Context: an optimization exercise on an open-source flow, tuned for small area. The choices shown serve that exercise and are no tape-out recipe.
At most, simulation tests tie the RTL to the original design; equivalence was not proved.
Not every run is shown, and edits may drop behaviour that the tests do not exercise.
The RTL of runs 2 to 6 was laid out without a check of its function.
Power and IR drop assume default switching activity.

[flow/config.mk]
export PLATFORM = sky130hd
export DESIGN_NAME = status_top
export DESIGN_NICKNAME = status_top
export VERILOG_FILES = /design/flow/design.v
export SDC_FILE = /design/flow/constraint.sdc
export NUM_CORES = 4
export LEC_CHECK = 0
export CAP_MARGIN = 20
export CORE_AREA = 6 6 554 554
export DIE_AREA = 0 0 560 560
export SLEW_MARGIN = 20
[flow/constraint.sdc]
create_clock -name core_clock -period 5.0 [get_ports {clk}]
set_input_delay 1.0000 -clock core_clock [delete_from_list [all_inputs] [get_ports {clk}]]
set_output_delay 1.0000 -clock core_clock [all_outputs]
set_load 0.01 [all_outputs]
[flow/design.v]
module status_splitter (
    input [127:0] info_in_id0,
    input [127:0] info_in_id1,
    input [127:0] info_in_id2,
    input [127:0] info_in_id3,
    input         valid_in_id0,
    input         valid_in_id1,
    input         valid_in_id2,
    input         valid_in_id3,
    output        upstream_busy,
    output [63:0] info_type1_id0,
    output [63:0] info_type1_id1,
    output [63:0] info_type1_id2,
    output [63:0] info_type1_id3,
    output        valid_type1_id0,
    output        valid_type1_id1,
    output        valid_type1_id2,
    output        valid_type1_id3,
    output [63:0] info_type2_id0,
    output [63:0] info_type2_id1,
    output [63:0] info_type2_id2,
    output [63:0] info_type2_id3,
    output        valid_type2_id0,
    output        valid_type2_id1,
    output        valid_type2_id2,
    output        valid_type2_id3,
    input         module2_busy
);
    assign info_type1_id0 = info_in_id0[127:64];
    assign info_type2_id0 = info_in_id0[63:0];
    assign info_type1_id1 = info_in_id1[127:64];
    assign info_type2_id1 = info_in_id1[63:0];
    assign info_type1_id2 = info_in_id2[127:64];
    assign info_type2_id2 = info_in_id2[63:0];
    assign info_type1_id3 = info_in_id3[127:64];
    assign info_type2_id3 = info_in_id3[63:0];
    assign valid_type1_id0 = valid_in_id0;
    assign valid_type1_id1 = valid_in_id1;
    assign valid_type1_id2 = valid_in_id2;
    assign valid_type1_id3 = valid_in_id3;
    assign valid_type2_id0 = valid_in_id0;
    assign valid_type2_id1 = valid_in_id1;
    assign valid_type2_id2 = valid_in_id2;
    assign valid_type2_id3 = valid_in_id3;
    assign upstream_busy = module2_busy;
endmodule
module status_detect_module1 (
    input                  info_valid_id0,
    input                  info_valid_id1,
    input                  info_valid_id2,
    input                  info_valid_id3,
    input [63:0] sub_board_info_type1_id0,
    input [63:0] sub_board_info_type1_id1,
    input [63:0] sub_board_info_type1_id2,
    input [63:0] sub_board_info_type1_id3,
    output reg   [31:0]    out_free_mem_id0,       
    output reg   [31:0]    out_pending_tasks_id0,  
    output reg             out_info1_valid_id0,    
    output reg   [31:0]    out_free_mem_id1,       
    output reg   [31:0]    out_pending_tasks_id1,  
    output reg             out_info1_valid_id1,    
    output reg   [31:0]    out_free_mem_id2,       
    output reg   [31:0]    out_pending_tasks_id2,  
    output reg             out_info1_valid_id2,    
    output reg   [31:0]    out_free_mem_id3,       
    output reg   [31:0]    out_pending_tasks_id3,  
    output reg             out_info1_valid_id3,    
    input                  clk,             
    input                  rst_n           
);
always @(posedge clk or negedge rst_n) begin
    if (!rst_n) begin
        out_free_mem_id0 <= 32'd0;
        out_pending_tasks_id0 <= 32'd0;
        out_info1_valid_id0 <= 1'b0;
    end else if (info_valid_id0) begin
        out_free_mem_id0 <= {sub_board_info_type1_id0[63:32]};  
        out_pending_tasks_id0 <= sub_board_info_type1_id0[31:0];    
        out_info1_valid_id0 <= 1'b1;
    end else begin
        out_info1_valid_id0 <= 1'b0;  
    end
end
always @(posedge clk or negedge rst_n) begin
    if (!rst_n) begin
        out_free_mem_id1 <= 32'd0;
        out_pending_tasks_id1 <= 32'd0;
        out_info1_valid_id1 <= 1'b0;
    end else if (info_valid_id1) begin
        out_free_mem_id1 <= {sub_board_info_type1_id1[63:32]};  
        out_pending_tasks_id1 <= sub_board_info_type1_id1[31:0];    
        out_info1_valid_id1 <= 1'b1;
    end else begin
        out_info1_valid_id1 <= 1'b0;  
    end
end
always @(posedge clk or negedge rst_n) begin
    if (!rst_n) begin
        out_free_mem_id2 <= 32'd0;
        out_pending_tasks_id2 <= 32'd0;
        out_info1_valid_id2 <= 1'b0;
    end else if (info_valid_id2) begin
        out_free_mem_id2 <= {sub_board_info_type1_id2[63:32]};  
        out_pending_tasks_id2 <= sub_board_info_type1_id2[31:0];    
        out_info1_valid_id2 <= 1'b1;
    end else begin
        out_info1_valid_id2 <= 1'b0;  
    end
end
always @(posedge clk or negedge rst_n) begin
    if (!rst_n) begin
        out_free_mem_id3 <= 32'd0;
        out_pending_tasks_id3 <= 32'd0;
        out_info1_valid_id3 <= 1'b0;
    end else if (info_valid_id3) begin
        out_free_mem_id3 <= {sub_board_info_type1_id3[63:32]};  
        out_pending_tasks_id3 <= sub_board_info_type1_id3[31:0];    
        out_info1_valid_id3 <= 1'b1;
    end else begin
        out_info1_valid_id3 <= 1'b0;  
    end
end
endmodule
module status_detect_module2 (
    input [63:0] sub_board_info_type2_id0,
    input [63:0] sub_board_info_type2_id1,
    input [63:0] sub_board_info_type2_id2,
    input [63:0] sub_board_info_type2_id3,
    input        info_valid_id0,
    input        info_valid_id1,
    input        info_valid_id2,
    input        info_valid_id3,
    input        clear_counter,
    output       busy,
    output        threshold_reached,
    output reg          ctrl1_wr_start_id0,
    output reg [31:0]   ctrl1_wr_addr_id0,
    output reg [63:0]   ctrl1_wr_data_id0,
    input               ctrl1_wr_done_id0,
    output reg          ctrl1_wr_start_id1,
    output reg [31:0]   ctrl1_wr_addr_id1,
    output reg [63:0]   ctrl1_wr_data_id1,
    input               ctrl1_wr_done_id1,
    output reg          ctrl1_wr_start_id2,
    output reg [31:0]   ctrl1_wr_addr_id2,
    output reg [63:0]   ctrl1_wr_data_id2,
    input               ctrl1_wr_done_id2,
    output reg          ctrl1_wr_start_id3,
    output reg [31:0]   ctrl1_wr_addr_id3,
    output reg [63:0]   ctrl1_wr_data_id3,
    input               ctrl1_wr_done_id3,
    output reg          ctrl2_wr_start_id0,
    output reg [31:0]   ctrl2_wr_addr_id0,
    output reg [31:0]   ctrl2_wr_data_id0,
    input               ctrl2_wr_done_id0,
    output reg          ctrl2_wr_start_id1,
    output reg [31:0]   ctrl2_wr_addr_id1,
    output reg [31:0]   ctrl2_wr_data_id1,
    input               ctrl2_wr_done_id1,
    output reg          ctrl2_wr_start_id2,
    output reg [31:0]   ctrl2_wr_addr_id2,
    output reg [31:0]   ctrl2_wr_data_id2,
    input               ctrl2_wr_done_id2,
    output reg          ctrl2_wr_start_id3,
    output reg [31:0]   ctrl2_wr_addr_id3,
    output reg [31:0]   ctrl2_wr_data_id3,
    input               ctrl2_wr_done_id3,
    input               clk,
    input               rst_n
);
    parameter [31:0] DATA_BASE_ID0  = 32'hC000_0000;
    parameter [31:0] DATA_BASE_ID1  = 32'hC001_0000;
    parameter [31:0] DATA_BASE_ID2  = 32'hC002_0000;
    parameter [31:0] DATA_BASE_ID3  = 32'hC003_0000;
    parameter [31:0] COUNT_BASE_ID0 = 32'hC100_0000;
    parameter [31:0] COUNT_BASE_ID1 = 32'hC101_0000;
    parameter [31:0] COUNT_BASE_ID2 = 32'hC102_0000;
    parameter [31:0] COUNT_BASE_ID3 = 32'hC103_0000;
    parameter [31:0] THRESHOLD      = 32'd256;
    reg [31:0] write_addr_ptr_id0;
    reg [31:0] write_addr_ptr_id1;
    reg [31:0] write_addr_ptr_id2;
    reg [31:0] write_addr_ptr_id3;
    (*keep="yes"*)reg [8:0] task_count_id0;
    (*keep="yes"*)reg [8:0] task_count_id1;
    (*keep="yes"*)reg [8:0] task_count_id2;
    (*keep="yes"*)reg [8:0] task_count_id3;
    reg threshold_sent;
    assign threshold_reached = threshold_sent;
    localparam CH_IDLE           = 4'b0001;
    localparam CH_WAIT_DATA_DONE = 4'b0010;
    localparam CH_WAIT_CNT_DONE  = 4'b0100;
    localparam CH_UPDATE_DATA    = 4'b1000;
    reg [3:0] ch_state_id0;
    reg [3:0] ch_state_id1;
    reg [3:0] ch_state_id2;
    reg [3:0] ch_state_id3;
    assign busy = (ch_state_id0 != CH_IDLE) || (ch_state_id1 != CH_IDLE) || (ch_state_id2 != CH_IDLE) || (ch_state_id3 != CH_IDLE);
    always @(posedge clk or negedge rst_n) begin
        if (!rst_n) begin
            ch_state_id0 <= CH_IDLE;
            write_addr_ptr_id0 <= DATA_BASE_ID0;
            task_count_id0 <= 32'd0;
            ctrl1_wr_start_id0 <= 1'b0; ctrl1_wr_addr_id0 <= DATA_BASE_ID0; ctrl1_wr_data_id0 <= 64'd0;
            ctrl2_wr_start_id0 <= 1'b0; ctrl2_wr_addr_id0 <= COUNT_BASE_ID0; ctrl2_wr_data_id0 <= 32'd0;
        end else begin
            case (ch_state_id0)
                CH_IDLE: begin
                    ctrl1_wr_start_id0 <= 1'b0; ctrl2_wr_start_id0 <= 1'b0;
                    if (clear_counter) begin
                        ctrl2_wr_start_id0 <= 1'b1; ctrl2_wr_addr_id0 <= COUNT_BASE_ID0; ctrl2_wr_data_id0 <= 32'd0;
                        task_count_id0 <= 32'd0; write_addr_ptr_id0 <= DATA_BASE_ID0;
                        ch_state_id0 <= CH_WAIT_CNT_DONE;
                    end else if (info_valid_id0 && !threshold_sent) begin
                        ctrl1_wr_addr_id0 <= write_addr_ptr_id0; ctrl1_wr_data_id0 <= sub_board_info_type2_id0;ctrl1_wr_start_id0 <= 1'b1;
                        ch_state_id0 <= CH_WAIT_DATA_DONE;
                    end
                    else begin
                       ch_state_id0 <= ch_state_id0;
                    end
                end
                CH_WAIT_DATA_DONE: begin
                    ctrl1_wr_start_id0 <= 1'b1;
                    if (ctrl1_wr_done_id0) begin
                         ctrl1_wr_start_id0 <= 1'b0;
                        ch_state_id0 <= CH_UPDATE_DATA;
                    end else begin
                        ch_state_id0 <= ch_state_id0;
                    end
                end
                CH_UPDATE_DATA: begin
                    ctrl1_wr_start_id0 <= 1'b0;
                    write_addr_ptr_id0 <= write_addr_ptr_id0 + 32'd8;
                    task_count_id0 <= task_count_id0 + 1;
                    ctrl2_wr_addr_id0 <= COUNT_BASE_ID0; ctrl2_wr_data_id0 <= task_count_id0 + 1; 
                    ch_state_id0 <= CH_WAIT_CNT_DONE;
                end
                CH_WAIT_CNT_DONE: begin
                    ctrl2_wr_start_id0 <= 1'b1;
                    if (ctrl2_wr_done_id0) begin
                        ctrl2_wr_start_id0 <= 1'b0;
                        ch_state_id0 <= CH_IDLE;
                    end else begin
                        ch_state_id0 <= ch_state_id0;
                    end
                end
                default: ch_state_id0 <= CH_IDLE;
            endcase
        end
    end
    always @(posedge clk or negedge rst_n) begin
        if (!rst_n) begin
            ch_state_id1 <= CH_IDLE;
            write_addr_ptr_id1 <= DATA_BASE_ID1;
            task_count_id1 <= 32'd0;
            ctrl1_wr_start_id1 <= 1'b0; ctrl1_wr_addr_id1 <= DATA_BASE_ID1; ctrl1_wr_data_id1 <= 64'd0;
            ctrl2_wr_start_id1 <= 1'b0; ctrl2_wr_addr_id1 <= COUNT_BASE_ID1; ctrl2_wr_data_id1 <= 32'd0;
        end else begin
            case (ch_state_id1)
                CH_IDLE: begin
                    ctrl1_wr_start_id1 <= 1'b0; ctrl2_wr_start_id1 <= 1'b0;
                    if (clear_counter) begin
                        ctrl2_wr_start_id1 <= 1'b1; ctrl2_wr_addr_id1 <= COUNT_BASE_ID1; ctrl2_wr_data_id1 <= 32'd0;
                        task_count_id1 <= 32'd0; write_addr_ptr_id1 <= DATA_BASE_ID1;
                        ch_state_id1 <= CH_WAIT_CNT_DONE;
                    end else if (info_valid_id1 && !threshold_sent) begin
                        ctrl1_wr_addr_id1 <= write_addr_ptr_id1; ctrl1_wr_data_id1 <= sub_board_info_type2_id1;ctrl1_wr_start_id1 <= 1'b1;
                        ch_state_id1 <= CH_WAIT_DATA_DONE;
                    end else begin
                        ch_state_id1 <= ch_state_id1;
                    end
                end
                CH_WAIT_DATA_DONE: begin
                    ctrl1_wr_start_id1 <= 1'b1;
                    if (ctrl1_wr_done_id1) begin
                        ch_state_id1 <= CH_UPDATE_DATA;
                    end else begin
                        ch_state_id1 <= ch_state_id1;
                    end
                end
                CH_UPDATE_DATA: begin
                    ctrl1_wr_start_id1 <= 1'b0;
                    write_addr_ptr_id1 <= write_addr_ptr_id1 + 32'd8;
                    task_count_id1 <= task_count_id1 + 1;
                     ctrl2_wr_addr_id1 <= COUNT_BASE_ID1; ctrl2_wr_data_id1 <= task_count_id1 + 1; 
                    ch_state_id1 <= CH_WAIT_CNT_DONE;
                end
                CH_WAIT_CNT_DONE: begin
                    ctrl2_wr_start_id1 <= 1'b1;
                    if (ctrl2_wr_done_id1) begin
                        ctrl2_wr_start_id1 <= 1'b0;
                        ch_state_id1 <= CH_IDLE;
                    end else begin
                        ch_state_id1 <= ch_state_id1;
                    end
                end
                default: ch_state_id1 <= CH_IDLE;
            endcase
        end
    end
    always @(posedge clk or negedge rst_n) begin
        if (!rst_n) begin
            ch_state_id2 <= CH_IDLE;
            write_addr_ptr_id2 <= DATA_BASE_ID2;
            task_count_id2 <= 32'd0;
            ctrl1_wr_start_id2 <= 1'b0; ctrl1_wr_addr_id2 <= DATA_BASE_ID2; ctrl1_wr_data_id2 <= 64'd0;
            ctrl2_wr_start_id2 <= 1'b0; ctrl2_wr_addr_id2 <= COUNT_BASE_ID2; ctrl2_wr_data_id2 <= 32'd0;
        end else begin
            case (ch_state_id2)
                CH_IDLE: begin
                    ctrl1_wr_start_id2 <= 1'b0; ctrl2_wr_start_id2 <= 1'b0;
                    if (clear_counter) begin
                        ctrl2_wr_start_id2 <= 1'b1; ctrl2_wr_addr_id2 <= COUNT_BASE_ID2; ctrl2_wr_data_id2 <= 32'd0;
                        task_count_id2 <= 32'd0; write_addr_ptr_id2 <= DATA_BASE_ID2;
                        ch_state_id2 <= CH_WAIT_CNT_DONE;
                    end else if (info_valid_id2 && !threshold_sent) begin
                        ctrl1_wr_addr_id2 <= write_addr_ptr_id2; ctrl1_wr_data_id2 <= sub_board_info_type2_id2;ctrl1_wr_start_id2 <= 1'b1;
                        ch_state_id2 <= CH_WAIT_DATA_DONE;
                    end else begin
                        ch_state_id2 <= ch_state_id2;
                    end
                end
                CH_WAIT_DATA_DONE: begin
                    ctrl1_wr_start_id2 <= 1'b1;
                    if (ctrl1_wr_done_id2) begin
                        ch_state_id2 <= CH_UPDATE_DATA;
                    end else begin
                        ch_state_id2 <= ch_state_id2;
                    end
                end
                CH_UPDATE_DATA: begin
                    ctrl1_wr_start_id2 <= 1'b0;
                    write_addr_ptr_id2 <= write_addr_ptr_id2 + 32'd8;
                    task_count_id2 <= task_count_id2 + 1;
                     ctrl2_wr_addr_id2 <= COUNT_BASE_ID2; ctrl2_wr_data_id2 <= task_count_id2 + 1; 
                    ch_state_id2 <= CH_WAIT_CNT_DONE;
                end
                CH_WAIT_CNT_DONE: begin
                    ctrl2_wr_start_id2 <= 1'b1;
                    if (ctrl2_wr_done_id2) begin
                        ctrl2_wr_start_id2 <= 1'b0;
                        ch_state_id2 <= CH_IDLE;
                    end else begin
                        ch_state_id2 <= ch_state_id2;
                    end
                end
                default: ch_state_id2 <= CH_IDLE;
            endcase
        end
    end
    always @(posedge clk or negedge rst_n) begin
        if (!rst_n) begin
            ch_state_id3 <= CH_IDLE;
            write_addr_ptr_id3 <= DATA_BASE_ID3;
            task_count_id3 <= 32'd0;
            ctrl1_wr_start_id3 <= 1'b0; ctrl1_wr_addr_id3 <= DATA_BASE_ID3; ctrl1_wr_data_id3 <= 64'd0;
            ctrl2_wr_start_id3 <= 1'b0; ctrl2_wr_addr_id3 <= COUNT_BASE_ID3; ctrl2_wr_data_id3 <= 32'd0;
        end else begin
            case (ch_state_id3)
                CH_IDLE: begin
                    ctrl1_wr_start_id3 <= 1'b0; ctrl2_wr_start_id3 <= 1'b0;
                    if (clear_counter) begin
                        ctrl2_wr_start_id3 <= 1'b1; ctrl2_wr_addr_id3 <= COUNT_BASE_ID3; ctrl2_wr_data_id3 <= 32'd0;
                        task_count_id3 <= 32'd0; write_addr_ptr_id3 <= DATA_BASE_ID3;
                        ch_state_id3 <= CH_WAIT_CNT_DONE;
                    end else if (info_valid_id3 && !threshold_sent) begin
                        ctrl1_wr_addr_id3 <= write_addr_ptr_id3; ctrl1_wr_data_id3 <= sub_board_info_type2_id3;ctrl1_wr_start_id3 <= 1'b1;
                        ch_state_id3 <= CH_WAIT_DATA_DONE;
                    end else begin
                        ch_state_id3 <= ch_state_id3;
                    end
                end
                CH_WAIT_DATA_DONE: begin
                    ctrl1_wr_start_id3 <= 1'b1;
                    if (ctrl1_wr_done_id3) begin
                        ch_state_id3 <= CH_UPDATE_DATA;
                    end else begin
                        ch_state_id3 <= ch_state_id3;
                    end
                end
                CH_UPDATE_DATA: begin
                    ctrl1_wr_start_id3 <= 1'b0;
                    write_addr_ptr_id3 <= write_addr_ptr_id3 + 32'd8;
                    task_count_id3 <= task_count_id3 + 1;
                    ctrl2_wr_addr_id3 <= COUNT_BASE_ID3; ctrl2_wr_data_id3 <= task_count_id3 + 1;  
                    ch_state_id3 <= CH_WAIT_CNT_DONE;
                end
                CH_WAIT_CNT_DONE: begin
                    ctrl2_wr_start_id3 <= 1'b1;
                    if (ctrl2_wr_done_id3) begin
                        ctrl2_wr_start_id3 <= 1'b0;
                        ch_state_id3 <= CH_IDLE;
                    end else begin
                        ch_state_id3 <= ch_state_id3;
                    end
                end
                default: ch_state_id3 <= CH_IDLE;
            endcase
        end
    end
    wire inc_ch0 = (ch_state_id0 == CH_WAIT_DATA_DONE) && ctrl1_wr_done_id0 && !clear_counter;
    wire inc_ch1 = (ch_state_id1 == CH_WAIT_DATA_DONE) && ctrl1_wr_done_id1 && !clear_counter;
    wire inc_ch2 = (ch_state_id2 == CH_WAIT_DATA_DONE) && ctrl1_wr_done_id2 && !clear_counter;
    wire inc_ch3 = (ch_state_id3 == CH_WAIT_DATA_DONE) && ctrl1_wr_done_id3 && !clear_counter;
    wire [31:0] aggregated_next_sum = task_count_id0 + task_count_id1 + task_count_id2 + task_count_id3 +
                                      (inc_ch0?32'd1:32'd0) + (inc_ch1?32'd1:32'd0) + (inc_ch2?32'd1:32'd0) + (inc_ch3?32'd1:32'd0);
    always @(posedge clk or negedge rst_n) begin
        if (!rst_n) begin
            threshold_sent <= 1'b0;
        end else begin
            if (clear_counter) begin
                threshold_sent <= 1'b0;
            end else if (!threshold_sent && (aggregated_next_sum >= THRESHOLD)) begin
                threshold_sent <= 1'b1;
            end
            else begin
                threshold_sent <= threshold_sent;
            end
        end
    end
endmodule
module status_top (
    input  [127:0]      info_in_id0,
    input  [127:0]      info_in_id1,
    input  [127:0]      info_in_id2,
    input  [127:0]      info_in_id3,
    input               valid_in_id0,
    input               valid_in_id1,
    input               valid_in_id2,
    input               valid_in_id3,
    input               clear_counter,
    output [31:0]       out_free_mem_id0,
    output [31:0]       out_pending_tasks_id0,
    output              out_info1_valid_id0,
    output [31:0]       out_free_mem_id1,
    output [31:0]       out_pending_tasks_id1,
    output              out_info1_valid_id1,
    output [31:0]       out_free_mem_id2,
    output [31:0]       out_pending_tasks_id2,
    output              out_info1_valid_id2,
    output [31:0]       out_free_mem_id3,
    output [31:0]       out_pending_tasks_id3,
    output              out_info1_valid_id3,
    output              upstream_busy,
    output              threshold_reached,             
    output              ctrl1_wr_start_id0,
    output [31:0]       ctrl1_wr_addr_id0,
    output [63:0]       ctrl1_wr_data_id0,
    input               ctrl1_wr_done_id0,
    output              ctrl1_wr_start_id1,
    output [31:0]       ctrl1_wr_addr_id1,
    output [63:0]       ctrl1_wr_data_id1,
    input               ctrl1_wr_done_id1,
    output              ctrl1_wr_start_id2,
    output [31:0]       ctrl1_wr_addr_id2,
    output [63:0]       ctrl1_wr_data_id2,
    input               ctrl1_wr_done_id2,
    output              ctrl1_wr_start_id3,
    output [31:0]       ctrl1_wr_addr_id3,
    output [63:0]       ctrl1_wr_data_id3,
    input               ctrl1_wr_done_id3,
    output              ctrl2_wr_start_id0,
    output [31:0]       ctrl2_wr_addr_id0,
    output [31:0]       ctrl2_wr_data_id0,
    input               ctrl2_wr_done_id0,
    output              ctrl2_wr_start_id1,
    output [31:0]       ctrl2_wr_addr_id1,
    output [31:0]       ctrl2_wr_data_id1,
    input               ctrl2_wr_done_id1,
    output              ctrl2_wr_start_id2,
    output [31:0]       ctrl2_wr_addr_id2,
    output [31:0]       ctrl2_wr_data_id2,
    input               ctrl2_wr_done_id2,
    output              ctrl2_wr_start_id3,
    output [31:0]       ctrl2_wr_addr_id3,
    output [31:0]       ctrl2_wr_data_id3,
    input               ctrl2_wr_done_id3,
    input               clk,
    input               rst_n
);
    wire [63:0] info_type1_id0;
    wire [63:0] info_type1_id1;
    wire [63:0] info_type1_id2;
    wire [63:0] info_type1_id3;
    wire [63:0] info_type2_id0;
    wire [63:0] info_type2_id1;
    wire [63:0] info_type2_id2;
    wire [63:0] info_type2_id3;
    wire        valid_type1_id0;
    wire        valid_type1_id1;
    wire        valid_type1_id2;
    wire        valid_type1_id3;
    wire        valid_type2_id0;
    wire        valid_type2_id1;
    wire        valid_type2_id2;
    wire        valid_type2_id3;
    wire        module2_busy;
    status_splitter splitter_inst (
        .info_in_id0(info_in_id0),
        .info_in_id1(info_in_id1),
        .info_in_id2(info_in_id2),
        .info_in_id3(info_in_id3),
        .valid_in_id0(valid_in_id0),
        .valid_in_id1(valid_in_id1),
        .valid_in_id2(valid_in_id2),
        .valid_in_id3(valid_in_id3),
        .upstream_busy(upstream_busy),
        .info_type1_id0(info_type1_id0),
        .info_type1_id1(info_type1_id1),
        .info_type1_id2(info_type1_id2),
        .info_type1_id3(info_type1_id3),
        .valid_type1_id0(valid_type1_id0),
        .valid_type1_id1(valid_type1_id1),
        .valid_type1_id2(valid_type1_id2),
        .valid_type1_id3(valid_type1_id3),
        .info_type2_id0(info_type2_id0),
        .info_type2_id1(info_type2_id1),
        .info_type2_id2(info_type2_id2),
        .info_type2_id3(info_type2_id3),
        .valid_type2_id0(valid_type2_id0),
        .valid_type2_id1(valid_type2_id1),
        .valid_type2_id2(valid_type2_id2),
        .valid_type2_id3(valid_type2_id3),
        .module2_busy(module2_busy)
    );
    status_detect_module1 module1_inst (
        .info_valid_id0(valid_type1_id0),
        .info_valid_id1(valid_type1_id1),
        .info_valid_id2(valid_type1_id2),
        .info_valid_id3(valid_type1_id3),
        .sub_board_info_type1_id0(info_type1_id0),
        .sub_board_info_type1_id1(info_type1_id1),
        .sub_board_info_type1_id2(info_type1_id2),
        .sub_board_info_type1_id3(info_type1_id3),
        .out_free_mem_id0(out_free_mem_id0),
        .out_pending_tasks_id0(out_pending_tasks_id0),
        .out_info1_valid_id0(out_info1_valid_id0),
        .out_free_mem_id1(out_free_mem_id1),
        .out_pending_tasks_id1(out_pending_tasks_id1),
        .out_info1_valid_id1(out_info1_valid_id1),
        .out_free_mem_id2(out_free_mem_id2),
        .out_pending_tasks_id2(out_pending_tasks_id2),
        .out_info1_valid_id2(out_info1_valid_id2),
        .out_free_mem_id3(out_free_mem_id3),
        .out_pending_tasks_id3(out_pending_tasks_id3),
        .out_info1_valid_id3(out_info1_valid_id3),
        .clk(clk),
        .rst_n(rst_n)
    );
    status_detect_module2 module2_inst (
        .sub_board_info_type2_id0(info_type2_id0),
        .sub_board_info_type2_id1(info_type2_id1),
        .sub_board_info_type2_id2(info_type2_id2),
        .sub_board_info_type2_id3(info_type2_id3),
        .info_valid_id0(valid_type2_id0),
        .info_valid_id1(valid_type2_id1),
        .info_valid_id2(valid_type2_id2),
        .info_valid_id3(valid_type2_id3),
        .clear_counter(clear_counter),
        .busy(module2_busy),
        .threshold_reached(threshold_reached),
        .ctrl1_wr_start_id0(ctrl1_wr_start_id0), .ctrl1_wr_addr_id0(ctrl1_wr_addr_id0), .ctrl1_wr_data_id0(ctrl1_wr_data_id0), .ctrl1_wr_done_id0(ctrl1_wr_done_id0),
        .ctrl1_wr_start_id1(ctrl1_wr_start_id1), .ctrl1_wr_addr_id1(ctrl1_wr_addr_id1), .ctrl1_wr_data_id1(ctrl1_wr_data_id1), .ctrl1_wr_done_id1(ctrl1_wr_done_id1),
        .ctrl1_wr_start_id2(ctrl1_wr_start_id2), .ctrl1_wr_addr_id2(ctrl1_wr_addr_id2), .ctrl1_wr_data_id2(ctrl1_wr_data_id2), .ctrl1_wr_done_id2(ctrl1_wr_done_id2),
        .ctrl1_wr_start_id3(ctrl1_wr_start_id3), .ctrl1_wr_addr_id3(ctrl1_wr_addr_id3), .ctrl1_wr_data_id3(ctrl1_wr_data_id3), .ctrl1_wr_done_id3(ctrl1_wr_done_id3),
        .ctrl2_wr_start_id0(ctrl2_wr_start_id0), .ctrl2_wr_addr_id0(ctrl2_wr_addr_id0), .ctrl2_wr_data_id0(ctrl2_wr_data_id0), .ctrl2_wr_done_id0(ctrl2_wr_done_id0),
        .ctrl2_wr_start_id1(ctrl2_wr_start_id1), .ctrl2_wr_addr_id1(ctrl2_wr_addr_id1), .ctrl2_wr_data_id1(ctrl2_wr_data_id1), .ctrl2_wr_done_id1(ctrl2_wr_done_id1),
        .ctrl2_wr_start_id2(ctrl2_wr_start_id2), .ctrl2_wr_addr_id2(ctrl2_wr_addr_id2), .ctrl2_wr_data_id2(ctrl2_wr_data_id2), .ctrl2_wr_done_id2(ctrl2_wr_done_id2),
        .ctrl2_wr_start_id3(ctrl2_wr_start_id3), .ctrl2_wr_addr_id3(ctrl2_wr_addr_id3), .ctrl2_wr_data_id3(ctrl2_wr_data_id3), .ctrl2_wr_done_id3(ctrl2_wr_done_id3),
        .clk(clk),
        .rst_n(rst_n)
    );
endmodule
[flow/run.sh]
#!/bin/bash
# synth_recipe.tcl (not shown) runs the flow's synth.tcl, then flattens the netlist and writes it again
# the make line also repeats each setting of config.mk as NAME=value (left out here)
make -C /OpenROAD-flow-scripts/flow DESIGN_CONFIG=/design/flow/config.mk WORK_HOME=/design/flow/orfs CLKGATE_MAP_FILE= SYNTH_SCRIPT=/design/flow/synth_recipe.tcl finish
==> summary.txt, run 1 <==
Outcome
  • Run status: complete, no violations

Yosys
  • Largest area contributor in the synthesized netlist: sky130_fd_sc_hd__dfrtp_1
  • Number of synthesized flops with an enable pin: 0
  • Most used flip-flop cell after synthesis: sky130_fd_sc_hd__dfrtp_1
  • Fraction of registers with async set/reset: 100%
  • Count of different cell masters after synthesis: 60
  • Total of flip-flops plus latches after synthesis: 813
  • Simple-Gate Fraction of Synth Area: 18.3%
  • Combined area of all synthesized cells: ~35000 sq um
  • Post-Synthesis Cells: around 3400
  • Largest family of logic cells by synthesized area: simple AND/OR/NAND/NOR gates
  • Mean cell area of the mapped netlist: about 10 sq um
  • Top cell type's share of synthesized area: roughly 56%

Critical path
  • Logic depth of the worst register-to-register path: 18
  • Critical Path End: module2_inst.threshold_sent
  • Worst EP required: 5.67 ns
  • Kind of cell with the highest combined delay on the critical path: adder cells
  • Type of the worst setup path: register to register
  • Critical path origin: module2_inst.task_count_id1[0]
  • Reg-to-Reg Start: module2_inst.task_count_id1[0]
  • Crit path launch type: register
  • Series of cell instances along the critical path: ha_1 > inv_1 > fa_1 > nor2b_1 > o21ai_0 > a21boi_0 > o21ai_0 > nor2b_1 > xnor2_1 > fa_1 > ha_1 > ha_1 > a211oi_1 > o21ai_0 > a21oi_1 > xnor2_1 > nor4b_1 > a31oi_1

Power and ir drop
  • Pwr Density: between 400 and 500 nW/um^2
  • Overall Power: around 27 mW
  • Share of power burned in combinational logic: 33.1%
  • Switching Fraction: around a third
  • Static Leak: ~24 nW
  • Power dissipated in combinational cells: ~8.8 mW
  • Internal power: around 18 mW
  • Clock net power: around 8.6 mW

Timing
  • Worst slew slack as a fraction of its limit: a little under a third
  • Setup repair after global routing missed its margin: no
  • Number of hold-slack violations in the final timing report: 0
  • Peak Freq: between 0.2 and 0.25 GHz
  • Count of pins over their slew limit: 0
  • Slew @ Worst Pin: 1.04 ns
  • Count of endpoints failing setup in the final report: 0
  • Post-route setup TNS: 0 ns
  • Worst setup slack after layout: between 0.7 and 0.8 ns

Cells and area
  • Number of fill cells: 32900
  • Biggest area consumer among cell classes: sequential cells
  • Seq/total area: about 37%
  • Non-Filler Instances: 8701
  • Utilization after layout: 18.5%
  • Antenna cell count: 69
  • Clkbuf count: about 160
  • Multi-input combinational cell count: 2390
  • Data-path buffer share of cell area in the final layout: 23.0%
  • Commonest cells after routing, fill and taps aside: sky130_fd_sc_hd__nand2_1 (1245), sky130_fd_sc_hd__clkdlybuf4s50_1 (1202), sky130_fd_sc_hd__dfrtp_1 (785)
  • Most common cell after layout, fill and taps aside: sky130_fd_sc_hd__nand2_1
  • Final-stage net count: slightly above 5000
  • Layout cells sized above 1: 12.0%

Route
  • DRC viols: 0
  • Post-DR vias/cell: about 3.4
  • Post-route antenna net violation count: 0
  • Sum of met3 wire segment lengths after detailed routing: 39800 microns
  • Number of detailed-routing iterations run before antenna repair: 5
  • Total routed wire length on the met1 layer: just under 80000 microns

CTS
  • Clock Tree Buf Depth: 4
  • TritonCTS buffer count: 112
  • Clock tree root driver cell: sky130_fd_sc_hd__clkbuf_16
  • TritonCTS clock tree: built
  • Post_cts resized: 0
  • H-tree level count: 3
  • # hold bufs at CTS: 0

Place
  • Placed cell areas: roughly 50000 sq um
  • Placer's final routability congestion estimate: between 0.8 and 0.9
  • Half-perimeter wire length after detailed placement: 200000 microns
  • Cell total after placement: ~8400
  • Setup slack after placement: 0.124 ns

Global routing
  • Maximum number of pins on one net before global-route repair: around 140
  • GR Layer Usage met1: roughly 14%
  • Number of global-route vias before repair: ~29000
  • Global-route congestion overflow total: 0
  • GR Layer Usage met3: 11.6%
  • Initial antenna violation count: 329
  • Global-route wire length before repair: roughly 300000 microns

Worst hold path
  • Hold crit path type: primary input to async pin

Floorplan
  • Count of standard-cell rows: 200
  • Count of inserted tapcells: ~4000
  • Core ar.: just under 300000 sq um

Flow run
  • Count of max-cap constraint violations: 0
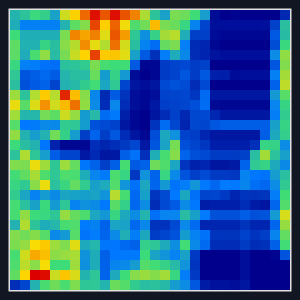
Run 1: routed metal per tile
Scale: 0.5 px per micron. 28 x 28 tiles, from dark blue (low) to red (high), scaled to the fullest tile. Values are wire area over tile area, all layers added.
mean over tiles = 0.14
fullest tile = 0.47
nearly empty tiles = 9.6%
tiles over half the peak = 22%
vias after detailed routing: 29400
DR WL/cell: 26.9 microns
total routing resource utilization after global routing: 14.3%
routed wire length: 234000 microns

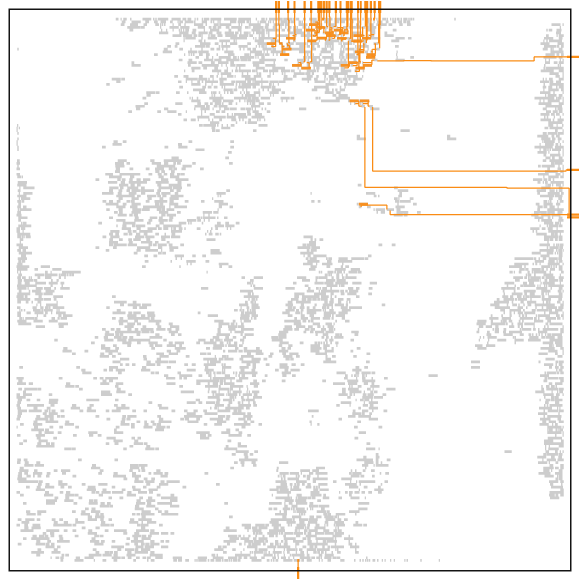
Run 1: I/O nets highlighted
Scale: 1 px per micron.
orange -> `ctrl1_wr_addr_id1`  # direction output, end cells 32, buffers 29, wire 2110 microns
I/O pin count: 1437
Port Buf Inserts: 1208

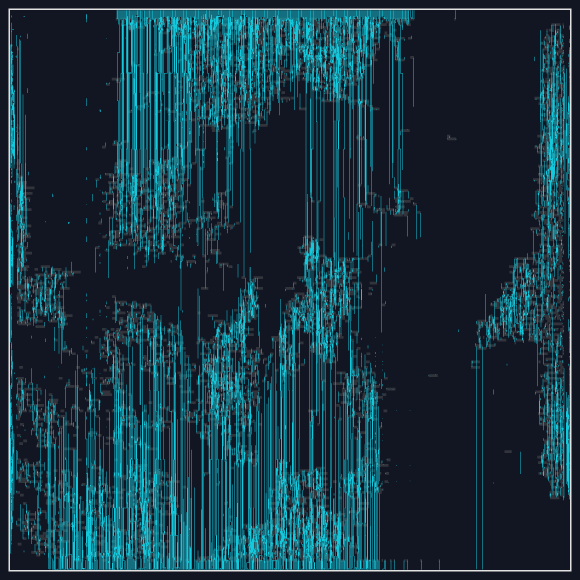
Run 1: M2 wires
Scale: 1 px per micron. Cells faint in the background.
share of all routed wire = 46%
nets with wire on the layer = 4385
wire length on this layer = 107 mm
GR Layer Usage met2: 23.3%

## Run 2: files that changed since run 1, shown whole
removed: flow/run.sh
==> flow/design.v <==
module status_splitter (
    input [127:0] info_in_id0,
    input [127:0] info_in_id1,
    input [127:0] info_in_id2,
    input [127:0] info_in_id3,
    input         valid_in_id0,
    input         valid_in_id1,
    input         valid_in_id2,
    input         valid_in_id3,
    output        upstream_busy,
    output [63:0] info_type1_id0,
    output [63:0] info_type1_id1,
    output [63:0] info_type1_id2,
    output [63:0] info_type1_id3,
    output        valid_type1_id0,
    output        valid_type1_id1,
    output        valid_type1_id2,
    output        valid_type1_id3,
    output [63:0] info_type2_id0,
    output [63:0] info_type2_id1,
    output [63:0] info_type2_id2,
    output [63:0] info_type2_id3,
    output        valid_type2_id0,
    output        valid_type2_id1,
    output        valid_type2_id2,
    output        valid_type2_id3,
    input         module2_busy
);
    assign info_type1_id0 = info_in_id0[127:64];
    assign info_type2_id0 = info_in_id0[63:0];
    assign info_type1_id1 = info_in_id1[127:64];
    assign info_type2_id1 = info_in_id1[63:0];
    assign info_type1_id2 = info_in_id2[127:64];
    assign info_type2_id2 = info_in_id2[63:0];
    assign info_type1_id3 = info_in_id3[127:64];
    assign info_type2_id3 = info_in_id3[63:0];
    assign valid_type1_id0 = valid_in_id0;
    assign valid_type1_id1 = valid_in_id1;
    assign valid_type1_id2 = valid_in_id2;
    assign valid_type1_id3 = valid_in_id3;
    assign valid_type2_id0 = valid_in_id0;
    assign valid_type2_id1 = valid_in_id1;
    assign valid_type2_id2 = valid_in_id2;
    assign valid_type2_id3 = valid_in_id3;
    assign upstream_busy = module2_busy;
endmodule
module status_detect_module1 (
    input                  info_valid_id0,
    input                  info_valid_id1,
    input                  info_valid_id2,
    input                  info_valid_id3,
    input [63:0] sub_board_info_type1_id0,
    input [63:0] sub_board_info_type1_id1,
    input [63:0] sub_board_info_type1_id2,
    input [63:0] sub_board_info_type1_id3,
    output reg   [31:0]    out_free_mem_id0,
    output reg   [31:0]    out_pending_tasks_id0,
    output reg             out_info1_valid_id0,
    output reg   [31:0]    out_free_mem_id1,
    output reg   [31:0]    out_pending_tasks_id1,
    output reg             out_info1_valid_id1,
    output reg   [31:0]    out_free_mem_id2,
    output reg   [31:0]    out_pending_tasks_id2,
    output reg             out_info1_valid_id2,
    output reg   [31:0]    out_free_mem_id3,
    output reg   [31:0]    out_pending_tasks_id3,
    output reg             out_info1_valid_id3,
    input                  clk,
    input                  rst_n
);
always @(posedge clk) begin
    {out_free_mem_id0, out_pending_tasks_id0} <= sub_board_info_type1_id0;
    {out_free_mem_id1, out_pending_tasks_id1} <= sub_board_info_type1_id1;
    {out_free_mem_id2, out_pending_tasks_id2} <= sub_board_info_type1_id2;
    {out_free_mem_id3, out_pending_tasks_id3} <= sub_board_info_type1_id3;
end
always @(posedge clk or negedge rst_n) begin
    if (!rst_n) begin
        out_info1_valid_id0 <= 1'b0;
        out_info1_valid_id1 <= 1'b0;
        out_info1_valid_id2 <= 1'b0;
        out_info1_valid_id3 <= 1'b0;
    end else begin
        out_info1_valid_id0 <= info_valid_id0;
        out_info1_valid_id1 <= info_valid_id1;
        out_info1_valid_id2 <= info_valid_id2;
        out_info1_valid_id3 <= info_valid_id3;
    end
end
endmodule
module status_channel #(
    parameter        FIRST      = 1'b0,
    parameter [31:0] DATA_BASE  = 32'hC000_0000,
    parameter [31:0] COUNT_BASE = 32'hC100_0000
) (
    input               clk,
    input               rst_n,
    input               info_valid,
    input      [63:0]   info,
    input               clear_counter,
    input               threshold_sent,
    input               wr1_done,
    input               wr2_done,
    output              wr1_start,
    output     [31:0]   wr1_addr,
    output reg [63:0]   wr1_data,
    output              wr2_start,
    output     [31:0]   wr2_addr,
    output     [31:0]   wr2_data,
    output     [8:0]    count,
    output              inc,
    output              busy
);
    reg        s2, s1, x;
    reg [28:0] ptr;
    wire idle   = !s2 && !s1 && !x;
    wire update = s1 && x;
    always @(posedge clk or negedge rst_n) begin
        if (!rst_n) begin
            s2 <= 1'b0; s1 <= 1'b0; x <= 1'b0;
        end else begin
            s1 <= (idle && !clear_counter && info_valid && !threshold_sent) || (s1 && !x);
            x  <= (idle && clear_counter) || (s1 && !x && wr1_done) || update || (s2 && x && !wr2_done);
            s2 <= (idle && clear_counter) || ((s2 || (!s1 && x)) && !wr2_done);
        end
    end
    always @(posedge clk or negedge rst_n) begin
        if (!rst_n)
            ptr <= DATA_BASE[31:3];
        else if (idle && clear_counter)
            ptr <= DATA_BASE[31:3];
        else if (update)
            ptr <= ptr + 29'd1;
    end
    always @(posedge clk)
        if (!s1) wr1_data <= info;
    assign wr1_start = FIRST ? (s1 && !x) : s1;
    assign wr1_addr  = {ptr, 3'b000};
    assign wr2_start = s2;
    assign wr2_addr  = COUNT_BASE;
    assign wr2_data  = {22'd0, s2 && !x && (ptr[8:0] == 9'd0), ptr[8:0]};
    assign count     = ptr[8:0];
    assign inc       = s1 && !x && wr1_done;
    assign busy      = s2 || s1 || x;
endmodule
module status_detect_module2 (
    input [63:0] sub_board_info_type2_id0,
    input [63:0] sub_board_info_type2_id1,
    input [63:0] sub_board_info_type2_id2,
    input [63:0] sub_board_info_type2_id3,
    input        info_valid_id0,
    input        info_valid_id1,
    input        info_valid_id2,
    input        info_valid_id3,
    input        clear_counter,
    output       busy,
    output       threshold_reached,
    output              ctrl1_wr_start_id0,
    output     [31:0]   ctrl1_wr_addr_id0,
    output     [63:0]   ctrl1_wr_data_id0,
    input               ctrl1_wr_done_id0,
    output              ctrl1_wr_start_id1,
    output     [31:0]   ctrl1_wr_addr_id1,
    output     [63:0]   ctrl1_wr_data_id1,
    input               ctrl1_wr_done_id1,
    output              ctrl1_wr_start_id2,
    output     [31:0]   ctrl1_wr_addr_id2,
    output     [63:0]   ctrl1_wr_data_id2,
    input               ctrl1_wr_done_id2,
    output              ctrl1_wr_start_id3,
    output     [31:0]   ctrl1_wr_addr_id3,
    output     [63:0]   ctrl1_wr_data_id3,
    input               ctrl1_wr_done_id3,
    output              ctrl2_wr_start_id0,
    output     [31:0]   ctrl2_wr_addr_id0,
    output     [31:0]   ctrl2_wr_data_id0,
    input               ctrl2_wr_done_id0,
    output              ctrl2_wr_start_id1,
    output     [31:0]   ctrl2_wr_addr_id1,
    output     [31:0]   ctrl2_wr_data_id1,
    input               ctrl2_wr_done_id1,
    output              ctrl2_wr_start_id2,
    output     [31:0]   ctrl2_wr_addr_id2,
    output     [31:0]   ctrl2_wr_data_id2,
    input               ctrl2_wr_done_id2,
    output              ctrl2_wr_start_id3,
    output     [31:0]   ctrl2_wr_addr_id3,
    output     [31:0]   ctrl2_wr_data_id3,
    input               ctrl2_wr_done_id3,
    input               clk,
    input               rst_n
);
    parameter [31:0] THRESHOLD = 32'd256;
    reg threshold_sent;
    assign threshold_reached = threshold_sent;
    wire [8:0] count_id0, count_id1, count_id2, count_id3;
    wire       inc_id0, inc_id1, inc_id2, inc_id3;
    wire       busy_id0, busy_id1, busy_id2, busy_id3;
    status_channel #(.FIRST(1'b1), .DATA_BASE(32'hC000_0000), .COUNT_BASE(32'hC100_0000)) ch0 (
        .clk(clk), .rst_n(rst_n),
        .info_valid(info_valid_id0), .info(sub_board_info_type2_id0),
        .clear_counter(clear_counter), .threshold_sent(threshold_sent),
        .wr1_done(ctrl1_wr_done_id0), .wr2_done(ctrl2_wr_done_id0),
        .wr1_start(ctrl1_wr_start_id0), .wr1_addr(ctrl1_wr_addr_id0), .wr1_data(ctrl1_wr_data_id0),
        .wr2_start(ctrl2_wr_start_id0), .wr2_addr(ctrl2_wr_addr_id0), .wr2_data(ctrl2_wr_data_id0),
        .count(count_id0), .inc(inc_id0), .busy(busy_id0)
    );
    status_channel #(.FIRST(1'b0), .DATA_BASE(32'hC001_0000), .COUNT_BASE(32'hC101_0000)) ch1 (
        .clk(clk), .rst_n(rst_n),
        .info_valid(info_valid_id1), .info(sub_board_info_type2_id1),
        .clear_counter(clear_counter), .threshold_sent(threshold_sent),
        .wr1_done(ctrl1_wr_done_id1), .wr2_done(ctrl2_wr_done_id1),
        .wr1_start(ctrl1_wr_start_id1), .wr1_addr(ctrl1_wr_addr_id1), .wr1_data(ctrl1_wr_data_id1),
        .wr2_start(ctrl2_wr_start_id1), .wr2_addr(ctrl2_wr_addr_id1), .wr2_data(ctrl2_wr_data_id1),
        .count(count_id1), .inc(inc_id1), .busy(busy_id1)
    );
    status_channel #(.FIRST(1'b0), .DATA_BASE(32'hC002_0000), .COUNT_BASE(32'hC102_0000)) ch2 (
        .clk(clk), .rst_n(rst_n),
        .info_valid(info_valid_id2), .info(sub_board_info_type2_id2),
        .clear_counter(clear_counter), .threshold_sent(threshold_sent),
        .wr1_done(ctrl1_wr_done_id2), .wr2_done(ctrl2_wr_done_id2),
        .wr1_start(ctrl1_wr_start_id2), .wr1_addr(ctrl1_wr_addr_id2), .wr1_data(ctrl1_wr_data_id2),
        .wr2_start(ctrl2_wr_start_id2), .wr2_addr(ctrl2_wr_addr_id2), .wr2_data(ctrl2_wr_data_id2),
        .count(count_id2), .inc(inc_id2), .busy(busy_id2)
    );
    status_channel #(.FIRST(1'b0), .DATA_BASE(32'hC003_0000), .COUNT_BASE(32'hC103_0000)) ch3 (
        .clk(clk), .rst_n(rst_n),
        .info_valid(info_valid_id3), .info(sub_board_info_type2_id3),
        .clear_counter(clear_counter), .threshold_sent(threshold_sent),
        .wr1_done(ctrl1_wr_done_id3), .wr2_done(ctrl2_wr_done_id3),
        .wr1_start(ctrl1_wr_start_id3), .wr1_addr(ctrl1_wr_addr_id3), .wr1_data(ctrl1_wr_data_id3),
        .wr2_start(ctrl2_wr_start_id3), .wr2_addr(ctrl2_wr_addr_id3), .wr2_data(ctrl2_wr_data_id3),
        .count(count_id3), .inc(inc_id3), .busy(busy_id3)
    );
    assign busy = busy_id0 || busy_id1 || busy_id2 || busy_id3;
    wire [11:0] aggregated_next_sum = count_id0 + count_id1 + count_id2 + count_id3 +
                                      inc_id0 + inc_id1 + inc_id2 + inc_id3;
    always @(posedge clk or negedge rst_n) begin
        if (!rst_n)
            threshold_sent <= 1'b0;
        else if (clear_counter)
            threshold_sent <= 1'b0;
        else if (aggregated_next_sum >= THRESHOLD)
            threshold_sent <= 1'b1;
    end
endmodule
module status_top (
    input  [127:0]      info_in_id0,
    input  [127:0]      info_in_id1,
    input  [127:0]      info_in_id2,
    input  [127:0]      info_in_id3,
    input               valid_in_id0,
    input               valid_in_id1,
    input               valid_in_id2,
    input               valid_in_id3,
    input               clear_counter,
    output [31:0]       out_free_mem_id0,
    output [31:0]       out_pending_tasks_id0,
    output              out_info1_valid_id0,
    output [31:0]       out_free_mem_id1,
    output [31:0]       out_pending_tasks_id1,
    output              out_info1_valid_id1,
    output [31:0]       out_free_mem_id2,
    output [31:0]       out_pending_tasks_id2,
    output              out_info1_valid_id2,
    output [31:0]       out_free_mem_id3,
    output [31:0]       out_pending_tasks_id3,
    output              out_info1_valid_id3,
    output              upstream_busy,
    output              threshold_reached,             
    output              ctrl1_wr_start_id0,
    output [31:0]       ctrl1_wr_addr_id0,
    output [63:0]       ctrl1_wr_data_id0,
    input               ctrl1_wr_done_id0,
    output              ctrl1_wr_start_id1,
    output [31:0]       ctrl1_wr_addr_id1,
    output [63:0]       ctrl1_wr_data_id1,
    input               ctrl1_wr_done_id1,
    output              ctrl1_wr_start_id2,
    output [31:0]       ctrl1_wr_addr_id2,
    output [63:0]       ctrl1_wr_data_id2,
    input               ctrl1_wr_done_id2,
    output              ctrl1_wr_start_id3,
    output [31:0]       ctrl1_wr_addr_id3,
    output [63:0]       ctrl1_wr_data_id3,
    input               ctrl1_wr_done_id3,
    output              ctrl2_wr_start_id0,
    output [31:0]       ctrl2_wr_addr_id0,
    output [31:0]       ctrl2_wr_data_id0,
    input               ctrl2_wr_done_id0,
    output              ctrl2_wr_start_id1,
    output [31:0]       ctrl2_wr_addr_id1,
    output [31:0]       ctrl2_wr_data_id1,
    input               ctrl2_wr_done_id1,
    output              ctrl2_wr_start_id2,
    output [31:0]       ctrl2_wr_addr_id2,
    output [31:0]       ctrl2_wr_data_id2,
    input               ctrl2_wr_done_id2,
    output              ctrl2_wr_start_id3,
    output [31:0]       ctrl2_wr_addr_id3,
    output [31:0]       ctrl2_wr_data_id3,
    input               ctrl2_wr_done_id3,
    input               clk,
    input               rst_n
);
    wire [63:0] info_type1_id0;
    wire [63:0] info_type1_id1;
    wire [63:0] info_type1_id2;
    wire [63:0] info_type1_id3;
    wire [63:0] info_type2_id0;
    wire [63:0] info_type2_id1;
    wire [63:0] info_type2_id2;
    wire [63:0] info_type2_id3;
    wire        valid_type1_id0;
    wire        valid_type1_id1;
    wire        valid_type1_id2;
    wire        valid_type1_id3;
    wire        valid_type2_id0;
    wire        valid_type2_id1;
    wire        valid_type2_id2;
    wire        valid_type2_id3;
    wire        module2_busy;
    status_splitter splitter_inst (
        .info_in_id0(info_in_id0),
        .info_in_id1(info_in_id1),
        .info_in_id2(info_in_id2),
        .info_in_id3(info_in_id3),
        .valid_in_id0(valid_in_id0),
        .valid_in_id1(valid_in_id1),
        .valid_in_id2(valid_in_id2),
        .valid_in_id3(valid_in_id3),
        .upstream_busy(upstream_busy),
        .info_type1_id0(info_type1_id0),
        .info_type1_id1(info_type1_id1),
        .info_type1_id2(info_type1_id2),
        .info_type1_id3(info_type1_id3),
        .valid_type1_id0(valid_type1_id0),
        .valid_type1_id1(valid_type1_id1),
        .valid_type1_id2(valid_type1_id2),
        .valid_type1_id3(valid_type1_id3),
        .info_type2_id0(info_type2_id0),
        .info_type2_id1(info_type2_id1),
        .info_type2_id2(info_type2_id2),
        .info_type2_id3(info_type2_id3),
        .valid_type2_id0(valid_type2_id0),
        .valid_type2_id1(valid_type2_id1),
        .valid_type2_id2(valid_type2_id2),
        .valid_type2_id3(valid_type2_id3),
        .module2_busy(module2_busy)
    );
    status_detect_module1 module1_inst (
        .info_valid_id0(valid_type1_id0),
        .info_valid_id1(valid_type1_id1),
        .info_valid_id2(valid_type1_id2),
        .info_valid_id3(valid_type1_id3),
        .sub_board_info_type1_id0(info_type1_id0),
        .sub_board_info_type1_id1(info_type1_id1),
        .sub_board_info_type1_id2(info_type1_id2),
        .sub_board_info_type1_id3(info_type1_id3),
        .out_free_mem_id0(out_free_mem_id0),
        .out_pending_tasks_id0(out_pending_tasks_id0),
        .out_info1_valid_id0(out_info1_valid_id0),
        .out_free_mem_id1(out_free_mem_id1),
        .out_pending_tasks_id1(out_pending_tasks_id1),
        .out_info1_valid_id1(out_info1_valid_id1),
        .out_free_mem_id2(out_free_mem_id2),
        .out_pending_tasks_id2(out_pending_tasks_id2),
        .out_info1_valid_id2(out_info1_valid_id2),
        .out_free_mem_id3(out_free_mem_id3),
        .out_pending_tasks_id3(out_pending_tasks_id3),
        .out_info1_valid_id3(out_info1_valid_id3),
        .clk(clk),
        .rst_n(rst_n)
    );
    status_detect_module2 module2_inst (
        .sub_board_info_type2_id0(info_type2_id0),
        .sub_board_info_type2_id1(info_type2_id1),
        .sub_board_info_type2_id2(info_type2_id2),
        .sub_board_info_type2_id3(info_type2_id3),
        .info_valid_id0(valid_type2_id0),
        .info_valid_id1(valid_type2_id1),
        .info_valid_id2(valid_type2_id2),
        .info_valid_id3(valid_type2_id3),
        .clear_counter(clear_counter),
        .busy(module2_busy),
        .threshold_reached(threshold_reached),
        .ctrl1_wr_start_id0(ctrl1_wr_start_id0), .ctrl1_wr_addr_id0(ctrl1_wr_addr_id0), .ctrl1_wr_data_id0(ctrl1_wr_data_id0), .ctrl1_wr_done_id0(ctrl1_wr_done_id0),
        .ctrl1_wr_start_id1(ctrl1_wr_start_id1), .ctrl1_wr_addr_id1(ctrl1_wr_addr_id1), .ctrl1_wr_data_id1(ctrl1_wr_data_id1), .ctrl1_wr_done_id1(ctrl1_wr_done_id1),
        .ctrl1_wr_start_id2(ctrl1_wr_start_id2), .ctrl1_wr_addr_id2(ctrl1_wr_addr_id2), .ctrl1_wr_data_id2(ctrl1_wr_data_id2), .ctrl1_wr_done_id2(ctrl1_wr_done_id2),
        .ctrl1_wr_start_id3(ctrl1_wr_start_id3), .ctrl1_wr_addr_id3(ctrl1_wr_addr_id3), .ctrl1_wr_data_id3(ctrl1_wr_data_id3), .ctrl1_wr_done_id3(ctrl1_wr_done_id3),
        .ctrl2_wr_start_id0(ctrl2_wr_start_id0), .ctrl2_wr_addr_id0(ctrl2_wr_addr_id0), .ctrl2_wr_data_id0(ctrl2_wr_data_id0), .ctrl2_wr_done_id0(ctrl2_wr_done_id0),
        .ctrl2_wr_start_id1(ctrl2_wr_start_id1), .ctrl2_wr_addr_id1(ctrl2_wr_addr_id1), .ctrl2_wr_data_id1(ctrl2_wr_data_id1), .ctrl2_wr_done_id1(ctrl2_wr_done_id1),
        .ctrl2_wr_start_id2(ctrl2_wr_start_id2), .ctrl2_wr_addr_id2(ctrl2_wr_addr_id2), .ctrl2_wr_data_id2(ctrl2_wr_data_id2), .ctrl2_wr_done_id2(ctrl2_wr_done_id2),
        .ctrl2_wr_start_id3(ctrl2_wr_start_id3), .ctrl2_wr_addr_id3(ctrl2_wr_addr_id3), .ctrl2_wr_data_id3(ctrl2_wr_data_id3), .ctrl2_wr_done_id3(ctrl2_wr_done_id3),
        .clk(clk),
        .rst_n(rst_n)
    );
endmodule
==> flow/flow/run.sh <==
#!/bin/bash
# Standard layout, with smaller port buffers and clock buffers.
export BUFFER_PORTS_ARGS="-buffer_cell sky130_fd_sc_hd__buf_1"
export CTS_ARGS="-sink_clustering_enable -repair_clock_nets -dont_use_dummy_load -buf_list sky130_fd_sc_hd__clkbuf_4"
bash standard.sh > standard.log 2>&1
==> flow/standard.sh <==
#!/bin/bash
# synth_recipe.tcl (not shown) runs the flow's synth.tcl, then flattens the netlist and writes it again
# the make line also repeats each setting of config.mk as NAME=value (left out here)
make -C /OpenROAD-flow-scripts/flow DESIGN_CONFIG=/design/flow/config.mk WORK_HOME=/design/flow/orfs CLKGATE_MAP_FILE= SYNTH_SCRIPT=/design/flow/synth_recipe.tcl "${@:-finish}"
==> flow/config.mk <==
export PLATFORM = sky130hd
export DESIGN_NAME = status_top
export DESIGN_NICKNAME = status_top
export VERILOG_FILES = /design/flow/design.v
export SDC_FILE = /design/flow/constraint.sdc
export NUM_CORES = 4
export LEC_CHECK = 0
export CAP_MARGIN = 20
export CORE_AREA = 4 4 496 496
export DIE_AREA = 0 0 500 500
export SLEW_MARGIN = 20
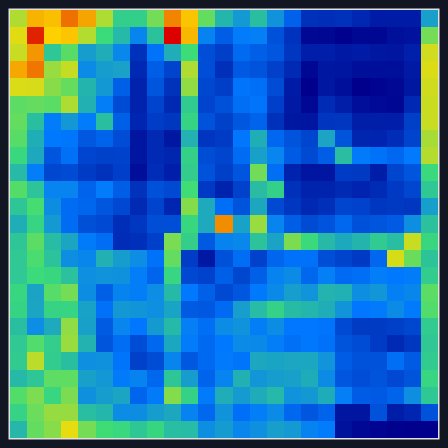
Run 2: routed metal per tile
25 x 25 tiles, from dark blue (low) to red (high), scaled to the fullest tile. Values are wire area over tile area, all layers added.
densest ninth of the die = top left
nearly empty tiles = 2.7%
fullest tile = 0.49
routed wire length: 198000 microns
vias after detailed routing: 20800

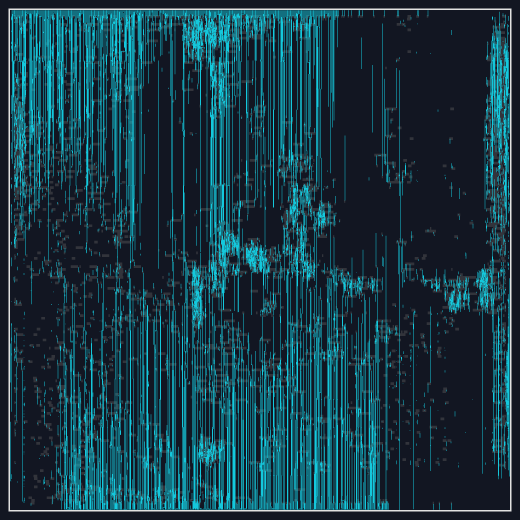
Run 2: M2 wires
Scale: 1 px per micron. Cells faint in the background.
wire length on this layer = 95.9 mm
longest straight run = 274 microns
share of all routed wire = 48%
main direction = vertical
GR Layer Usage met2: 26.1%

==> run 2 against run 1 <==
  * Cell count fell by 21%
  * Synthesized area down 35%
  * Via count decreased by 29%
  * Utilization decreased by 3.0 points
  * Clock power fell by 51%
  * Synthesized cell count decreased by 53%
  * Cell area shrank 32%
  * Sequential cell count down 168
  * Global-route usage increased by 0.88 points
  * First-iteration DRC count is 29% lower
  * Fmax grew 1.3%
  * Critical endpoint unchanged
  * Largest cell class unchanged
==> summary.txt, run 2 <==
Outcome
  • Run status: complete, no violations (unchanged)

Yosys
  • Top cell type's share of synthesized area: 33.9% (was 55.9%)
  • Count of different cell masters after synthesis: 60 (unchanged)
  • Simple-Gate Fraction of Synth Area: 9.14% (was 18.3%)
  • Largest area contributor in the synthesized netlist: sky130_fd_sc_hd__edfxtp_1 (was sky130_fd_sc_hd__dfrtp_1)
  • Most used flip-flop cell after synthesis: sky130_fd_sc_hd__edfxtp_1 (was sky130_fd_sc_hd__dfrtp_1)
  • Combined area of all synthesized cells: 22700 sq um (was 35100 sq um)

Global routing
  • Global-route congestion overflow total: 0 (unchanged)
  • GR Layer Usage met1: 15.5% (was 13.9%)
  • Maximum number of pins on one net before global-route repair: 94 (was 144)
  • GR Layer Usage met3: 9.29% (was 11.6%)

Timing
  • Count of endpoints failing setup in the final report: 0 (unchanged)
  • Worst setup slack after layout: 0.775 ns (was 0.719 ns)
  • Number of hold-slack violations in the final timing report: 0 (unchanged)
  • Post-route setup TNS: 0 ns (unchanged)
  • Count of pins over their slew limit: 0 (unchanged)

Place
  • Half-perimeter wire length after detailed placement: 175000 microns (was 200000 microns)
  • Cell total after placement: 5952 (was 8425)
  • Placer's final routability congestion estimate: 0.806 (was 0.846)
  • Port Buf Inserts: 1208 (unchanged)
  • Setup slack after placement: 0.839 ns (was 0.124 ns)

Cells and area
  • Biggest area consumer among cell classes: sequential cells (unchanged)
  • Most common cell after layout, fill and taps aside: sky130_fd_sc_hd__buf_1 (was sky130_fd_sc_hd__nand2_1)
  • Antenna cell count: 166 (was 69)
  • Layout cells sized above 1: 7.60% (was 12.0%)
  • Seq/total area: 43.3% (was 36.9%)
  • Clkbuf count: 209 (was 159)
  • Data-path buffer share of cell area in the final layout: 26.7% (was 23.0%)

Power and ir drop
  • Clock net power: 4.22 mW (was 8.59 mW)
  • Overall Power: 14.7 mW (was 26.7 mW)
  • Pwr Density: 395 nW/um^2 (was 484 nW/um^2)
  • Switching Fraction: 37.1% (was 34.4%)
  • Share of power burned in combinational logic: 24.7% (was 33.1%)
  • Static Leak: 13.6 nW (was 23.9 nW)
  • Power dissipated in combinational cells: 3.64 mW (was 8.83 mW)

Critical path
  • Series of cell instances along the critical path: ha_1 > inv_1 > fa_1 > nor2b_1 > o21ai_0 > a21oi_1 > nor3_1 > xnor2_1 > fa_1 > ha_1 > ha_1 > nor3_1 > nand3b_1 > o221a_2 > o211ai_1 > a31oi_1 (was ha_1 > inv_1 > fa_1 > nor2b_1 > o21ai_0 > a21boi_0 > o21ai_0 > nor2b_1 > xnor2_1 > fa_1 > ha_1 > ha_1 > a211oi_1 > o21ai_0 > a21oi_1 > xnor2_1 > nor4b_1 > a31oi_1)
  • Worst EP required: 5.97 ns (was 5.67 ns)
  • Kind of cell with the highest combined delay on the critical path: adder cells (unchanged)
  • Type of the worst setup path: register to register (unchanged)

Route
  • Number of detailed-routing iterations run before antenna repair: 5 (unchanged)
  • Post-route antenna net violation count: 0 (unchanged)
  • Sum of met3 wire segment lengths after detailed routing: 25600 microns (was 39800 microns)
  • DRC viols: 0 (unchanged)
  • Total routed wire length on the met1 layer: 69700 microns (was 78200 microns)

CTS
  • Clock Tree Buf Depth: 3 (was 4)
  • # hold bufs at CTS: 525 (was 0)
  • H-tree level count: 4 (was 3)
  • TritonCTS clock tree: built (unchanged)
  • Clock tree root driver cell: sky130_fd_sc_hd__clkbuf_4 (was sky130_fd_sc_hd__clkbuf_16)

Floorplan
  • Count of inserted tapcells: 3185 (was 3939)
  • Count of standard-cell rows: 180 (was 200)
  • Core ar.: 241000 sq um (was 298000 sq um)

Worst hold path
  • Hold crit path type: primary input to register (was primary input to async pin)
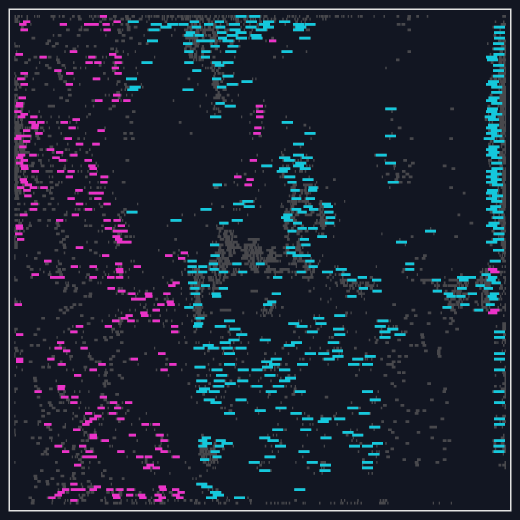
Run 2: hierarchy map of the flops
Scale: 1 px per micron. Other cells in grey.
cyan -> `module2_inst`  # placed flops 385
magenta -> `module1_inst`  # placed flops 260
Non-Filler Instances: 6852
utilization after layout: 15.5%

==> run 3: changes to the inputs <==
--- a/flow/config.mk
+++ b/flow/config.mk
@@ -10,2 +10,3 @@
 export DIE_AREA = 0 0 500 500
+export PLACE_DENSITY = 0.55
 export SLEW_MARGIN = 20
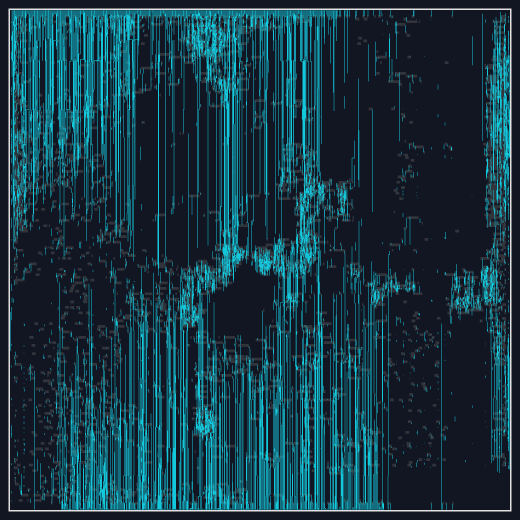
Run 3: M2 wires
Scale: 1 px per micron. Cells faint in the background.
wire length on this layer = 93.4 mm
share of all routed wire = 48%
longest straight run = 291 microns
nets with wire on the layer = 3715
vias after detailed routing: 20800
GR Layer Usage met2: 25.2%
routed wire length: 195000 microns

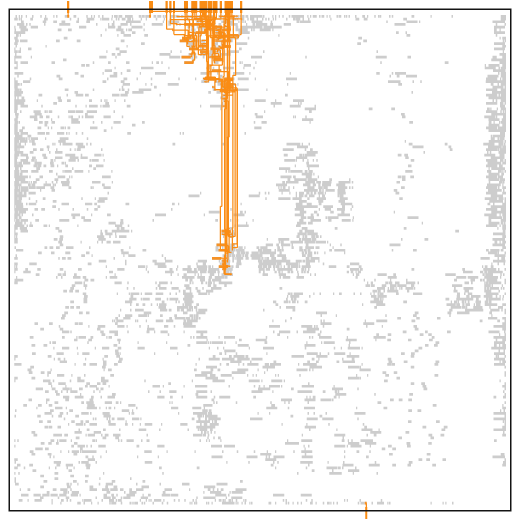
Run 3: I/O nets highlighted
Scale: 1 px per micron.
orange -> `ctrl1_wr_addr_id1`  # direction output, end cells 32, buffers 37, wire 4310 microns

==> run 3 against run 2 <==
  * Clock skew shrank 0.033 ns
  * Worst setup slack worse by 0.033 ns
  * Count of clock-buffer cells in the layout unchanged
  * Synthesized area did not move
  * First-iteration DRC count down 1.6%
  * Synthesized cell count unchanged
  * Critical endpoint unchanged
  * Combinational power about the same
  * Still clean on timing, DRC and antenna
  * Die area unchanged
  * Sequential cell count is the same
  * Critical path type unchanged
  * Worst hold slack worse by 0.044 ns
  * Cell count about the same
  * Largest cell class unchanged
  * Cell area about the same
==> summary.txt, run 3 <==
Outcome
  • Run status: complete, no violations (unchanged)

Timing
  • Count of pins over their slew limit: 0 (unchanged)
  • Setup repair after global routing missed its margin: no (unchanged)
  • Count of endpoints failing setup in the final report: 0 (unchanged)
  • Peak Freq: 0.235 GHz (was 0.237 GHz)
  • Slew @ Worst Pin: 1.14 ns (was 1.02 ns)

Power and ir drop
  • Power dissipated in combinational cells: 3.61 mW (was 3.64 mW)
  • Switching Fraction: 37.0% (was 37.1%)
  • Share of power burned in combinational logic: 24.6% (was 24.7%)
  • Clock net power: 4.22 mW (about the same)
  • Pwr Density: 394 nW/um^2 (was 395 nW/um^2)
  • Static Leak: 13.6 nW (about the same)
  • Overall Power: 14.7 mW (about the same)

Yosys
  • Fraction of registers with async set/reset: 20.6% (unchanged)
  • Most used flip-flop cell after synthesis: sky130_fd_sc_hd__edfxtp_1 (unchanged)
  • Combined area of all synthesized cells: 22700 sq um (unchanged)
  • Largest family of logic cells by synthesized area: buffers and inverters (unchanged)
  • Top cell type's share of synthesized area: 33.9% (unchanged)
  • Total of flip-flops plus latches after synthesis: 645 (unchanged)
  • Mean cell area of the mapped netlist: 14.1 sq um (unchanged)
  • Simple-Gate Fraction of Synth Area: 9.14% (unchanged)

Cells and area
  • Most common cell after layout, fill and taps aside: sky130_fd_sc_hd__buf_1 (unchanged)
  • Layout cells sized above 1: 7.60% (about the same)
  • Final-stage net count: 4077 (was 4078)
  • Antenna cell count: 166 (unchanged)
  • Utilization after layout: 15.5% (about the same)
  • Multi-input combinational cell count: 852 (unchanged)
  • Number of fill cells: 27200 (about the same)
  • Data-path buffer share of cell area in the final layout: 26.7% (about the same)

Floorplan
  • I/O pin count: 1437 (unchanged)

CTS
  • Clock Tree Buf Depth: 3 (unchanged)
  • TritonCTS clock tree: built (unchanged)

Place
  • Half-perimeter wire length after detailed placement: 172000 microns (was 175000 microns)
  • Port Buf Inserts: 1208 (unchanged)
  • Cell total after placement: 5952 (unchanged)
  • Placer's final routability congestion estimate: 0.776 (was 0.806)

Global routing
  • Number of global-route vias before repair: 20600 (was 20500)
  • Initial antenna violation count: 318 (was 309)
  • Global-route congestion overflow total: 0 (unchanged)
  • GR Layer Usage met3: 8.82% (was 9.29%)

Critical path
  • Critical Path End: module2_inst.threshold_sent (unchanged)
  • Critical path origin: module2_inst.ch0.ptr[0] (unchanged)
  • Kind of cell with the highest combined delay on the critical path: adder cells (unchanged)
  • Worst EP required: 6.04 ns (was 5.97 ns)
  • Type of the worst setup path: register to register (unchanged)
  • Series of cell instances along the critical path: ha_1 > inv_1 > fa_1 > nor2b_1 > o21ai_0 > a21oi_1 > nor3_1 > xnor2_1 > fa_1 > ha_1 > ha_1 > nor3_1 > nand2_1 > o21ai_0 > mux2i_1 > a31oi_1 (was ha_1 > inv_1 > fa_1 > nor2b_1 > o21ai_0 > a21oi_1 > nor3_1 > xnor2_1 > fa_1 > ha_1 > ha_1 > nor3_1 > nand3b_1 > o221a_2 > o211ai_1 > a31oi_1)

Route
  • DRC viols: 0 (unchanged)
  • Number of detailed-routing iterations run before antenna repair: 5 (unchanged)
  • Total routed wire length on the met1 layer: 69900 microns (was 69700 microns)
  • Sum of met3 wire segment lengths after detailed routing: 24100 microns (was 25600 microns)
  • DR WL/cell: 28.4 microns (was 28.9 microns)

Worst hold path
  • Hold crit path type: primary input to register (unchanged)
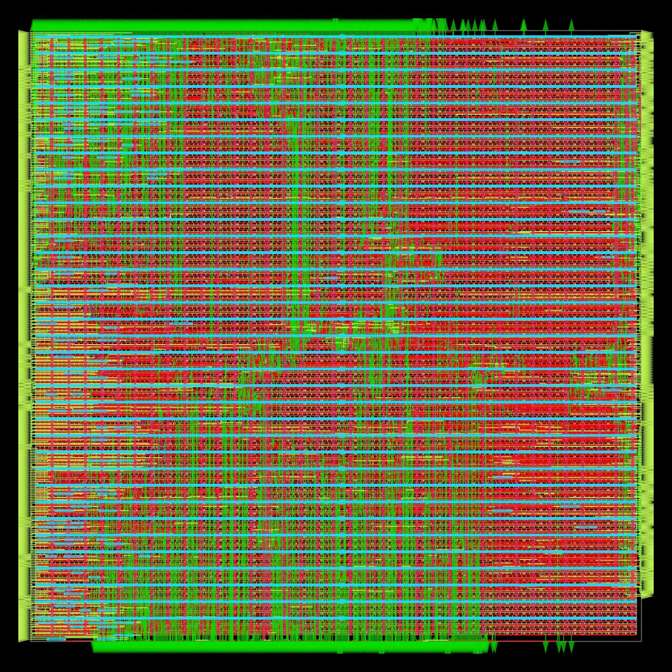
Run 3: the whole layout, all layers
Die Ht: 500 microns
Non-Filler Instances: 6851
area enclosed by the die boundary: 250000 sq um
die width: 500 microns

==> run 4: changes to the inputs <==
--- a/flow/design.v
+++ b/flow/design.v
@@ -101,2 +101,3 @@
     input               threshold_sent,
+    input               fresh,
     input               wr1_done,
@@ -126,9 +127,9 @@
     end
-    always @(posedge clk or negedge rst_n) begin
-        if (!rst_n)
+    always @(posedge clk) begin
+        if (fresh || (idle && clear_counter))
             ptr <= DATA_BASE[31:3];
-        else if (idle && clear_counter)
-            ptr <= DATA_BASE[31:3];
-        else if (update)
-            ptr <= ptr + 29'd1;
+        else if (update) begin
+            ptr[8:0] <= ptr[8:0] + 9'd1;
+            if (&ptr[8:0]) ptr[28:9] <= ptr[28:9] + 20'd1;
+        end
     end
@@ -192,5 +193,5 @@
 );
-    parameter [31:0] THRESHOLD = 32'd256;
     reg threshold_sent;
     assign threshold_reached = threshold_sent;
+    reg fresh;
     wire [8:0] count_id0, count_id1, count_id2, count_id3;
@@ -201,3 +202,3 @@
         .info_valid(info_valid_id0), .info(sub_board_info_type2_id0),
-        .clear_counter(clear_counter), .threshold_sent(threshold_sent),
+        .clear_counter(clear_counter), .threshold_sent(threshold_sent), .fresh(fresh),
         .wr1_done(ctrl1_wr_done_id0), .wr2_done(ctrl2_wr_done_id0),
@@ -210,3 +211,3 @@
         .info_valid(info_valid_id1), .info(sub_board_info_type2_id1),
-        .clear_counter(clear_counter), .threshold_sent(threshold_sent),
+        .clear_counter(clear_counter), .threshold_sent(threshold_sent), .fresh(fresh),
         .wr1_done(ctrl1_wr_done_id1), .wr2_done(ctrl2_wr_done_id1),
@@ -219,3 +220,3 @@
         .info_valid(info_valid_id2), .info(sub_board_info_type2_id2),
-        .clear_counter(clear_counter), .threshold_sent(threshold_sent),
+        .clear_counter(clear_counter), .threshold_sent(threshold_sent), .fresh(fresh),
         .wr1_done(ctrl1_wr_done_id2), .wr2_done(ctrl2_wr_done_id2),
@@ -228,3 +229,3 @@
         .info_valid(info_valid_id3), .info(sub_board_info_type2_id3),
-        .clear_counter(clear_counter), .threshold_sent(threshold_sent),
+        .clear_counter(clear_counter), .threshold_sent(threshold_sent), .fresh(fresh),
         .wr1_done(ctrl1_wr_done_id3), .wr2_done(ctrl2_wr_done_id3),
@@ -235,4 +236,12 @@
     assign busy = busy_id0 || busy_id1 || busy_id2 || busy_id3;
-    wire [11:0] aggregated_next_sum = count_id0 + count_id1 + count_id2 + count_id3 +
-                                      inc_id0 + inc_id1 + inc_id2 + inc_id3;
+    wire [8:0] pair_a = count_id0[7:0] + count_id1[7:0] + inc_id0;
+    wire [8:0] pair_b = count_id2[7:0] + count_id3[7:0] + inc_id1;
+    wire [9:0] low_sum = pair_a + pair_b + inc_id2 + inc_id3;
+    wire sum_reached = count_id0[8] | count_id1[8] | count_id2[8] | count_id3[8] | low_sum[9] | low_sum[8];
+    always @(posedge clk or negedge rst_n) begin
+        if (!rst_n)
+            fresh <= 1'b1;
+        else
+            fresh <= 1'b0;
+    end
     always @(posedge clk or negedge rst_n) begin
@@ -240,5 +249,5 @@
             threshold_sent <= 1'b0;
-        else if (clear_counter)
+        else if (clear_counter || fresh)
             threshold_sent <= 1'b0;
-        else if (aggregated_next_sum >= THRESHOLD)
+        else if (sum_reached)
             threshold_sent <= 1'b1;
==> flow/flow/run.sh (replaced) <==
#!/bin/bash
# Standard layout, with smaller port buffers and a leaner clock tree.
export BUFFER_PORTS_ARGS="-buffer_cell sky130_fd_sc_hd__buf_1"
export CTS_ARGS="-sink_clustering_enable -repair_clock_nets -dont_use_dummy_load -sink_clustering_size 30 -sink_clustering_max_diameter 100"
bash standard.sh > standard.log 2>&1
--- a/flow/config.mk
+++ b/flow/config.mk
@@ -10,3 +10,2 @@
 export DIE_AREA = 0 0 500 500
-export PLACE_DENSITY = 0.55
 export SLEW_MARGIN = 20
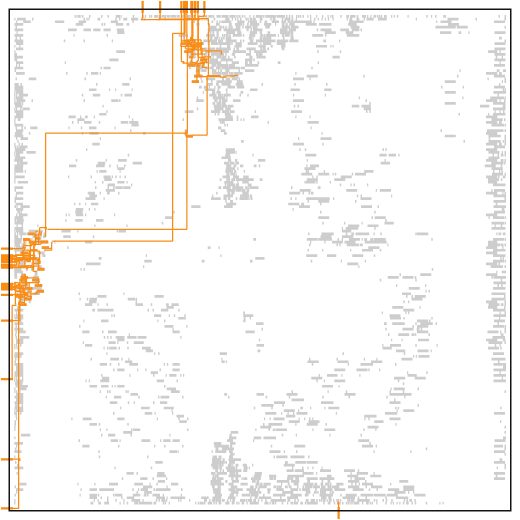
Run 4: I/O nets highlighted
Scale: 1 px per micron.
orange -> `ctrl1_wr_addr_id1`  # direction output, end cells 32, buffers 30, wire 3250 microns

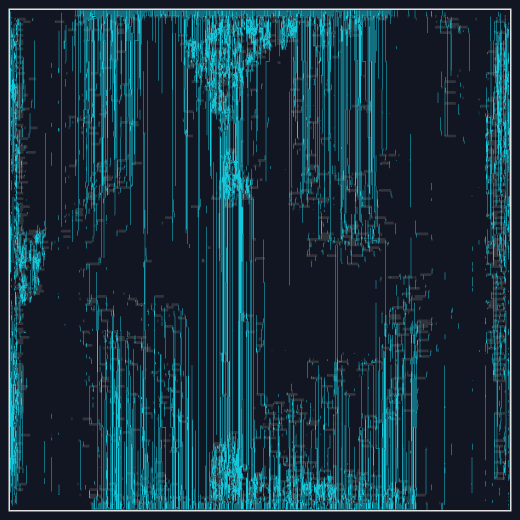
Run 4: M2 wires
Scale: 1 px per micron. Cells faint in the background.
longest straight run = 409 microns
main direction = vertical
share of all routed wire = 47%
vias after detailed routing: 18400
routed wire length: 173000 microns
GR Layer Usage met2: 22.1%

==> run 4 against run 3 <==
  * Worst setup slack better by 0.73 ns
  * Synthesized cell count up 1.9%
  * Non-clock buffer count shrank 526
  * Sequential power is 0.6% lower
  * Still clean on timing, DRC and antenna
  * Count of clock-buffer cells in the layout fell by 149
==> summary.txt, run 4 <==
Outcome
  • Run status: complete, no violations (unchanged)

Yosys
  • Mean cell area of the mapped netlist: 13.5 sq um (was 14.1 sq um)
  • Largest area contributor in the synthesized netlist: sky130_fd_sc_hd__edfxtp_1 (unchanged)
  • Largest family of logic cells by synthesized area: buffers and inverters (unchanged)
  • Post-Synthesis Cells: 1639 (was 1608)
  • Count of different cell masters after synthesis: 47 (was 60)
  • Combined area of all synthesized cells: 22100 sq um (was 22700 sq um)
  • Simple-Gate Fraction of Synth Area: 9.34% (was 9.14%)
  • Fraction of registers with async set/reset: 2.79% (was 20.6%)
  • Total of flip-flops plus latches after synthesis: 646 (was 645)
  • Number of synthesized flops with an enable pin: 256 (unchanged)

Critical path
  • Reg-to-Reg Start: module2_inst.ch3.ptr[7] (was module2_inst.ch0.ptr[0])
  • Critical Path End: upstream_busy (was module2_inst.threshold_sent)
  • Series of cell instances along the critical path: nor3_1 > nand4_1 > buf_1 (was ha_1 > inv_1 > fa_1 > nor2b_1 > o21ai_0 > a21oi_1 > nor3_1 > xnor2_1 > fa_1 > ha_1 > ha_1 > nor3_1 > nand2_1 > o21ai_0 > mux2i_1 > a31oi_1)
  • Crit path launch type: register (unchanged)
  • Kind of cell with the highest combined delay on the critical path: simple AND/OR/NAND/NOR gates (was adder cells)
  • Worst EP required: 4.00 ns (was 6.04 ns)
  • Type of the worst setup path: register to primary output (was register to register)
  • Logic depth of the worst register-to-register path: 10 (was 16)
  • Critical path origin: module2_inst.ch1.s1 (was module2_inst.ch0.ptr[0])

Route
  • Post-route antenna net violation count: 0 (unchanged)
  • Sum of met3 wire segment lengths after detailed routing: 28900 microns (was 24100 microns)
  • Post-DR vias/cell: 3.03 (was 3.04)
  • Number of detailed-routing iterations run before antenna repair: 5 (unchanged)
  • DRC viols: 0 (unchanged)

Floorplan
  • Core ar.: 241000 sq um (unchanged)
  • I/O pin count: 1437 (unchanged)
  • Die Ht: 500 microns (unchanged)
  • Die width: 500 microns (unchanged)
  • Count of standard-cell rows: 180 (unchanged)
  • Count of inserted tapcells: 3185 (unchanged)
  • Area enclosed by the die boundary: 250000 sq um (unchanged)

Timing
  • Post-route setup TNS: 0 ns (unchanged)
  • Worst setup slack after layout: 1.47 ns (was 0.742 ns)
  • Peak Freq: 0.283 GHz (was 0.235 GHz)
  • Slew @ Worst Pin: 1.06 ns (was 1.14 ns)
  • Setup repair after global routing missed its margin: no (unchanged)
  • Worst slew slack as a fraction of its limit: 29.1% (was 23.9%)
  • Number of hold-slack violations in the final timing report: 0 (unchanged)

Cells and area
  • Data-path buffer share of cell area in the final layout: 15.0% (was 26.7%)
  • Biggest area consumer among cell classes: sequential cells (unchanged)
  • Most common cell after layout, fill and taps aside: sky130_fd_sc_hd__buf_1 (unchanged)
  • Number of fill cells: 27400 (was 27200)
  • Non-Filler Instances: 6090 (was 6851)
  • Utilization after layout: 12.9% (was 15.5%)
  • Multi-input combinational cell count: 837 (was 852)
  • Commonest cells after routing, fill and taps aside: sky130_fd_sc_hd__buf_1 (1206), sky130_fd_sc_hd__dfxtp_1 (372), sky130_fd_sc_hd__edfxtp_1 (256) (was sky130_fd_sc_hd__buf_1 (1207), sky130_fd_sc_hd__dlygate4sd3_1 (524), sky130_fd_sc_hd__dfxtp_1 (256), sky130_fd_sc_hd__edfxtp_1 (256), sky130_fd_sc_hd__conb_1 (228))
  • Antenna cell count: 62 (was 166)
  • Layout cells sized above 1: 3.48% (was 7.60%)
  • Clkbuf count: 60 (was 209)
  • Final-stage net count: 3417 (was 4077)

Power and ir drop
  • Pwr Density: 439 nW/um^2 (was 394 nW/um^2)
  • Power dissipated in combinational cells: 2.67 mW (was 3.61 mW)
  • Share of power burned in combinational logic: 19.5% (was 24.6%)
  • Internal power: 9.07 mW (was 9.27 mW)
  • Clock net power: 4.19 mW (was 4.22 mW)

CTS
  • TritonCTS buffer count: 60 (was 209)
  • H-tree level count: 2 (was 4)
  • Post_cts resized: 0 (unchanged)
  • Clock tree root driver cell: sky130_fd_sc_hd__clkbuf_16 (was sky130_fd_sc_hd__clkbuf_4)
  • # hold bufs at CTS: 0 (was 524)

Global routing
  • GR Layer Usage met1: 11.2% (was 15.7%)
  • Global-route wire length before repair: 207000 microns (was 238000 microns)
  • Maximum number of pins on one net before global-route repair: 65 (was 96)
  • Global-route congestion overflow total: 0 (unchanged)
  • Number of global-route vias before repair: 17800 (was 20600)
  • GR Layer Usage met3: 10.3% (was 8.82%)

Worst hold path
  • Hold crit path type: primary input to async pin (was primary input to register)

Place
  • Half-perimeter wire length after detailed placement: 154000 microns (was 172000 microns)
  • Placed cell areas: 29500 sq um (was 30100 sq um)
  • Setup slack after placement: 1.43 ns (was 0.854 ns)
  • Port Buf Inserts: 1208 (unchanged)
  • Placer's final routability congestion estimate: 0.850 (was 0.776)
  • Cell total after placement: 5968 (was 5952)

Flow run
  • Count of max-cap constraint violations: 0 (unchanged)
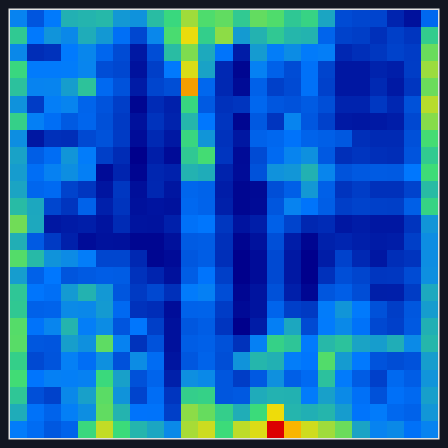
Run 4: routed metal per tile
25 x 25 tiles, from dark blue (low) to red (high), scaled to the fullest tile. Values are wire area over tile area, all layers added.
mean over tiles = 0.13
tiles over half the peak = 6.6%
nearly empty tiles = 3.2%
fullest tile = 0.59
emptiest ninth of the die = middle
DR WL/cell: 28.4 microns
total routing resource utilization after global routing: 13.1%

==> run 5: changes to the inputs <==
==> flow/flow/run.sh (replaced) <==
#!/bin/bash
# Standard layout, with smaller port buffers and a leaner clock tree.
export BUFFER_PORTS_ARGS="-buffer_cell sky130_fd_sc_hd__buf_1"
export CTS_ARGS="-sink_clustering_enable -repair_clock_nets -dont_use_dummy_load -root_buf sky130_fd_sc_hd__clkbuf_16 -buf_list sky130_fd_sc_hd__clkbuf_8 -sink_clustering_size 20 -sink_clustering_max_diameter 80"
bash standard.sh > standard.log 2>&1
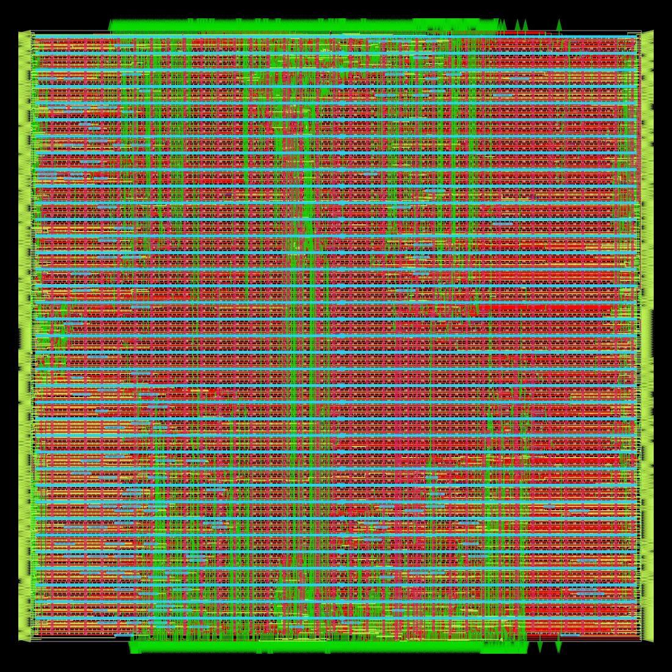
Run 5: the whole layout, all layers
count of standard-cell rows: 180
Non-Filler Instances: 6101
utilization after layout: 12.8%

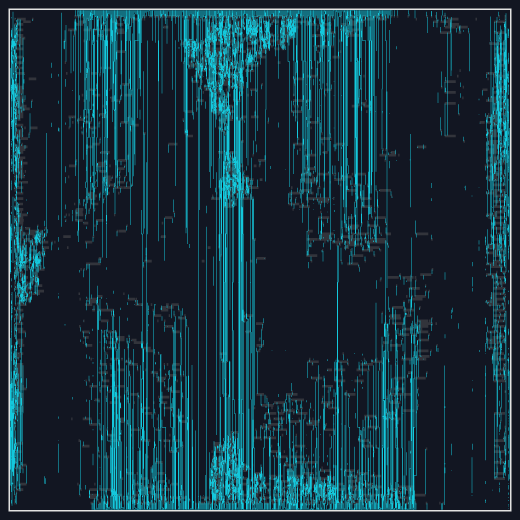
Run 5: M2 wires
Scale: 1 px per micron. Cells faint in the background.
main direction = vertical
wire length on this layer = 81.5 mm
nets with wire on the layer = 3212
routed wire length: 173000 microns
vias after detailed routing: 18500
GR Layer Usage met2: 22.1%

==> run 5 against run 4 <==
  * Sequential power is essentially flat
  * Non-clock buffer count is the same
  * Fmax grew 1.8%
  * Via count grew 0.59%
  * Routed wire length grew 0.24%
  * Synthesized area is the same
  * Sequential cell count is the same
  * Clock power shrank 13%
  * Combinational power is essentially flat
  * Cell area shrank 1.0%
  * Power shrank 3.9%
  * Critical path depth is the same
  * Critical endpoint unchanged
==> summary.txt, run 5 <==
Outcome
  • Run status: complete, no violations (unchanged)

Critical path
  • Series of cell instances along the critical path: nor3_1 > nand4_1 > buf_1 (unchanged)
  • Critical path origin: module2_inst.ch1.s1 (unchanged)
  • Crit path launch type: register (unchanged)
  • Logic depth of the worst register-to-register path: 10 (unchanged)
  • Critical Path End: upstream_busy (unchanged)
  • Worst-path fanout max: 12 (unchanged)
  • Worst EP required: 4.00 ns (about the same)
  • Delay contributed by the slowest stage of the critical path: 0.58 ns (was 0.61 ns)
  • Kind of cell with the highest combined delay on the critical path: simple AND/OR/NAND/NOR gates (unchanged)
  • Reg-to-Reg Start: module2_inst.ch3.ptr[7] (unchanged)

Power and ir drop
  • Power spent charging and discharging nets: 4.58 mW (was 4.62 mW)
  • Overall Power: 13.1 mW (was 13.7 mW)
  • Share of power burned in combinational logic: 20.3% (was 19.5%)
  • Static Leak: 10.2 nW (was 10.4 nW)
  • Switching Fraction: 34.8% (was 33.7%)
  • Power dissipated in combinational cells: 2.67 mW (about the same)
  • Clock net power: 3.65 mW (was 4.19 mW)
  • Pwr Density: 426 nW/um^2 (was 439 nW/um^2)
  • Internal power: 8.57 mW (was 9.07 mW)
  • Sequential share of power: 51.9% (was 49.9%)

Timing
  • WHS: 0.396 ns (was 0.340 ns)
  • Part of the cycle the worst path needs: 69.3% (was 70.6%)
  • Number of hold-slack violations in the final timing report: 0 (unchanged)
  • Count of endpoints failing setup in the final report: 0 (unchanged)
  • Worst setup slack after layout: 1.53 ns (was 1.47 ns)
  • Worst clock skew: 0.0699 ns (was 0.0928 ns)
  • Post-route setup TNS: 0 ns (unchanged)
  • Count of pins over their slew limit: 0 (unchanged)
  • Peak Freq: 0.288 GHz (was 0.283 GHz)
  • Slew @ Worst Pin: 1.04 ns (was 1.06 ns)
  • Setup repair after global routing missed its margin: no (unchanged)
  • Worst slew slack as a fraction of its limit: 30.4% (was 29.1%)

Yosys
  • Top cell type's share of synthesized area: 34.7% (unchanged)
  • Most used flip-flop cell after synthesis: sky130_fd_sc_hd__dfxtp_1 (unchanged)
  • Mux contribution to synthesized area: 0.543% (unchanged)
  • Mean cell area of the mapped netlist: 13.5 sq um (unchanged)
  • Number of synthesized flops with an enable pin: 256 (unchanged)
  • Post-Synthesis Cells: 1639 (unchanged)
  • Simple-Gate Fraction of Synth Area: 9.34% (unchanged)
  • Count of different cell masters after synthesis: 47 (unchanged)
  • Fraction of registers with async set/reset: 2.79% (unchanged)
  • Largest family of logic cells by synthesized area: buffers and inverters (unchanged)
  • Total of flip-flops plus latches after synthesis: 646 (unchanged)

Cells and area
  • Most common cell after layout, fill and taps aside: sky130_fd_sc_hd__buf_1 (unchanged)
  • Biggest area consumer among cell classes: sequential cells (unchanged)
  • Fraction of area in multi-input gates: 16.1% (was 15.9%)
  • Number of fill cells: 27400 (about the same)
  • Multi-input combinational cell count: 837 (unchanged)
  • Layout cells sized above 1: 4.16% (was 3.48%)
  • Final-stage net count: 3437 (was 3417)
  • Clkbuf count: 80 (was 60)
  • Antenna cell count: 53 (was 62)
  • Seq/total area: 50.5% (was 50.0%)
  • Multi-input combinational cell area: 4970 sq um (unchanged)
  • Commonest cells after routing, fill and taps aside: sky130_fd_sc_hd__buf_1 (1206), sky130_fd_sc_hd__dfxtp_1 (372), sky130_fd_sc_hd__edfxtp_1 (256) (unchanged)
  • Data-path buffer share of cell area in the final layout: 15.2% (was 15.0%)
  • Area of all placed cells without fillers: 30800 sq um (was 31200 sq um)

CTS
  • H-tree level count: 3 (was 2)
  • TritonCTS clock tree: built (unchanged)
  • Post_cts resized: 0 (unchanged)
  • TritonCTS buffer count: 80 (was 60)
  • Clock Tree Buf Depth: 3 (unchanged)
  • Clock tree root driver cell: sky130_fd_sc_hd__clkbuf_16 (unchanged)
  • # hold bufs at CTS: 0 (unchanged)

Place
  • Port Buf Inserts: 1208 (unchanged)
  • Placed cell areas: 29500 sq um (unchanged)
  • Setup slack after placement: 1.43 ns (unchanged)
  • Half-perimeter wire length after detailed placement: 154000 microns (unchanged)
  • Cell total after placement: 5968 (unchanged)
  • Placer's final routability congestion estimate: 0.850 (unchanged)

Global routing
  • Global-route congestion overflow total: 0 (unchanged)
  • Global-route wire length before repair: 207000 microns (about the same)
  • Total routing resource utilization after global routing: 13.2% (was 13.1%)
  • Number of global-route vias before repair: 17800 (about the same)
  • GR Layer Usage met3: 10.4% (was 10.3%)
  • Initial antenna violation count: 313 (was 312)
  • Maximum number of pins on one net before global-route repair: 65 (unchanged)
  • GR Layer Usage met1: 11.3% (was 11.2%)

Route
  • DR WL/cell: 28.4 microns (about the same)
  • Sum of met3 wire segment lengths after detailed routing: 29100 microns (was 28900 microns)
  • Number of detailed-routing iterations run before antenna repair: 5 (unchanged)
  • DRC viols: 0 (unchanged)
  • Post-DR vias/cell: 3.04 (was 3.03)
  • Total routed wire length on the met1 layer: 51500 microns (about the same)

Flow run
  • Count of max-cap constraint violations: 0 (unchanged)

Floorplan
  • Count of inserted tapcells: 3185 (unchanged)
  • Core ar.: 241000 sq um (unchanged)
  • Die width: 500 microns (unchanged)
  • I/O pin count: 1437 (unchanged)
  • Area enclosed by the die boundary: 250000 sq um (unchanged)
  • Die Ht: 500 microns (unchanged)

Worst hold path
  • Hold crit path type: primary input to register (was primary input to async pin)
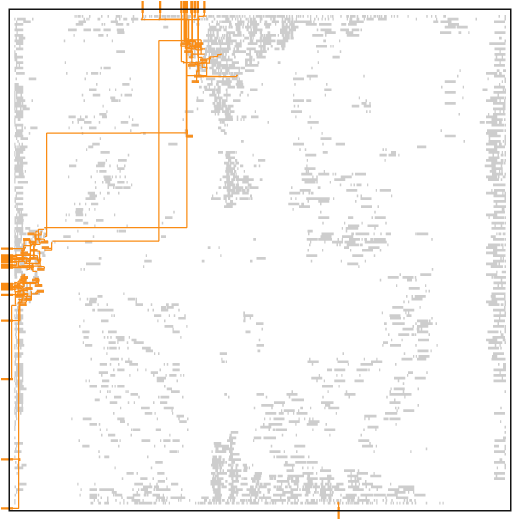
Run 5: I/O nets highlighted
Scale: 1 px per micron.
orange -> `ctrl1_wr_addr_id1`  # direction output, end cells 32, buffers 30, wire 3230 microns

==> run 6: changes to the inputs <==
--- a/flow/design.v
+++ b/flow/design.v
@@ -127,10 +127,12 @@
     end
-    always @(posedge clk) begin
-        if (fresh || (idle && clear_counter))
-            ptr <= DATA_BASE[31:3];
-        else if (update) begin
-            ptr[8:0] <= ptr[8:0] + 9'd1;
-            if (&ptr[8:0]) ptr[28:9] <= ptr[28:9] + 20'd1;
+    wire [29:0] carry;
+    assign carry[0] = update;
+    genvar i;
+    generate
+        for (i = 0; i < 29; i = i + 1) begin : g_carry
+            assign carry[i+1] = carry[i] & ptr[i];
         end
-    end
+    endgenerate
+    always @(posedge clk)
+        ptr <= (fresh || (idle && clear_counter)) ? DATA_BASE[31:3] : ptr ^ carry[28:0];
     always @(posedge clk)
==> flow/flow/run.sh (replaced) <==
#!/bin/bash
# Standard layout, with smaller port buffers and a leaner clock tree.
export BUFFER_PORTS_ARGS="-buffer_cell sky130_fd_sc_hd__buf_1"
export CTS_ARGS="-sink_clustering_enable -repair_clock_nets -dont_use_dummy_load -root_buf sky130_fd_sc_hd__clkbuf_16 -buf_list sky130_fd_sc_hd__clkbuf_8 -sink_clustering_size 16 -sink_clustering_max_diameter 60"

bash standard.sh > standard.log 2>&1
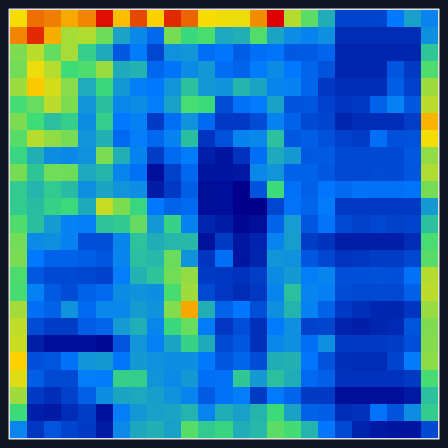
Run 6: routed metal per tile
25 x 25 tiles, from dark blue (low) to red (high), scaled to the fullest tile. Values are wire area over tile area, all layers added.
mean over tiles = 0.14
tiles over half the peak = 16%
densest ninth of the die = top left
total routing resource utilization after global routing: 13.8%
vias after detailed routing: 15800
routed wire length: 181000 microns

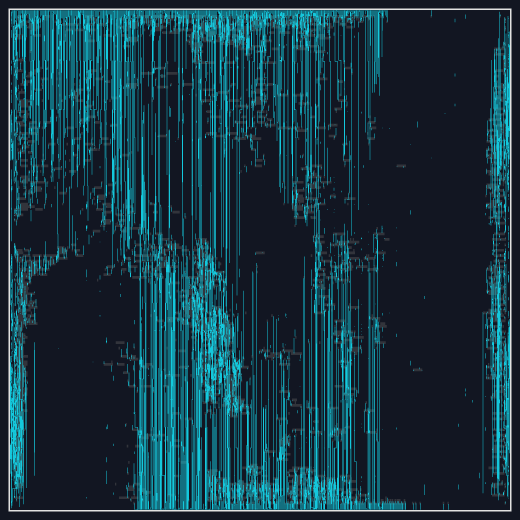
Run 6: M2 wires
Scale: 1 px per micron. Cells faint in the background.
main direction = vertical
nets with wire on the layer = 3074
share of all routed wire = 49%
longest straight run = 300 microns
GR Layer Usage met2: 24.1%

==> run 6 against run 5 <==
  * The layout now fails its checks (setup timing)
  * Worst hold slack got worse by 0.041 ns
  * Utilization increased by 0.30 points
  * Synthesized area decreased by 5.6%
  * Non-clock buffer count increased by 11
  * Via count decreased by 15%
  * Cell count decreased by 4.6%
  * Clock power increased by 9.9%
  * Fmax decreased by 34%
  * Critical endpoint is now module2_inst.ch2.ptr[28]
==> summary.txt, run 6 <==
Outcome
  • Run status: failed layout checks (was complete, no violations)
  • Layout check failures: setup timing

Cells and area
  • Multi-input combinational cell area: 5590 sq um (was 4970 sq um)
  • Most common cell after layout, fill and taps aside: sky130_fd_sc_hd__buf_1 (unchanged)
  • Seq/total area: 49.4% (was 50.5%)
  • Biggest area consumer among cell classes: sequential cells (unchanged)
  • Antenna cell count: 57 (was 53)
  • Clkbuf count: 98 (was 80)
  • Commonest cells after routing, fill and taps aside: sky130_fd_sc_hd__buf_1 (1207), sky130_fd_sc_hd__dfxtp_1 (372), sky130_fd_sc_hd__edfxtp_1 (256) (was sky130_fd_sc_hd__buf_1 (1206), sky130_fd_sc_hd__dfxtp_1 (372), sky130_fd_sc_hd__edfxtp_1 (256))
  • Utilization after layout: 13.1% (was 12.8%)
  • Number of fill cells: 27300 (was 27400)
  • Non-Filler Instances: 5821 (was 6101)
  • Multi-input combinational cell count: 586 (was 837)
  • Data-path buffer share of cell area in the final layout: 15.1% (was 15.2%)
  • Final-stage net count: 3253 (was 3437)
  • Fraction of area in multi-input gates: 17.7% (was 16.1%)
  • Layout cells sized above 1: 10.5% (was 4.16%)
  • Non-clock buffer total of the final layout: 1238 (was 1227)
  • Area of all placed cells without fillers: 31600 sq um (was 30800 sq um)

Route
  • Total routed wire length on the met1 layer: 52800 microns (was 51500 microns)
  • Sum of met3 wire segment lengths after detailed routing: 31500 microns (was 29100 microns)
  • Number of detailed-routing iterations run before antenna repair: 5 (unchanged)
  • Post-DR vias/cell: 2.71 (was 3.04)
  • DRC viols: 0 (unchanged)
  • DR WL/cell: 31.0 microns (was 28.4 microns)
  • Post-route antenna net violation count: 0 (unchanged)

Floorplan
  • Area enclosed by the die boundary: 250000 sq um (unchanged)
  • Core ar.: 241000 sq um (unchanged)
  • Die Ht: 500 microns (unchanged)
  • Count of inserted tapcells: 3185 (unchanged)
  • Count of standard-cell rows: 180 (unchanged)
  • I/O pin count: 1437 (unchanged)

CTS
  • H-tree level count: 3 (unchanged)
  • # hold bufs at CTS: 0 (unchanged)
  • Post_cts resized: 8 (was 0)
  • TritonCTS clock tree: built (unchanged)
  • Clock Tree Buf Depth: 3 (unchanged)
  • TritonCTS buffer count: 98 (was 80)

Critical path
  • Kind of cell with the highest combined delay on the critical path: adder cells (was simple AND/OR/NAND/NOR gates)
  • Type of the worst setup path: register to register (was register to primary output)
  • Most repeated library cell on the critical path: sky130_fd_sc_hd__ha_4
  • Reg-to-Reg Start: module2_inst.ch2.x (was module2_inst.ch3.ptr[7])
  • Worst-path fanout max: 2 (was 12)
  • Critical Path End: module2_inst.ch2.ptr[28] (was upstream_busy)
  • Delay contributed by the slowest stage of the critical path: 0.38 ns (was 0.58 ns)
  • Crit path launch type: register (unchanged)
  • Worst EP required: 5.56 ns (was 4.00 ns)

Global routing
  • GR Layer Usage met1: 11.9% (was 11.3%)
  • Number of global-route vias before repair: 15500 (was 17800)
  • Maximum number of pins on one net before global-route repair: 53 (was 65)
  • GR Layer Usage met3: 11.4% (was 10.4%)
  • Global-route wire length before repair: 211000 microns (was 207000 microns)
  • Initial antenna violation count: 309 (was 313)

Yosys
  • Count of different cell masters after synthesis: 35 (was 47)
  • Largest family of logic cells by synthesized area: buffers and inverters (unchanged)
  • Mean cell area of the mapped netlist: 16.1 sq um (was 13.5 sq um)
  • Most used flip-flop cell after synthesis: sky130_fd_sc_hd__dfxtp_1 (unchanged)
  • Combined area of all synthesized cells: 20900 sq um (was 22100 sq um)
  • Total of flip-flops plus latches after synthesis: 646 (unchanged)
  • Mux contribution to synthesized area: 0% (was 0.543%)
  • Post-Synthesis Cells: 1294 (was 1639)
  • Number of synthesized flops with an enable pin: 256 (unchanged)
  • Fraction of registers with async set/reset: 2.79% (unchanged)

Place
  • Setup slack after placement: -0.251 ns (was 1.43 ns)
  • Placer's final routability congestion estimate: 0.823 (was 0.850)
  • Port Buf Inserts: 1208 (unchanged)
  • Placed cell areas: 29900 sq um (was 29500 sq um)
  • Half-perimeter wire length after detailed placement: 164000 microns (was 154000 microns)
  • Cell total after placement: 5662 (was 5968)

Timing
  • Setup repair after global routing missed its margin: yes (was no)
  • Slew @ Worst Pin: 0.875 ns (was 1.04 ns)
  • Peak Freq: 0.191 GHz (was 0.288 GHz)
  • Part of the cycle the worst path needs: 105% (was 69.3%)
  • Worst setup slack after layout: -0.245 ns (was 1.53 ns)
  • Count of pins over their slew limit: 0 (unchanged)
  • Count of endpoints failing setup in the final report: 12 (was 0)
  • WHS: 0.355 ns (was 0.396 ns)
  • Worst clock skew: 0.0939 ns (was 0.0699 ns)
  • Number of hold-slack violations in the final timing report: 0 (unchanged)
  • Post-route setup TNS: -1.96 ns (was 0 ns)

Power and ir drop
  • Internal power: 8.93 mW (was 8.57 mW)
  • Clock net power: 4.01 mW (was 3.65 mW)
  • Power dissipated in combinational cells: 2.90 mW (was 2.67 mW)
  • Static Leak: 11.0 nW (was 10.2 nW)
  • Share of power burned in combinational logic: 21.3% (was 20.3%)
  • Overall Power: 13.6 mW (was 13.1 mW)
  • Sequential share of power: 49.3% (was 51.9%)

Worst hold path
  • Hold crit path type: primary input to register (unchanged)

Flow run
  • Count of max-cap constraint violations: 0 (unchanged)
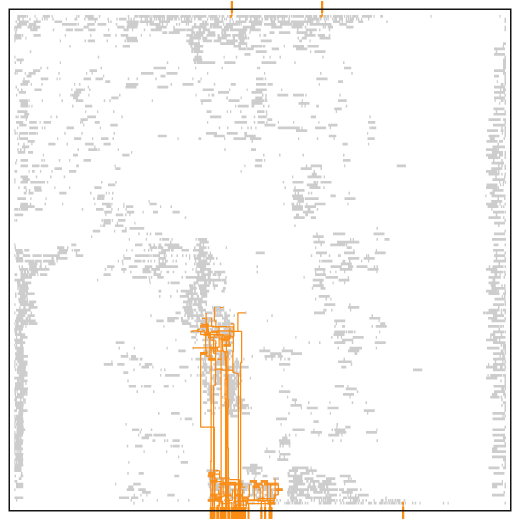
Run 6: I/O nets highlighted
Scale: 1 px per micron.
orange -> `ctrl1_wr_addr_id1`  # direction output, end cells 32, buffers 32, wire 2850 microns

==> run 7: changes to the inputs <==
--- a/flow/design.v
+++ b/flow/design.v
@@ -127,12 +127,20 @@
     end
-    wire [29:0] carry;
-    assign carry[0] = update;
+    reg         carry_hi;
+    wire [9:0]  carry_lo;
+    wire [20:0] carry_up;
+    assign carry_lo[0] = update;
+    assign carry_up[0] = carry_hi;
     genvar i;
     generate
-        for (i = 0; i < 29; i = i + 1) begin : g_carry
-            assign carry[i+1] = carry[i] & ptr[i];
+        for (i = 0; i < 9; i = i + 1) begin : g_carry_lo
+            assign carry_lo[i+1] = carry_lo[i] & ptr[i];
+        end
+        for (i = 0; i < 20; i = i + 1) begin : g_carry_up
+            assign carry_up[i+1] = carry_up[i] & ptr[i+9];
         end
     endgenerate
-    always @(posedge clk)
-        ptr <= (fresh || (idle && clear_counter)) ? DATA_BASE[31:3] : ptr ^ carry[28:0];
+    always @(posedge clk) begin
+        carry_hi <= carry_lo[9];
+        ptr <= (fresh || (idle && clear_counter)) ? DATA_BASE[31:3] : ptr ^ {carry_up[19:0], carry_lo[8:0]};
+    end
     always @(posedge clk)
==> flow/flow/run.sh (replaced) <==
#!/bin/bash
# Standard layout, with smaller port buffers, a leaner clock tree and tie
# cells shared between neighbouring constant outputs.
export FLOW_FLOW_DIR=$(pwd)/flow
export BUFFER_PORTS_ARGS="-buffer_cell sky130_fd_sc_hd__buf_1"
export CTS_ARGS="-sink_clustering_enable -repair_clock_nets -dont_use_dummy_load -root_buf sky130_fd_sc_hd__clkbuf_16 -buf_list {sky130_fd_sc_hd__clkbuf_4 sky130_fd_sc_hd__clkbuf_8} -sink_clustering_size 12 -sink_clustering_max_diameter 50"
export POST_GLOBAL_PLACE_TCL=$FLOW_FLOW_DIR/post_gpl.tcl
bash standard.sh > standard.log 2>&1
==> flow/flow/merge_ties.tcl (new file) <==
# Share tie cells between constant output ports that lie close together on
# the die's edge: each tie cell then drives a few nearby ports (its HI and
# LO pins both used) instead of one port each.
proc merge_ties { max_span max_ports } {
  set block [ord::get_db_block]
  set ports {}
  foreach inst [$block getInsts] {
    if { [[$inst getMaster] getName] ne "sky130_fd_sc_hd__conb_1" } { continue }
    foreach it [$inst getITerms] {
      set net [$it getNet]
      if { $net eq "NULL" } { continue }
      set mt [$it getMTerm]
      if { [$mt getSigType] ne "SIGNAL" } { continue }
      set pin [$mt getName]
      # only nets that are a tie pin and output ports
      if { [llength [$net getITerms]] != 1 } { continue }
      foreach bt [$net getBTerms] {
        set bb [$bt getBBox]
        set x [expr {([$bb xMin] + [$bb xMax]) / 2}]
        set y [expr {([$bb yMin] + [$bb yMax]) / 2}]
        lappend ports [list $bt $pin $inst $net $x $y]
      }
    }
  }
  set die [$block getDieArea]
  set W [$die xMax]
  set H [$die yMax]
  # position along the perimeter
  set keyed {}
  foreach p $ports {
    lassign $p bt pin inst net x y
    set d [list $x [expr {$H - $y}] [expr {$W - $x}] $y]
    set side [lsearch $d [tcl::mathfunc::min {*}$d]]
    switch $side {
      0 { set t [expr {$y}] }
      1 { set t [expr {$H + $x}] }
      2 { set t [expr {$H + $W + ($H - $y)}] }
      3 { set t [expr {2 * $H + $W + ($W - $x)}] }
    }
    lappend keyed [list $t {*}$p]
  }
  set keyed [lsort -real -index 0 $keyed]
  set span [expr {int($max_span * [$block getDbUnitsPerMicron])}]
  set clusters {}
  set cur {}
  set t0 0
  foreach k $keyed {
    set t [lindex $k 0]
    if { [llength $cur] > 0 && ($t - $t0 > $span || [llength $cur] >= $max_ports) } {
      lappend clusters $cur
      set cur {}
    }
    if { [llength $cur] == 0 } { set t0 $t }
    lappend cur $k
  }
  if { [llength $cur] > 0 } { lappend clusters $cur }
  set removed 0
  foreach c $clusters {
    set keeper [lindex $c 0 3]
    set knet(HI) ""
    set knet(LO) ""
    foreach it [$keeper getITerms] {
      set n [$it getNet]
      if { $n ne "NULL" } { set knet([[$it getMTerm] getName]) $n }
    }
    foreach k $c {
      lassign $k t bt pin inst net x y
      if { $inst eq $keeper } { continue }
      if { $knet($pin) eq "" } {
        # give the keeper's unused pin this member's net
        $bt disconnect
        [$keeper findITerm $pin] connect $net
        $bt connect $net
        [$inst findITerm $pin] disconnect
        set knet($pin) $net
      } else {
        $bt disconnect
        $bt connect $knet($pin)
        [$inst findITerm $pin] disconnect
        if { [llength [$net getITerms]] == 0 && [llength [$net getBTerms]] == 0 } {
          odb::dbNet_destroy $net
        }
      }
      set used 0
      foreach it [$inst getITerms] {
        if { [[$it getMTerm] getSigType] eq "SIGNAL" && [$it getNet] ne "NULL" } { set used 1 }
      }
      if { !$used } {
        odb::dbInst_destroy $inst
        incr removed
      }
    }
  }
  puts "merge_ties: [llength $ports] tie-driven ports in [llength $clusters] groups, removed $removed tie cells"
}
==> flow/flow/post_gpl.tcl (new file) <==
source $::env(FLOW_FLOW_DIR)/merge_ties.tcl
merge_ties 40 16
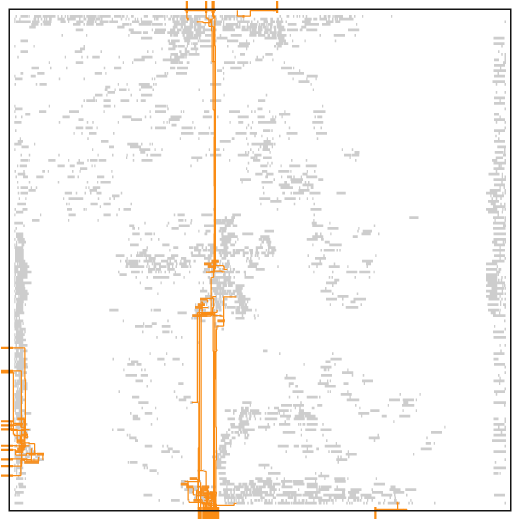
Run 7: I/O nets highlighted
Scale: 1 px per micron.
orange -> `ctrl1_wr_addr_id1`  # direction output, end cells 32, buffers 29, wire 3420 microns

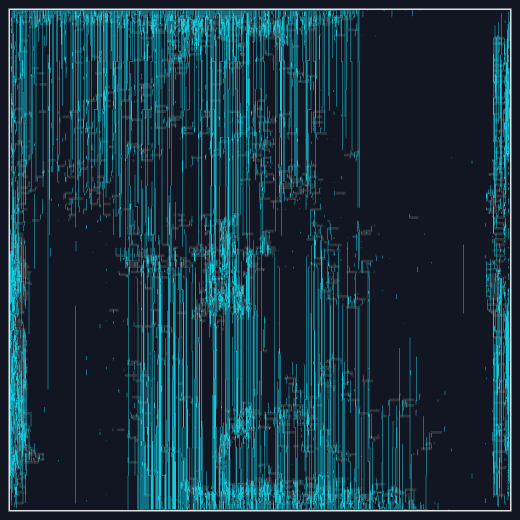
Run 7: M2 wires
Scale: 1 px per micron. Cells faint in the background.
nets with wire on the layer = 2863
share of all routed wire = 48%
GR Layer Usage met2: 23.7%
routed wire length: 182000 microns
vias after detailed routing: 15600

==> run 7 against run 6 <==
  * Now clean on timing, DRC and antenna
  * Routed wire length rose by 0.91%
  * Clock skew barely moved
  * Sequential cell count rose by 4
  * Register-to-register slack improved by 0.64 ns
  * Cell area fell by 5.8%
  * Power rose by 1.4%
  * Synthesized area rose by 1.3%
  * Utilization fell by 0.76 points
==> summary.txt, run 7 <==
Timing
  • Worst slew slack as a fraction of its limit: 30.1% (was 41.7%)
  • Part of the cycle the worst path needs: 92.1% (was 105%)
  • Peak Freq: 0.217 GHz (was 0.191 GHz)
  • Worst setup slack after layout: 0.393 ns (was -0.245 ns)
  • WHS: 0.333 ns (was 0.355 ns)
  • Slew @ Worst Pin: 1.05 ns (was 0.875 ns)
  • Worst clock skew: 0.0939 ns (about the same)
  • Setup repair after global routing missed its margin: no (was yes)

Floorplan
  • Core ar.: 241000 sq um (unchanged)
  • Count of standard-cell rows: 180 (unchanged)
  • Area enclosed by the die boundary: 250000 sq um (unchanged)
  • Die Ht: 500 microns (unchanged)
  • Count of inserted tapcells: 3185 (unchanged)
  • Die width: 500 microns (unchanged)

Critical path
  • Reg-to-Reg Start: module2_inst.ch3.ptr[9] (was module2_inst.ch2.x)
  • Kind of cell with the highest combined delay on the critical path: adder cells (unchanged)
  • Logic depth of the worst register-to-register path: 20 (was 31)
  • Series of cell instances along the critical path: ha_1 > ha_1 > ha_1 > ha_1 > ha_1 > ha_1 > ha_1 > ha_1 > ha_1 > ha_1 > ha_1 > ha_1 > ha_1 > ha_1 > ha_1 > ha_1 > ha_1 > ha_1 > ha_1 > or3_1
  • Worst-path fanout max: 2 (unchanged)
  • Worst EP required: 5.51 ns (was 5.56 ns)
  • Critical path origin: module2_inst.ch3.ptr[9] (was module2_inst.ch2.x)
  • Crit path launch type: register (unchanged)

Yosys
  • Simple-Gate Fraction of Synth Area: 4.87% (was 4.94%)
  • Number of synthesized flops with an enable pin: 256 (unchanged)
  • Most used flip-flop cell after synthesis: sky130_fd_sc_hd__dfxtp_1 (unchanged)
  • Post-Synthesis Cells: 1335 (was 1294)
  • Fraction of registers with async set/reset: 2.77% (was 2.79%)
  • Count of different cell masters after synthesis: 39 (was 35)
  • Largest area contributor in the synthesized netlist: sky130_fd_sc_hd__edfxtp_1 (unchanged)
  • Largest family of logic cells by synthesized area: buffers and inverters (unchanged)
  • Mean cell area of the mapped netlist: 15.9 sq um (was 16.1 sq um)
  • Mux contribution to synthesized area: 0.106% (was 0%)

Cells and area
  • Multi-input combinational cell count: 379 (was 586)
  • Layout cells sized above 1: 6.01% (was 10.5%)
  • Final-stage net count: 3096 (was 3253)
  • Fraction of area in multi-input gates: 11.3% (was 17.7%)
  • Most common cell after layout, fill and taps aside: sky130_fd_sc_hd__buf_1 (unchanged)
  • Biggest area consumer among cell classes: sequential cells (unchanged)
  • Data-path buffer share of cell area in the final layout: 15.4% (was 15.1%)
  • Clkbuf count: 120 (was 98)
  • Multi-input combinational cell area: 3370 sq um (was 5590 sq um)
  • Commonest cells after routing, fill and taps aside: sky130_fd_sc_hd__buf_1 (1208), sky130_fd_sc_hd__dfxtp_1 (376), sky130_fd_sc_hd__edfxtp_1 (256) (was sky130_fd_sc_hd__buf_1 (1207), sky130_fd_sc_hd__dfxtp_1 (372), sky130_fd_sc_hd__edfxtp_1 (256))
  • Antenna cell count: 74 (was 57)
  • Non-clock buffer total of the final layout: 1215 (was 1238)

Power and ir drop
  • Overall Power: 13.8 mW (was 13.6 mW)
  • Power dissipated in combinational cells: 2.56 mW (was 2.90 mW)
  • Power spent charging and discharging nets: 4.63 mW (was 4.69 mW)
  • Static Leak: 10.7 nW (was 11.0 nW)
  • Share of power burned in combinational logic: 18.5% (was 21.3%)
  • Internal power: 9.18 mW (was 8.93 mW)

Route
  • Number of detailed-routing iterations run before antenna repair: 4 (was 5)
  • Sum of met3 wire segment lengths after detailed routing: 34600 microns (was 31500 microns)
  • DR WL/cell: 32.1 microns (was 31.0 microns)

Outcome
  • Run status: complete, no violations (was failed layout checks)

Global routing
  • GR Layer Usage met3: 12.4% (was 11.4%)
  • Total routing resource utilization after global routing: 14.0% (was 13.8%)
  • Maximum number of pins on one net before global-route repair: 66 (was 53)
  • Global-route wire length before repair: 213000 microns (was 211000 microns)
  • Initial antenna violation count: 308 (was 309)
  • GR Layer Usage met1: 11.6% (was 11.9%)
  • Number of global-route vias before repair: 15900 (was 15500)

Place
  • Half-perimeter wire length after detailed placement: 164000 microns (about the same)
  • Cell total after placement: 5477 (was 5662)

CTS
  • H-tree level count: 3 (unchanged)
  • TritonCTS clock tree: built (unchanged)
  • TritonCTS buffer count: 120 (was 98)
  • Clock Tree Buf Depth: 3 (unchanged)
  • # hold bufs at CTS: 0 (unchanged)
  • Clock tree root driver cell: sky130_fd_sc_hd__clkbuf_16 (unchanged)

Worst hold path
  • Hold crit path type: primary input to async pin (was primary input to register)
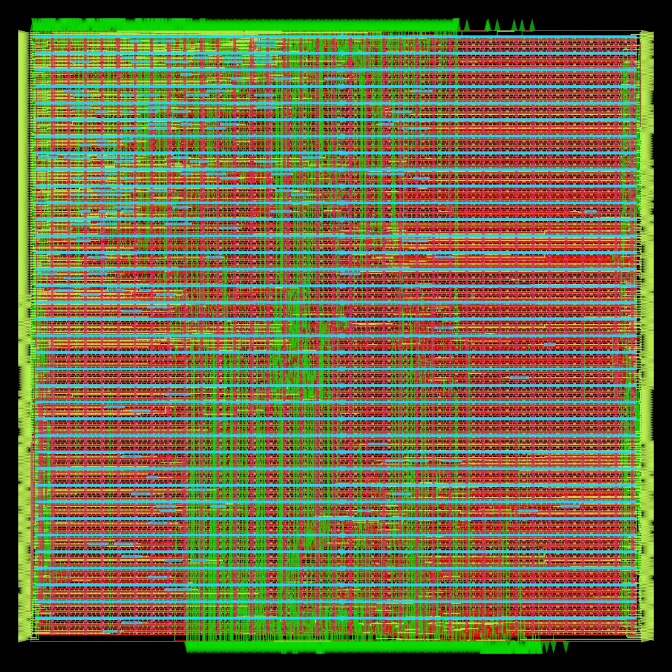
Run 7: the whole layout, all layers
area of all placed cells without fillers: 29700 sq um
utilization after layout: 12.3%
Non-Filler Instances: 5671

==> run 8: changes to the inputs <==
==> flow/flow/run.sh (replaced) <==
#!/bin/bash
# Standard layout, with smaller port buffers, a leaner clock tree and tie
# cells shared between neighbouring constant outputs.
export FLOW_FLOW_DIR=$(pwd)/flow
export BUFFER_PORTS_ARGS="-buffer_cell sky130_fd_sc_hd__buf_1"
export CTS_ARGS="-sink_clustering_enable -repair_clock_nets -dont_use_dummy_load -root_buf sky130_fd_sc_hd__clkbuf_16 -buf_list sky130_fd_sc_hd__clkbuf_8 -sink_clustering_size 24 -sink_clustering_max_diameter 40"
export POST_GLOBAL_PLACE_TCL=$FLOW_FLOW_DIR/post_gpl.tcl
bash standard.sh > standard.log 2>&1
--- a/flow/config.mk
+++ b/flow/config.mk
@@ -8,3 +8,3 @@
 export CAP_MARGIN = 20
-export CORE_AREA = 4 4 496 496
+export CORE_AREA = 150 150 350 350
 export DIE_AREA = 0 0 500 500
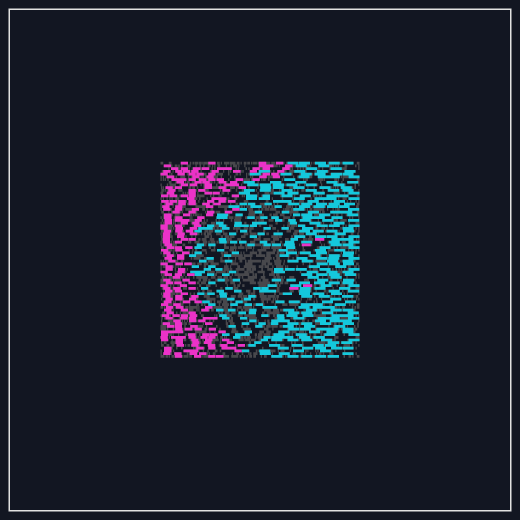
Run 8: hierarchy map of the flops
Scale: 1 px per micron. Other cells in grey.
magenta -> `module1_inst`  # placed flops 260
cyan -> `module2_inst`  # placed flops 390, where middle
Non-Filler Instances: 3034
utilization after layout: 66.4%

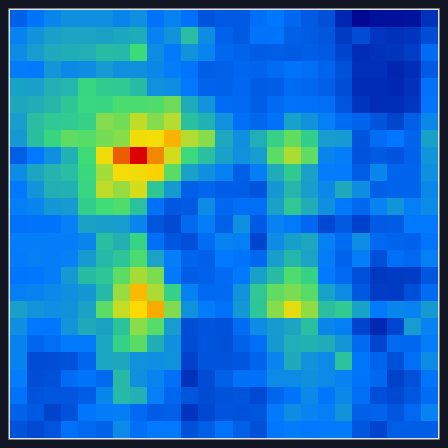
Run 8: routed metal per tile
25 x 25 tiles, from dark blue (low) to red (high), scaled to the fullest tile. Values are wire area over tile area, all layers added.
mean over tiles = 0.26
emptiest ninth of the die = top right
nearly empty tiles = 0.20%
fullest tile = 0.88
tiles over half the peak = 9.6%
routed wire length: 327000 microns
total routing resource utilization after global routing: 21.8%
DR WL/cell: 108 microns
vias after detailed routing: 17600

==> run 8 against run 7 <==
  * Still clean on timing, DRC and antenna
  * Sequential share of layout area is 7.8 points higher
  * Routed wire length is 80% higher
  * Power is 4.5% lower
  * Critical path depth stayed put
  * Non-clock buffer count is 2 lower
  * Via count is 13% higher
  * Synthesized area stayed put
  * Cell count is 46% lower
  * Utilization is 54 points higher
  * Count of clock-buffer cells in the layout is 50 lower
  * First-iteration DRC count is 110% higher
  * Critical path type unchanged
  * Critical endpoint is now module2_inst.ch2.ptr[27]
==> summary.txt, run 8 <==
Power and ir drop
  • Clock net power: 3.08 mW (was 4.48 mW)
  • Power dissipated in combinational cells: 3.39 mW (was 2.56 mW)
  • Sequential share of power: 50.9% (was 49.0%)
  • Switching Fraction: 36.9% (was 33.5%)
  • Pwr Density: 509 nW/um^2 (was 464 nW/um^2)
  • Share of power burned in combinational logic: 25.7% (was 18.5%)

Timing
  • Part of the cycle the worst path needs: 85.7% (was 92.1%)
  • Count of pins over their slew limit: 0 (unchanged)
  • Worst setup slack after layout: 0.716 ns (was 0.393 ns)
  • Slew @ Worst Pin: 0.981 ns (was 1.05 ns)
  • Setup repair after global routing missed its margin: no (unchanged)
  • Worst slew slack as a fraction of its limit: 34.9% (was 30.1%)
  • Post-route setup TNS: 0 ns (unchanged)
  • Peak Freq: 0.233 GHz (was 0.217 GHz)
  • Worst clock skew: 0.0367 ns (was 0.0939 ns)

Route
  • DRC viols: 0 (unchanged)
  • Sum of met3 wire segment lengths after detailed routing: 78600 microns (was 34600 microns)
  • Post-route antenna net violation count: 0 (unchanged)
  • Post-DR vias/cell: 5.79 (was 2.75)

Critical path
  • Type of the worst setup path: register to register (unchanged)
  • Series of cell instances along the critical path: ha_1 > ha_1 > ha_1 > ha_1 > ha_1 > ha_1 > ha_1 > ha_1 > ha_1 > ha_1 > ha_1 > ha_1 > ha_1 > ha_1 > ha_1 > ha_1 > ha_1 > ha_1 > ha_1 > or3_1 (unchanged)
  • Logic depth of the worst register-to-register path: 20 (unchanged)
  • Crit path launch type: register (unchanged)
  • Kind of cell with the highest combined delay on the critical path: adder cells (unchanged)
  • Worst-path fanout max: 2 (unchanged)
  • Most repeated library cell on the critical path: sky130_fd_sc_hd__ha_1 (unchanged)
  • Delay contributed by the slowest stage of the critical path: 0.33 ns (was 0.36 ns)

Place
  • Setup slack after placement: 0.706 ns (was 0.438 ns)
  • Port Buf Inserts: 1208 (unchanged)

CTS
  • # hold bufs at CTS: 0 (unchanged)
  • H-tree level count: 3 (unchanged)
  • Clock Tree Buf Depth: 3 (unchanged)
  • TritonCTS buffer count: 70 (was 120)
  • Post_cts resized: 0 (unchanged)

Floorplan
  • Core ar.: 39000 sq um (was 241000 sq um)
  • I/O pin count: 1437 (unchanged)
  • Die width: 500 microns (unchanged)
  • Count of inserted tapcells: 518 (was 3185)
  • Area enclosed by the die boundary: 250000 sq um (unchanged)
  • Die Ht: 500 microns (unchanged)

Cells and area
  • Biggest area consumer among cell classes: sequential cells (unchanged)
  • Commonest cells after routing, fill and taps aside: sky130_fd_sc_hd__buf_1 (1207), sky130_fd_sc_hd__dfxtp_1 (376), sky130_fd_sc_hd__edfxtp_1 (256) (was sky130_fd_sc_hd__buf_1 (1208), sky130_fd_sc_hd__dfxtp_1 (376), sky130_fd_sc_hd__edfxtp_1 (256))
  • Antenna cell count: 152 (was 74)
  • Multi-input combinational cell count: 383 (was 379)
  • Most common cell after layout, fill and taps aside: sky130_fd_sc_hd__buf_1 (unchanged)
  • Multi-input combinational cell area: 3370 sq um (about the same)
  • Fraction of area in multi-input gates: 13.0% (was 11.3%)
  • Final-stage net count: 3050 (was 3096)
  • Seq/total area: 60.5% (was 52.7%)

Yosys
  • Top cell type's share of synthesized area: 36.3% (unchanged)
  • Combined area of all synthesized cells: 21200 sq um (unchanged)
  • Count of different cell masters after synthesis: 39 (unchanged)
  • Number of synthesized flops with an enable pin: 256 (unchanged)
  • Largest family of logic cells by synthesized area: buffers and inverters (unchanged)
  • Fraction of registers with async set/reset: 2.77% (unchanged)
  • Post-Synthesis Cells: 1335 (unchanged)

Global routing
  • GR Layer Usage met3: 27.1% (was 12.4%)
  • GR Layer Usage met1: 13.0% (was 11.6%)
  • Global-route wire length before repair: 359000 microns (was 213000 microns)
  • Number of global-route vias before repair: 14900 (was 15900)
  • Global-route congestion overflow total: 0 (unchanged)
  • Initial antenna violation count: 498 (was 308)

Flow run
  • Count of max-cap constraint violations: 0 (unchanged)

Outcome
  • Run status: complete, no violations (unchanged)

Worst hold path
  • Hold crit path type: primary input to async pin (unchanged)
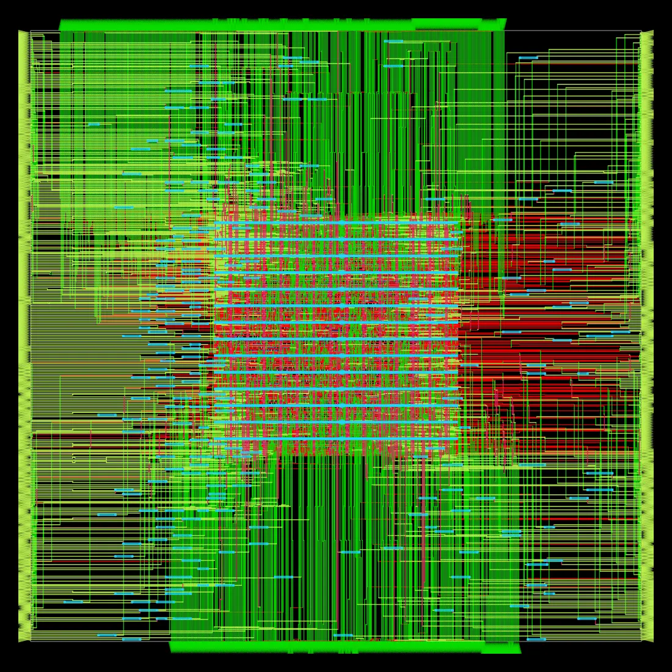
Run 8: the whole layout, all layers
area of all placed cells without fillers: 25900 sq um
count of standard-cell rows: 72


==> gallery <==
Hierarchy map of the flops.
Scale: 1 px per micron. Other cells in grey.
(a)
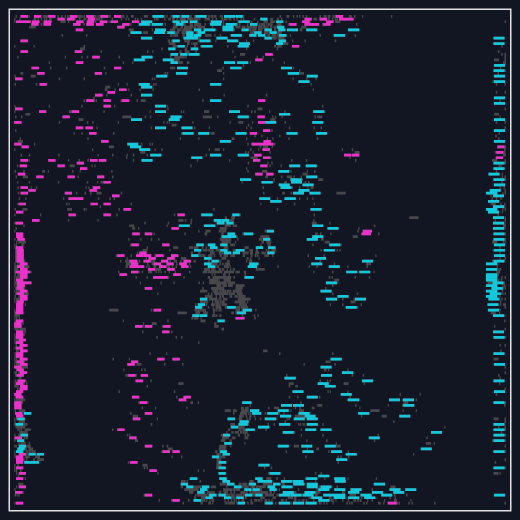
(b)
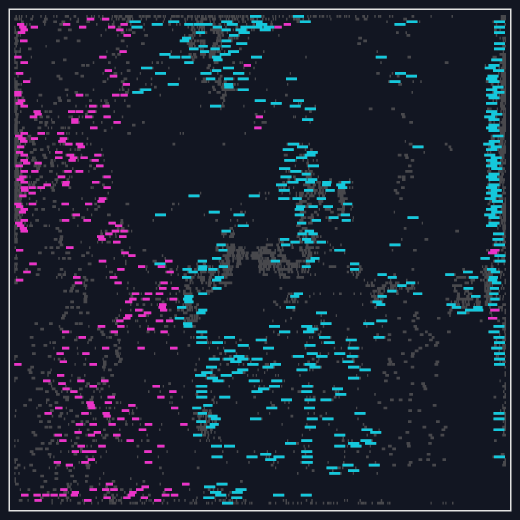
(c)
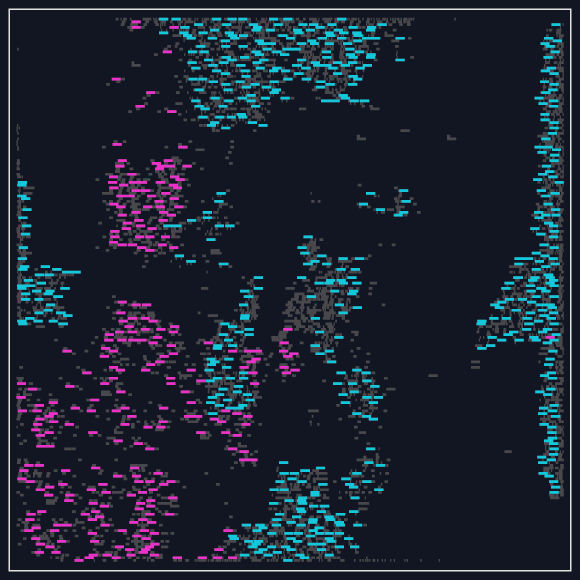
(d)
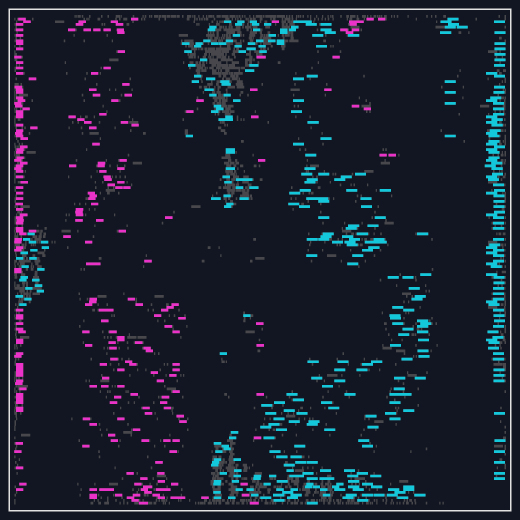
(e)
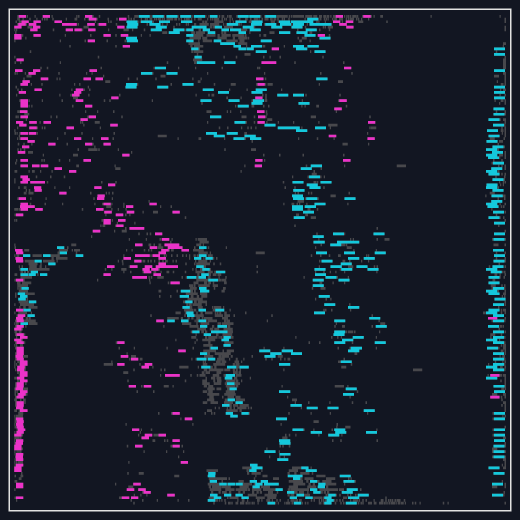
| from | picture |
|---|---|
| run 6 | (e) |
| run 3 | (b) |
| run 7 | (a) |
| run 1 | (c) |
| run 4 | (d) |

Key to (a):
magenta -> `module1_inst`  # placed flops 260
cyan -> `module2_inst`  # placed flops 390, where widely spread


## Gallery

Routed metal per tile.
25 x 25 tiles, from dark blue (low) to red (high), scaled to the fullest tile. Values are wire area over tile area, all layers added.
image #1
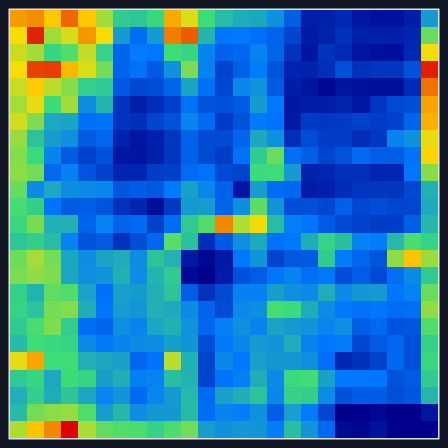
image #2
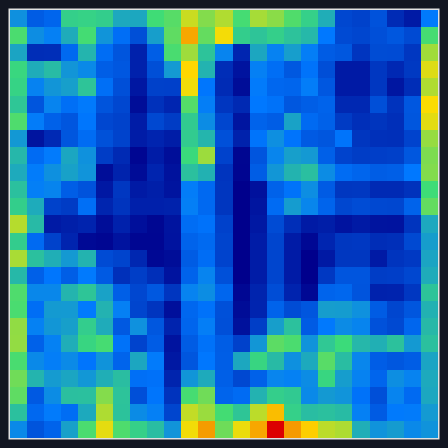
image #3
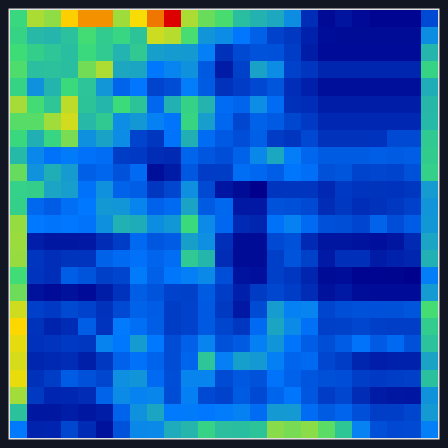
Run 5 is image #2.
Run 7 is image #3.
Run 3 is image #1.

## what the ideal ports hide
The flow's constraints put no driver on any port. The routed layouts listed below were extracted and timed again, unchanged, in two steps. Step 1: set_driving_cell puts a clkbuf_16 on clk and a buf_2 on each other input, an assumption about the parent block. Step 2 also shifts input and output timing later by t, the mid clock arrival at the registers, as if the neighbouring blocks saw the same clock. a / b / c = no drivers / after step 1 / after step 2; a / b = the first two.
run	shift t [ns]	slack for setup (ns)	worst setup path at the end	clock arrival spread, ns	worst register clock-pin slew, ns
run 1	0.895	0.719 / 0.705 / -0.051	input to register	0.150 / 0.150	0.07 / 0.07
run 2	1.215	0.775 / 0.775 / 0.135	input to register	0.194 / 0.194	0.07 / 0.07
run 3	1.230	0.742 / 0.742 / 0.233	input to register	0.180 / 0.181	0.07 / 0.07
run 4	0.756	1.470 / 1.404 / 1.495	input to register	0.107 / 0.107	0.12 / 0.12
run 5	0.711	1.534 / 1.465 / 1.483	input to register	0.082 / 0.082	0.12 / 0.12
run 6	0.746	-0.245 / -0.245 / -0.245	register to register	0.118 / 0.119	0.10 / 0.10
run 7	0.760	0.393 / 0.393 / 0.393	register to register	0.142 / 0.142	0.08 / 0.08
run 8	0.619	0.716 / 0.716 / 0.716	register to register	0.067 / 0.067	0.11 / 0.11
Met with ideal ports but missed after step 2: setup timing in run 1. The setup slack of run 1, which loses most, moves by -0.014 ns with the drivers and by -0.770 ns with both steps.
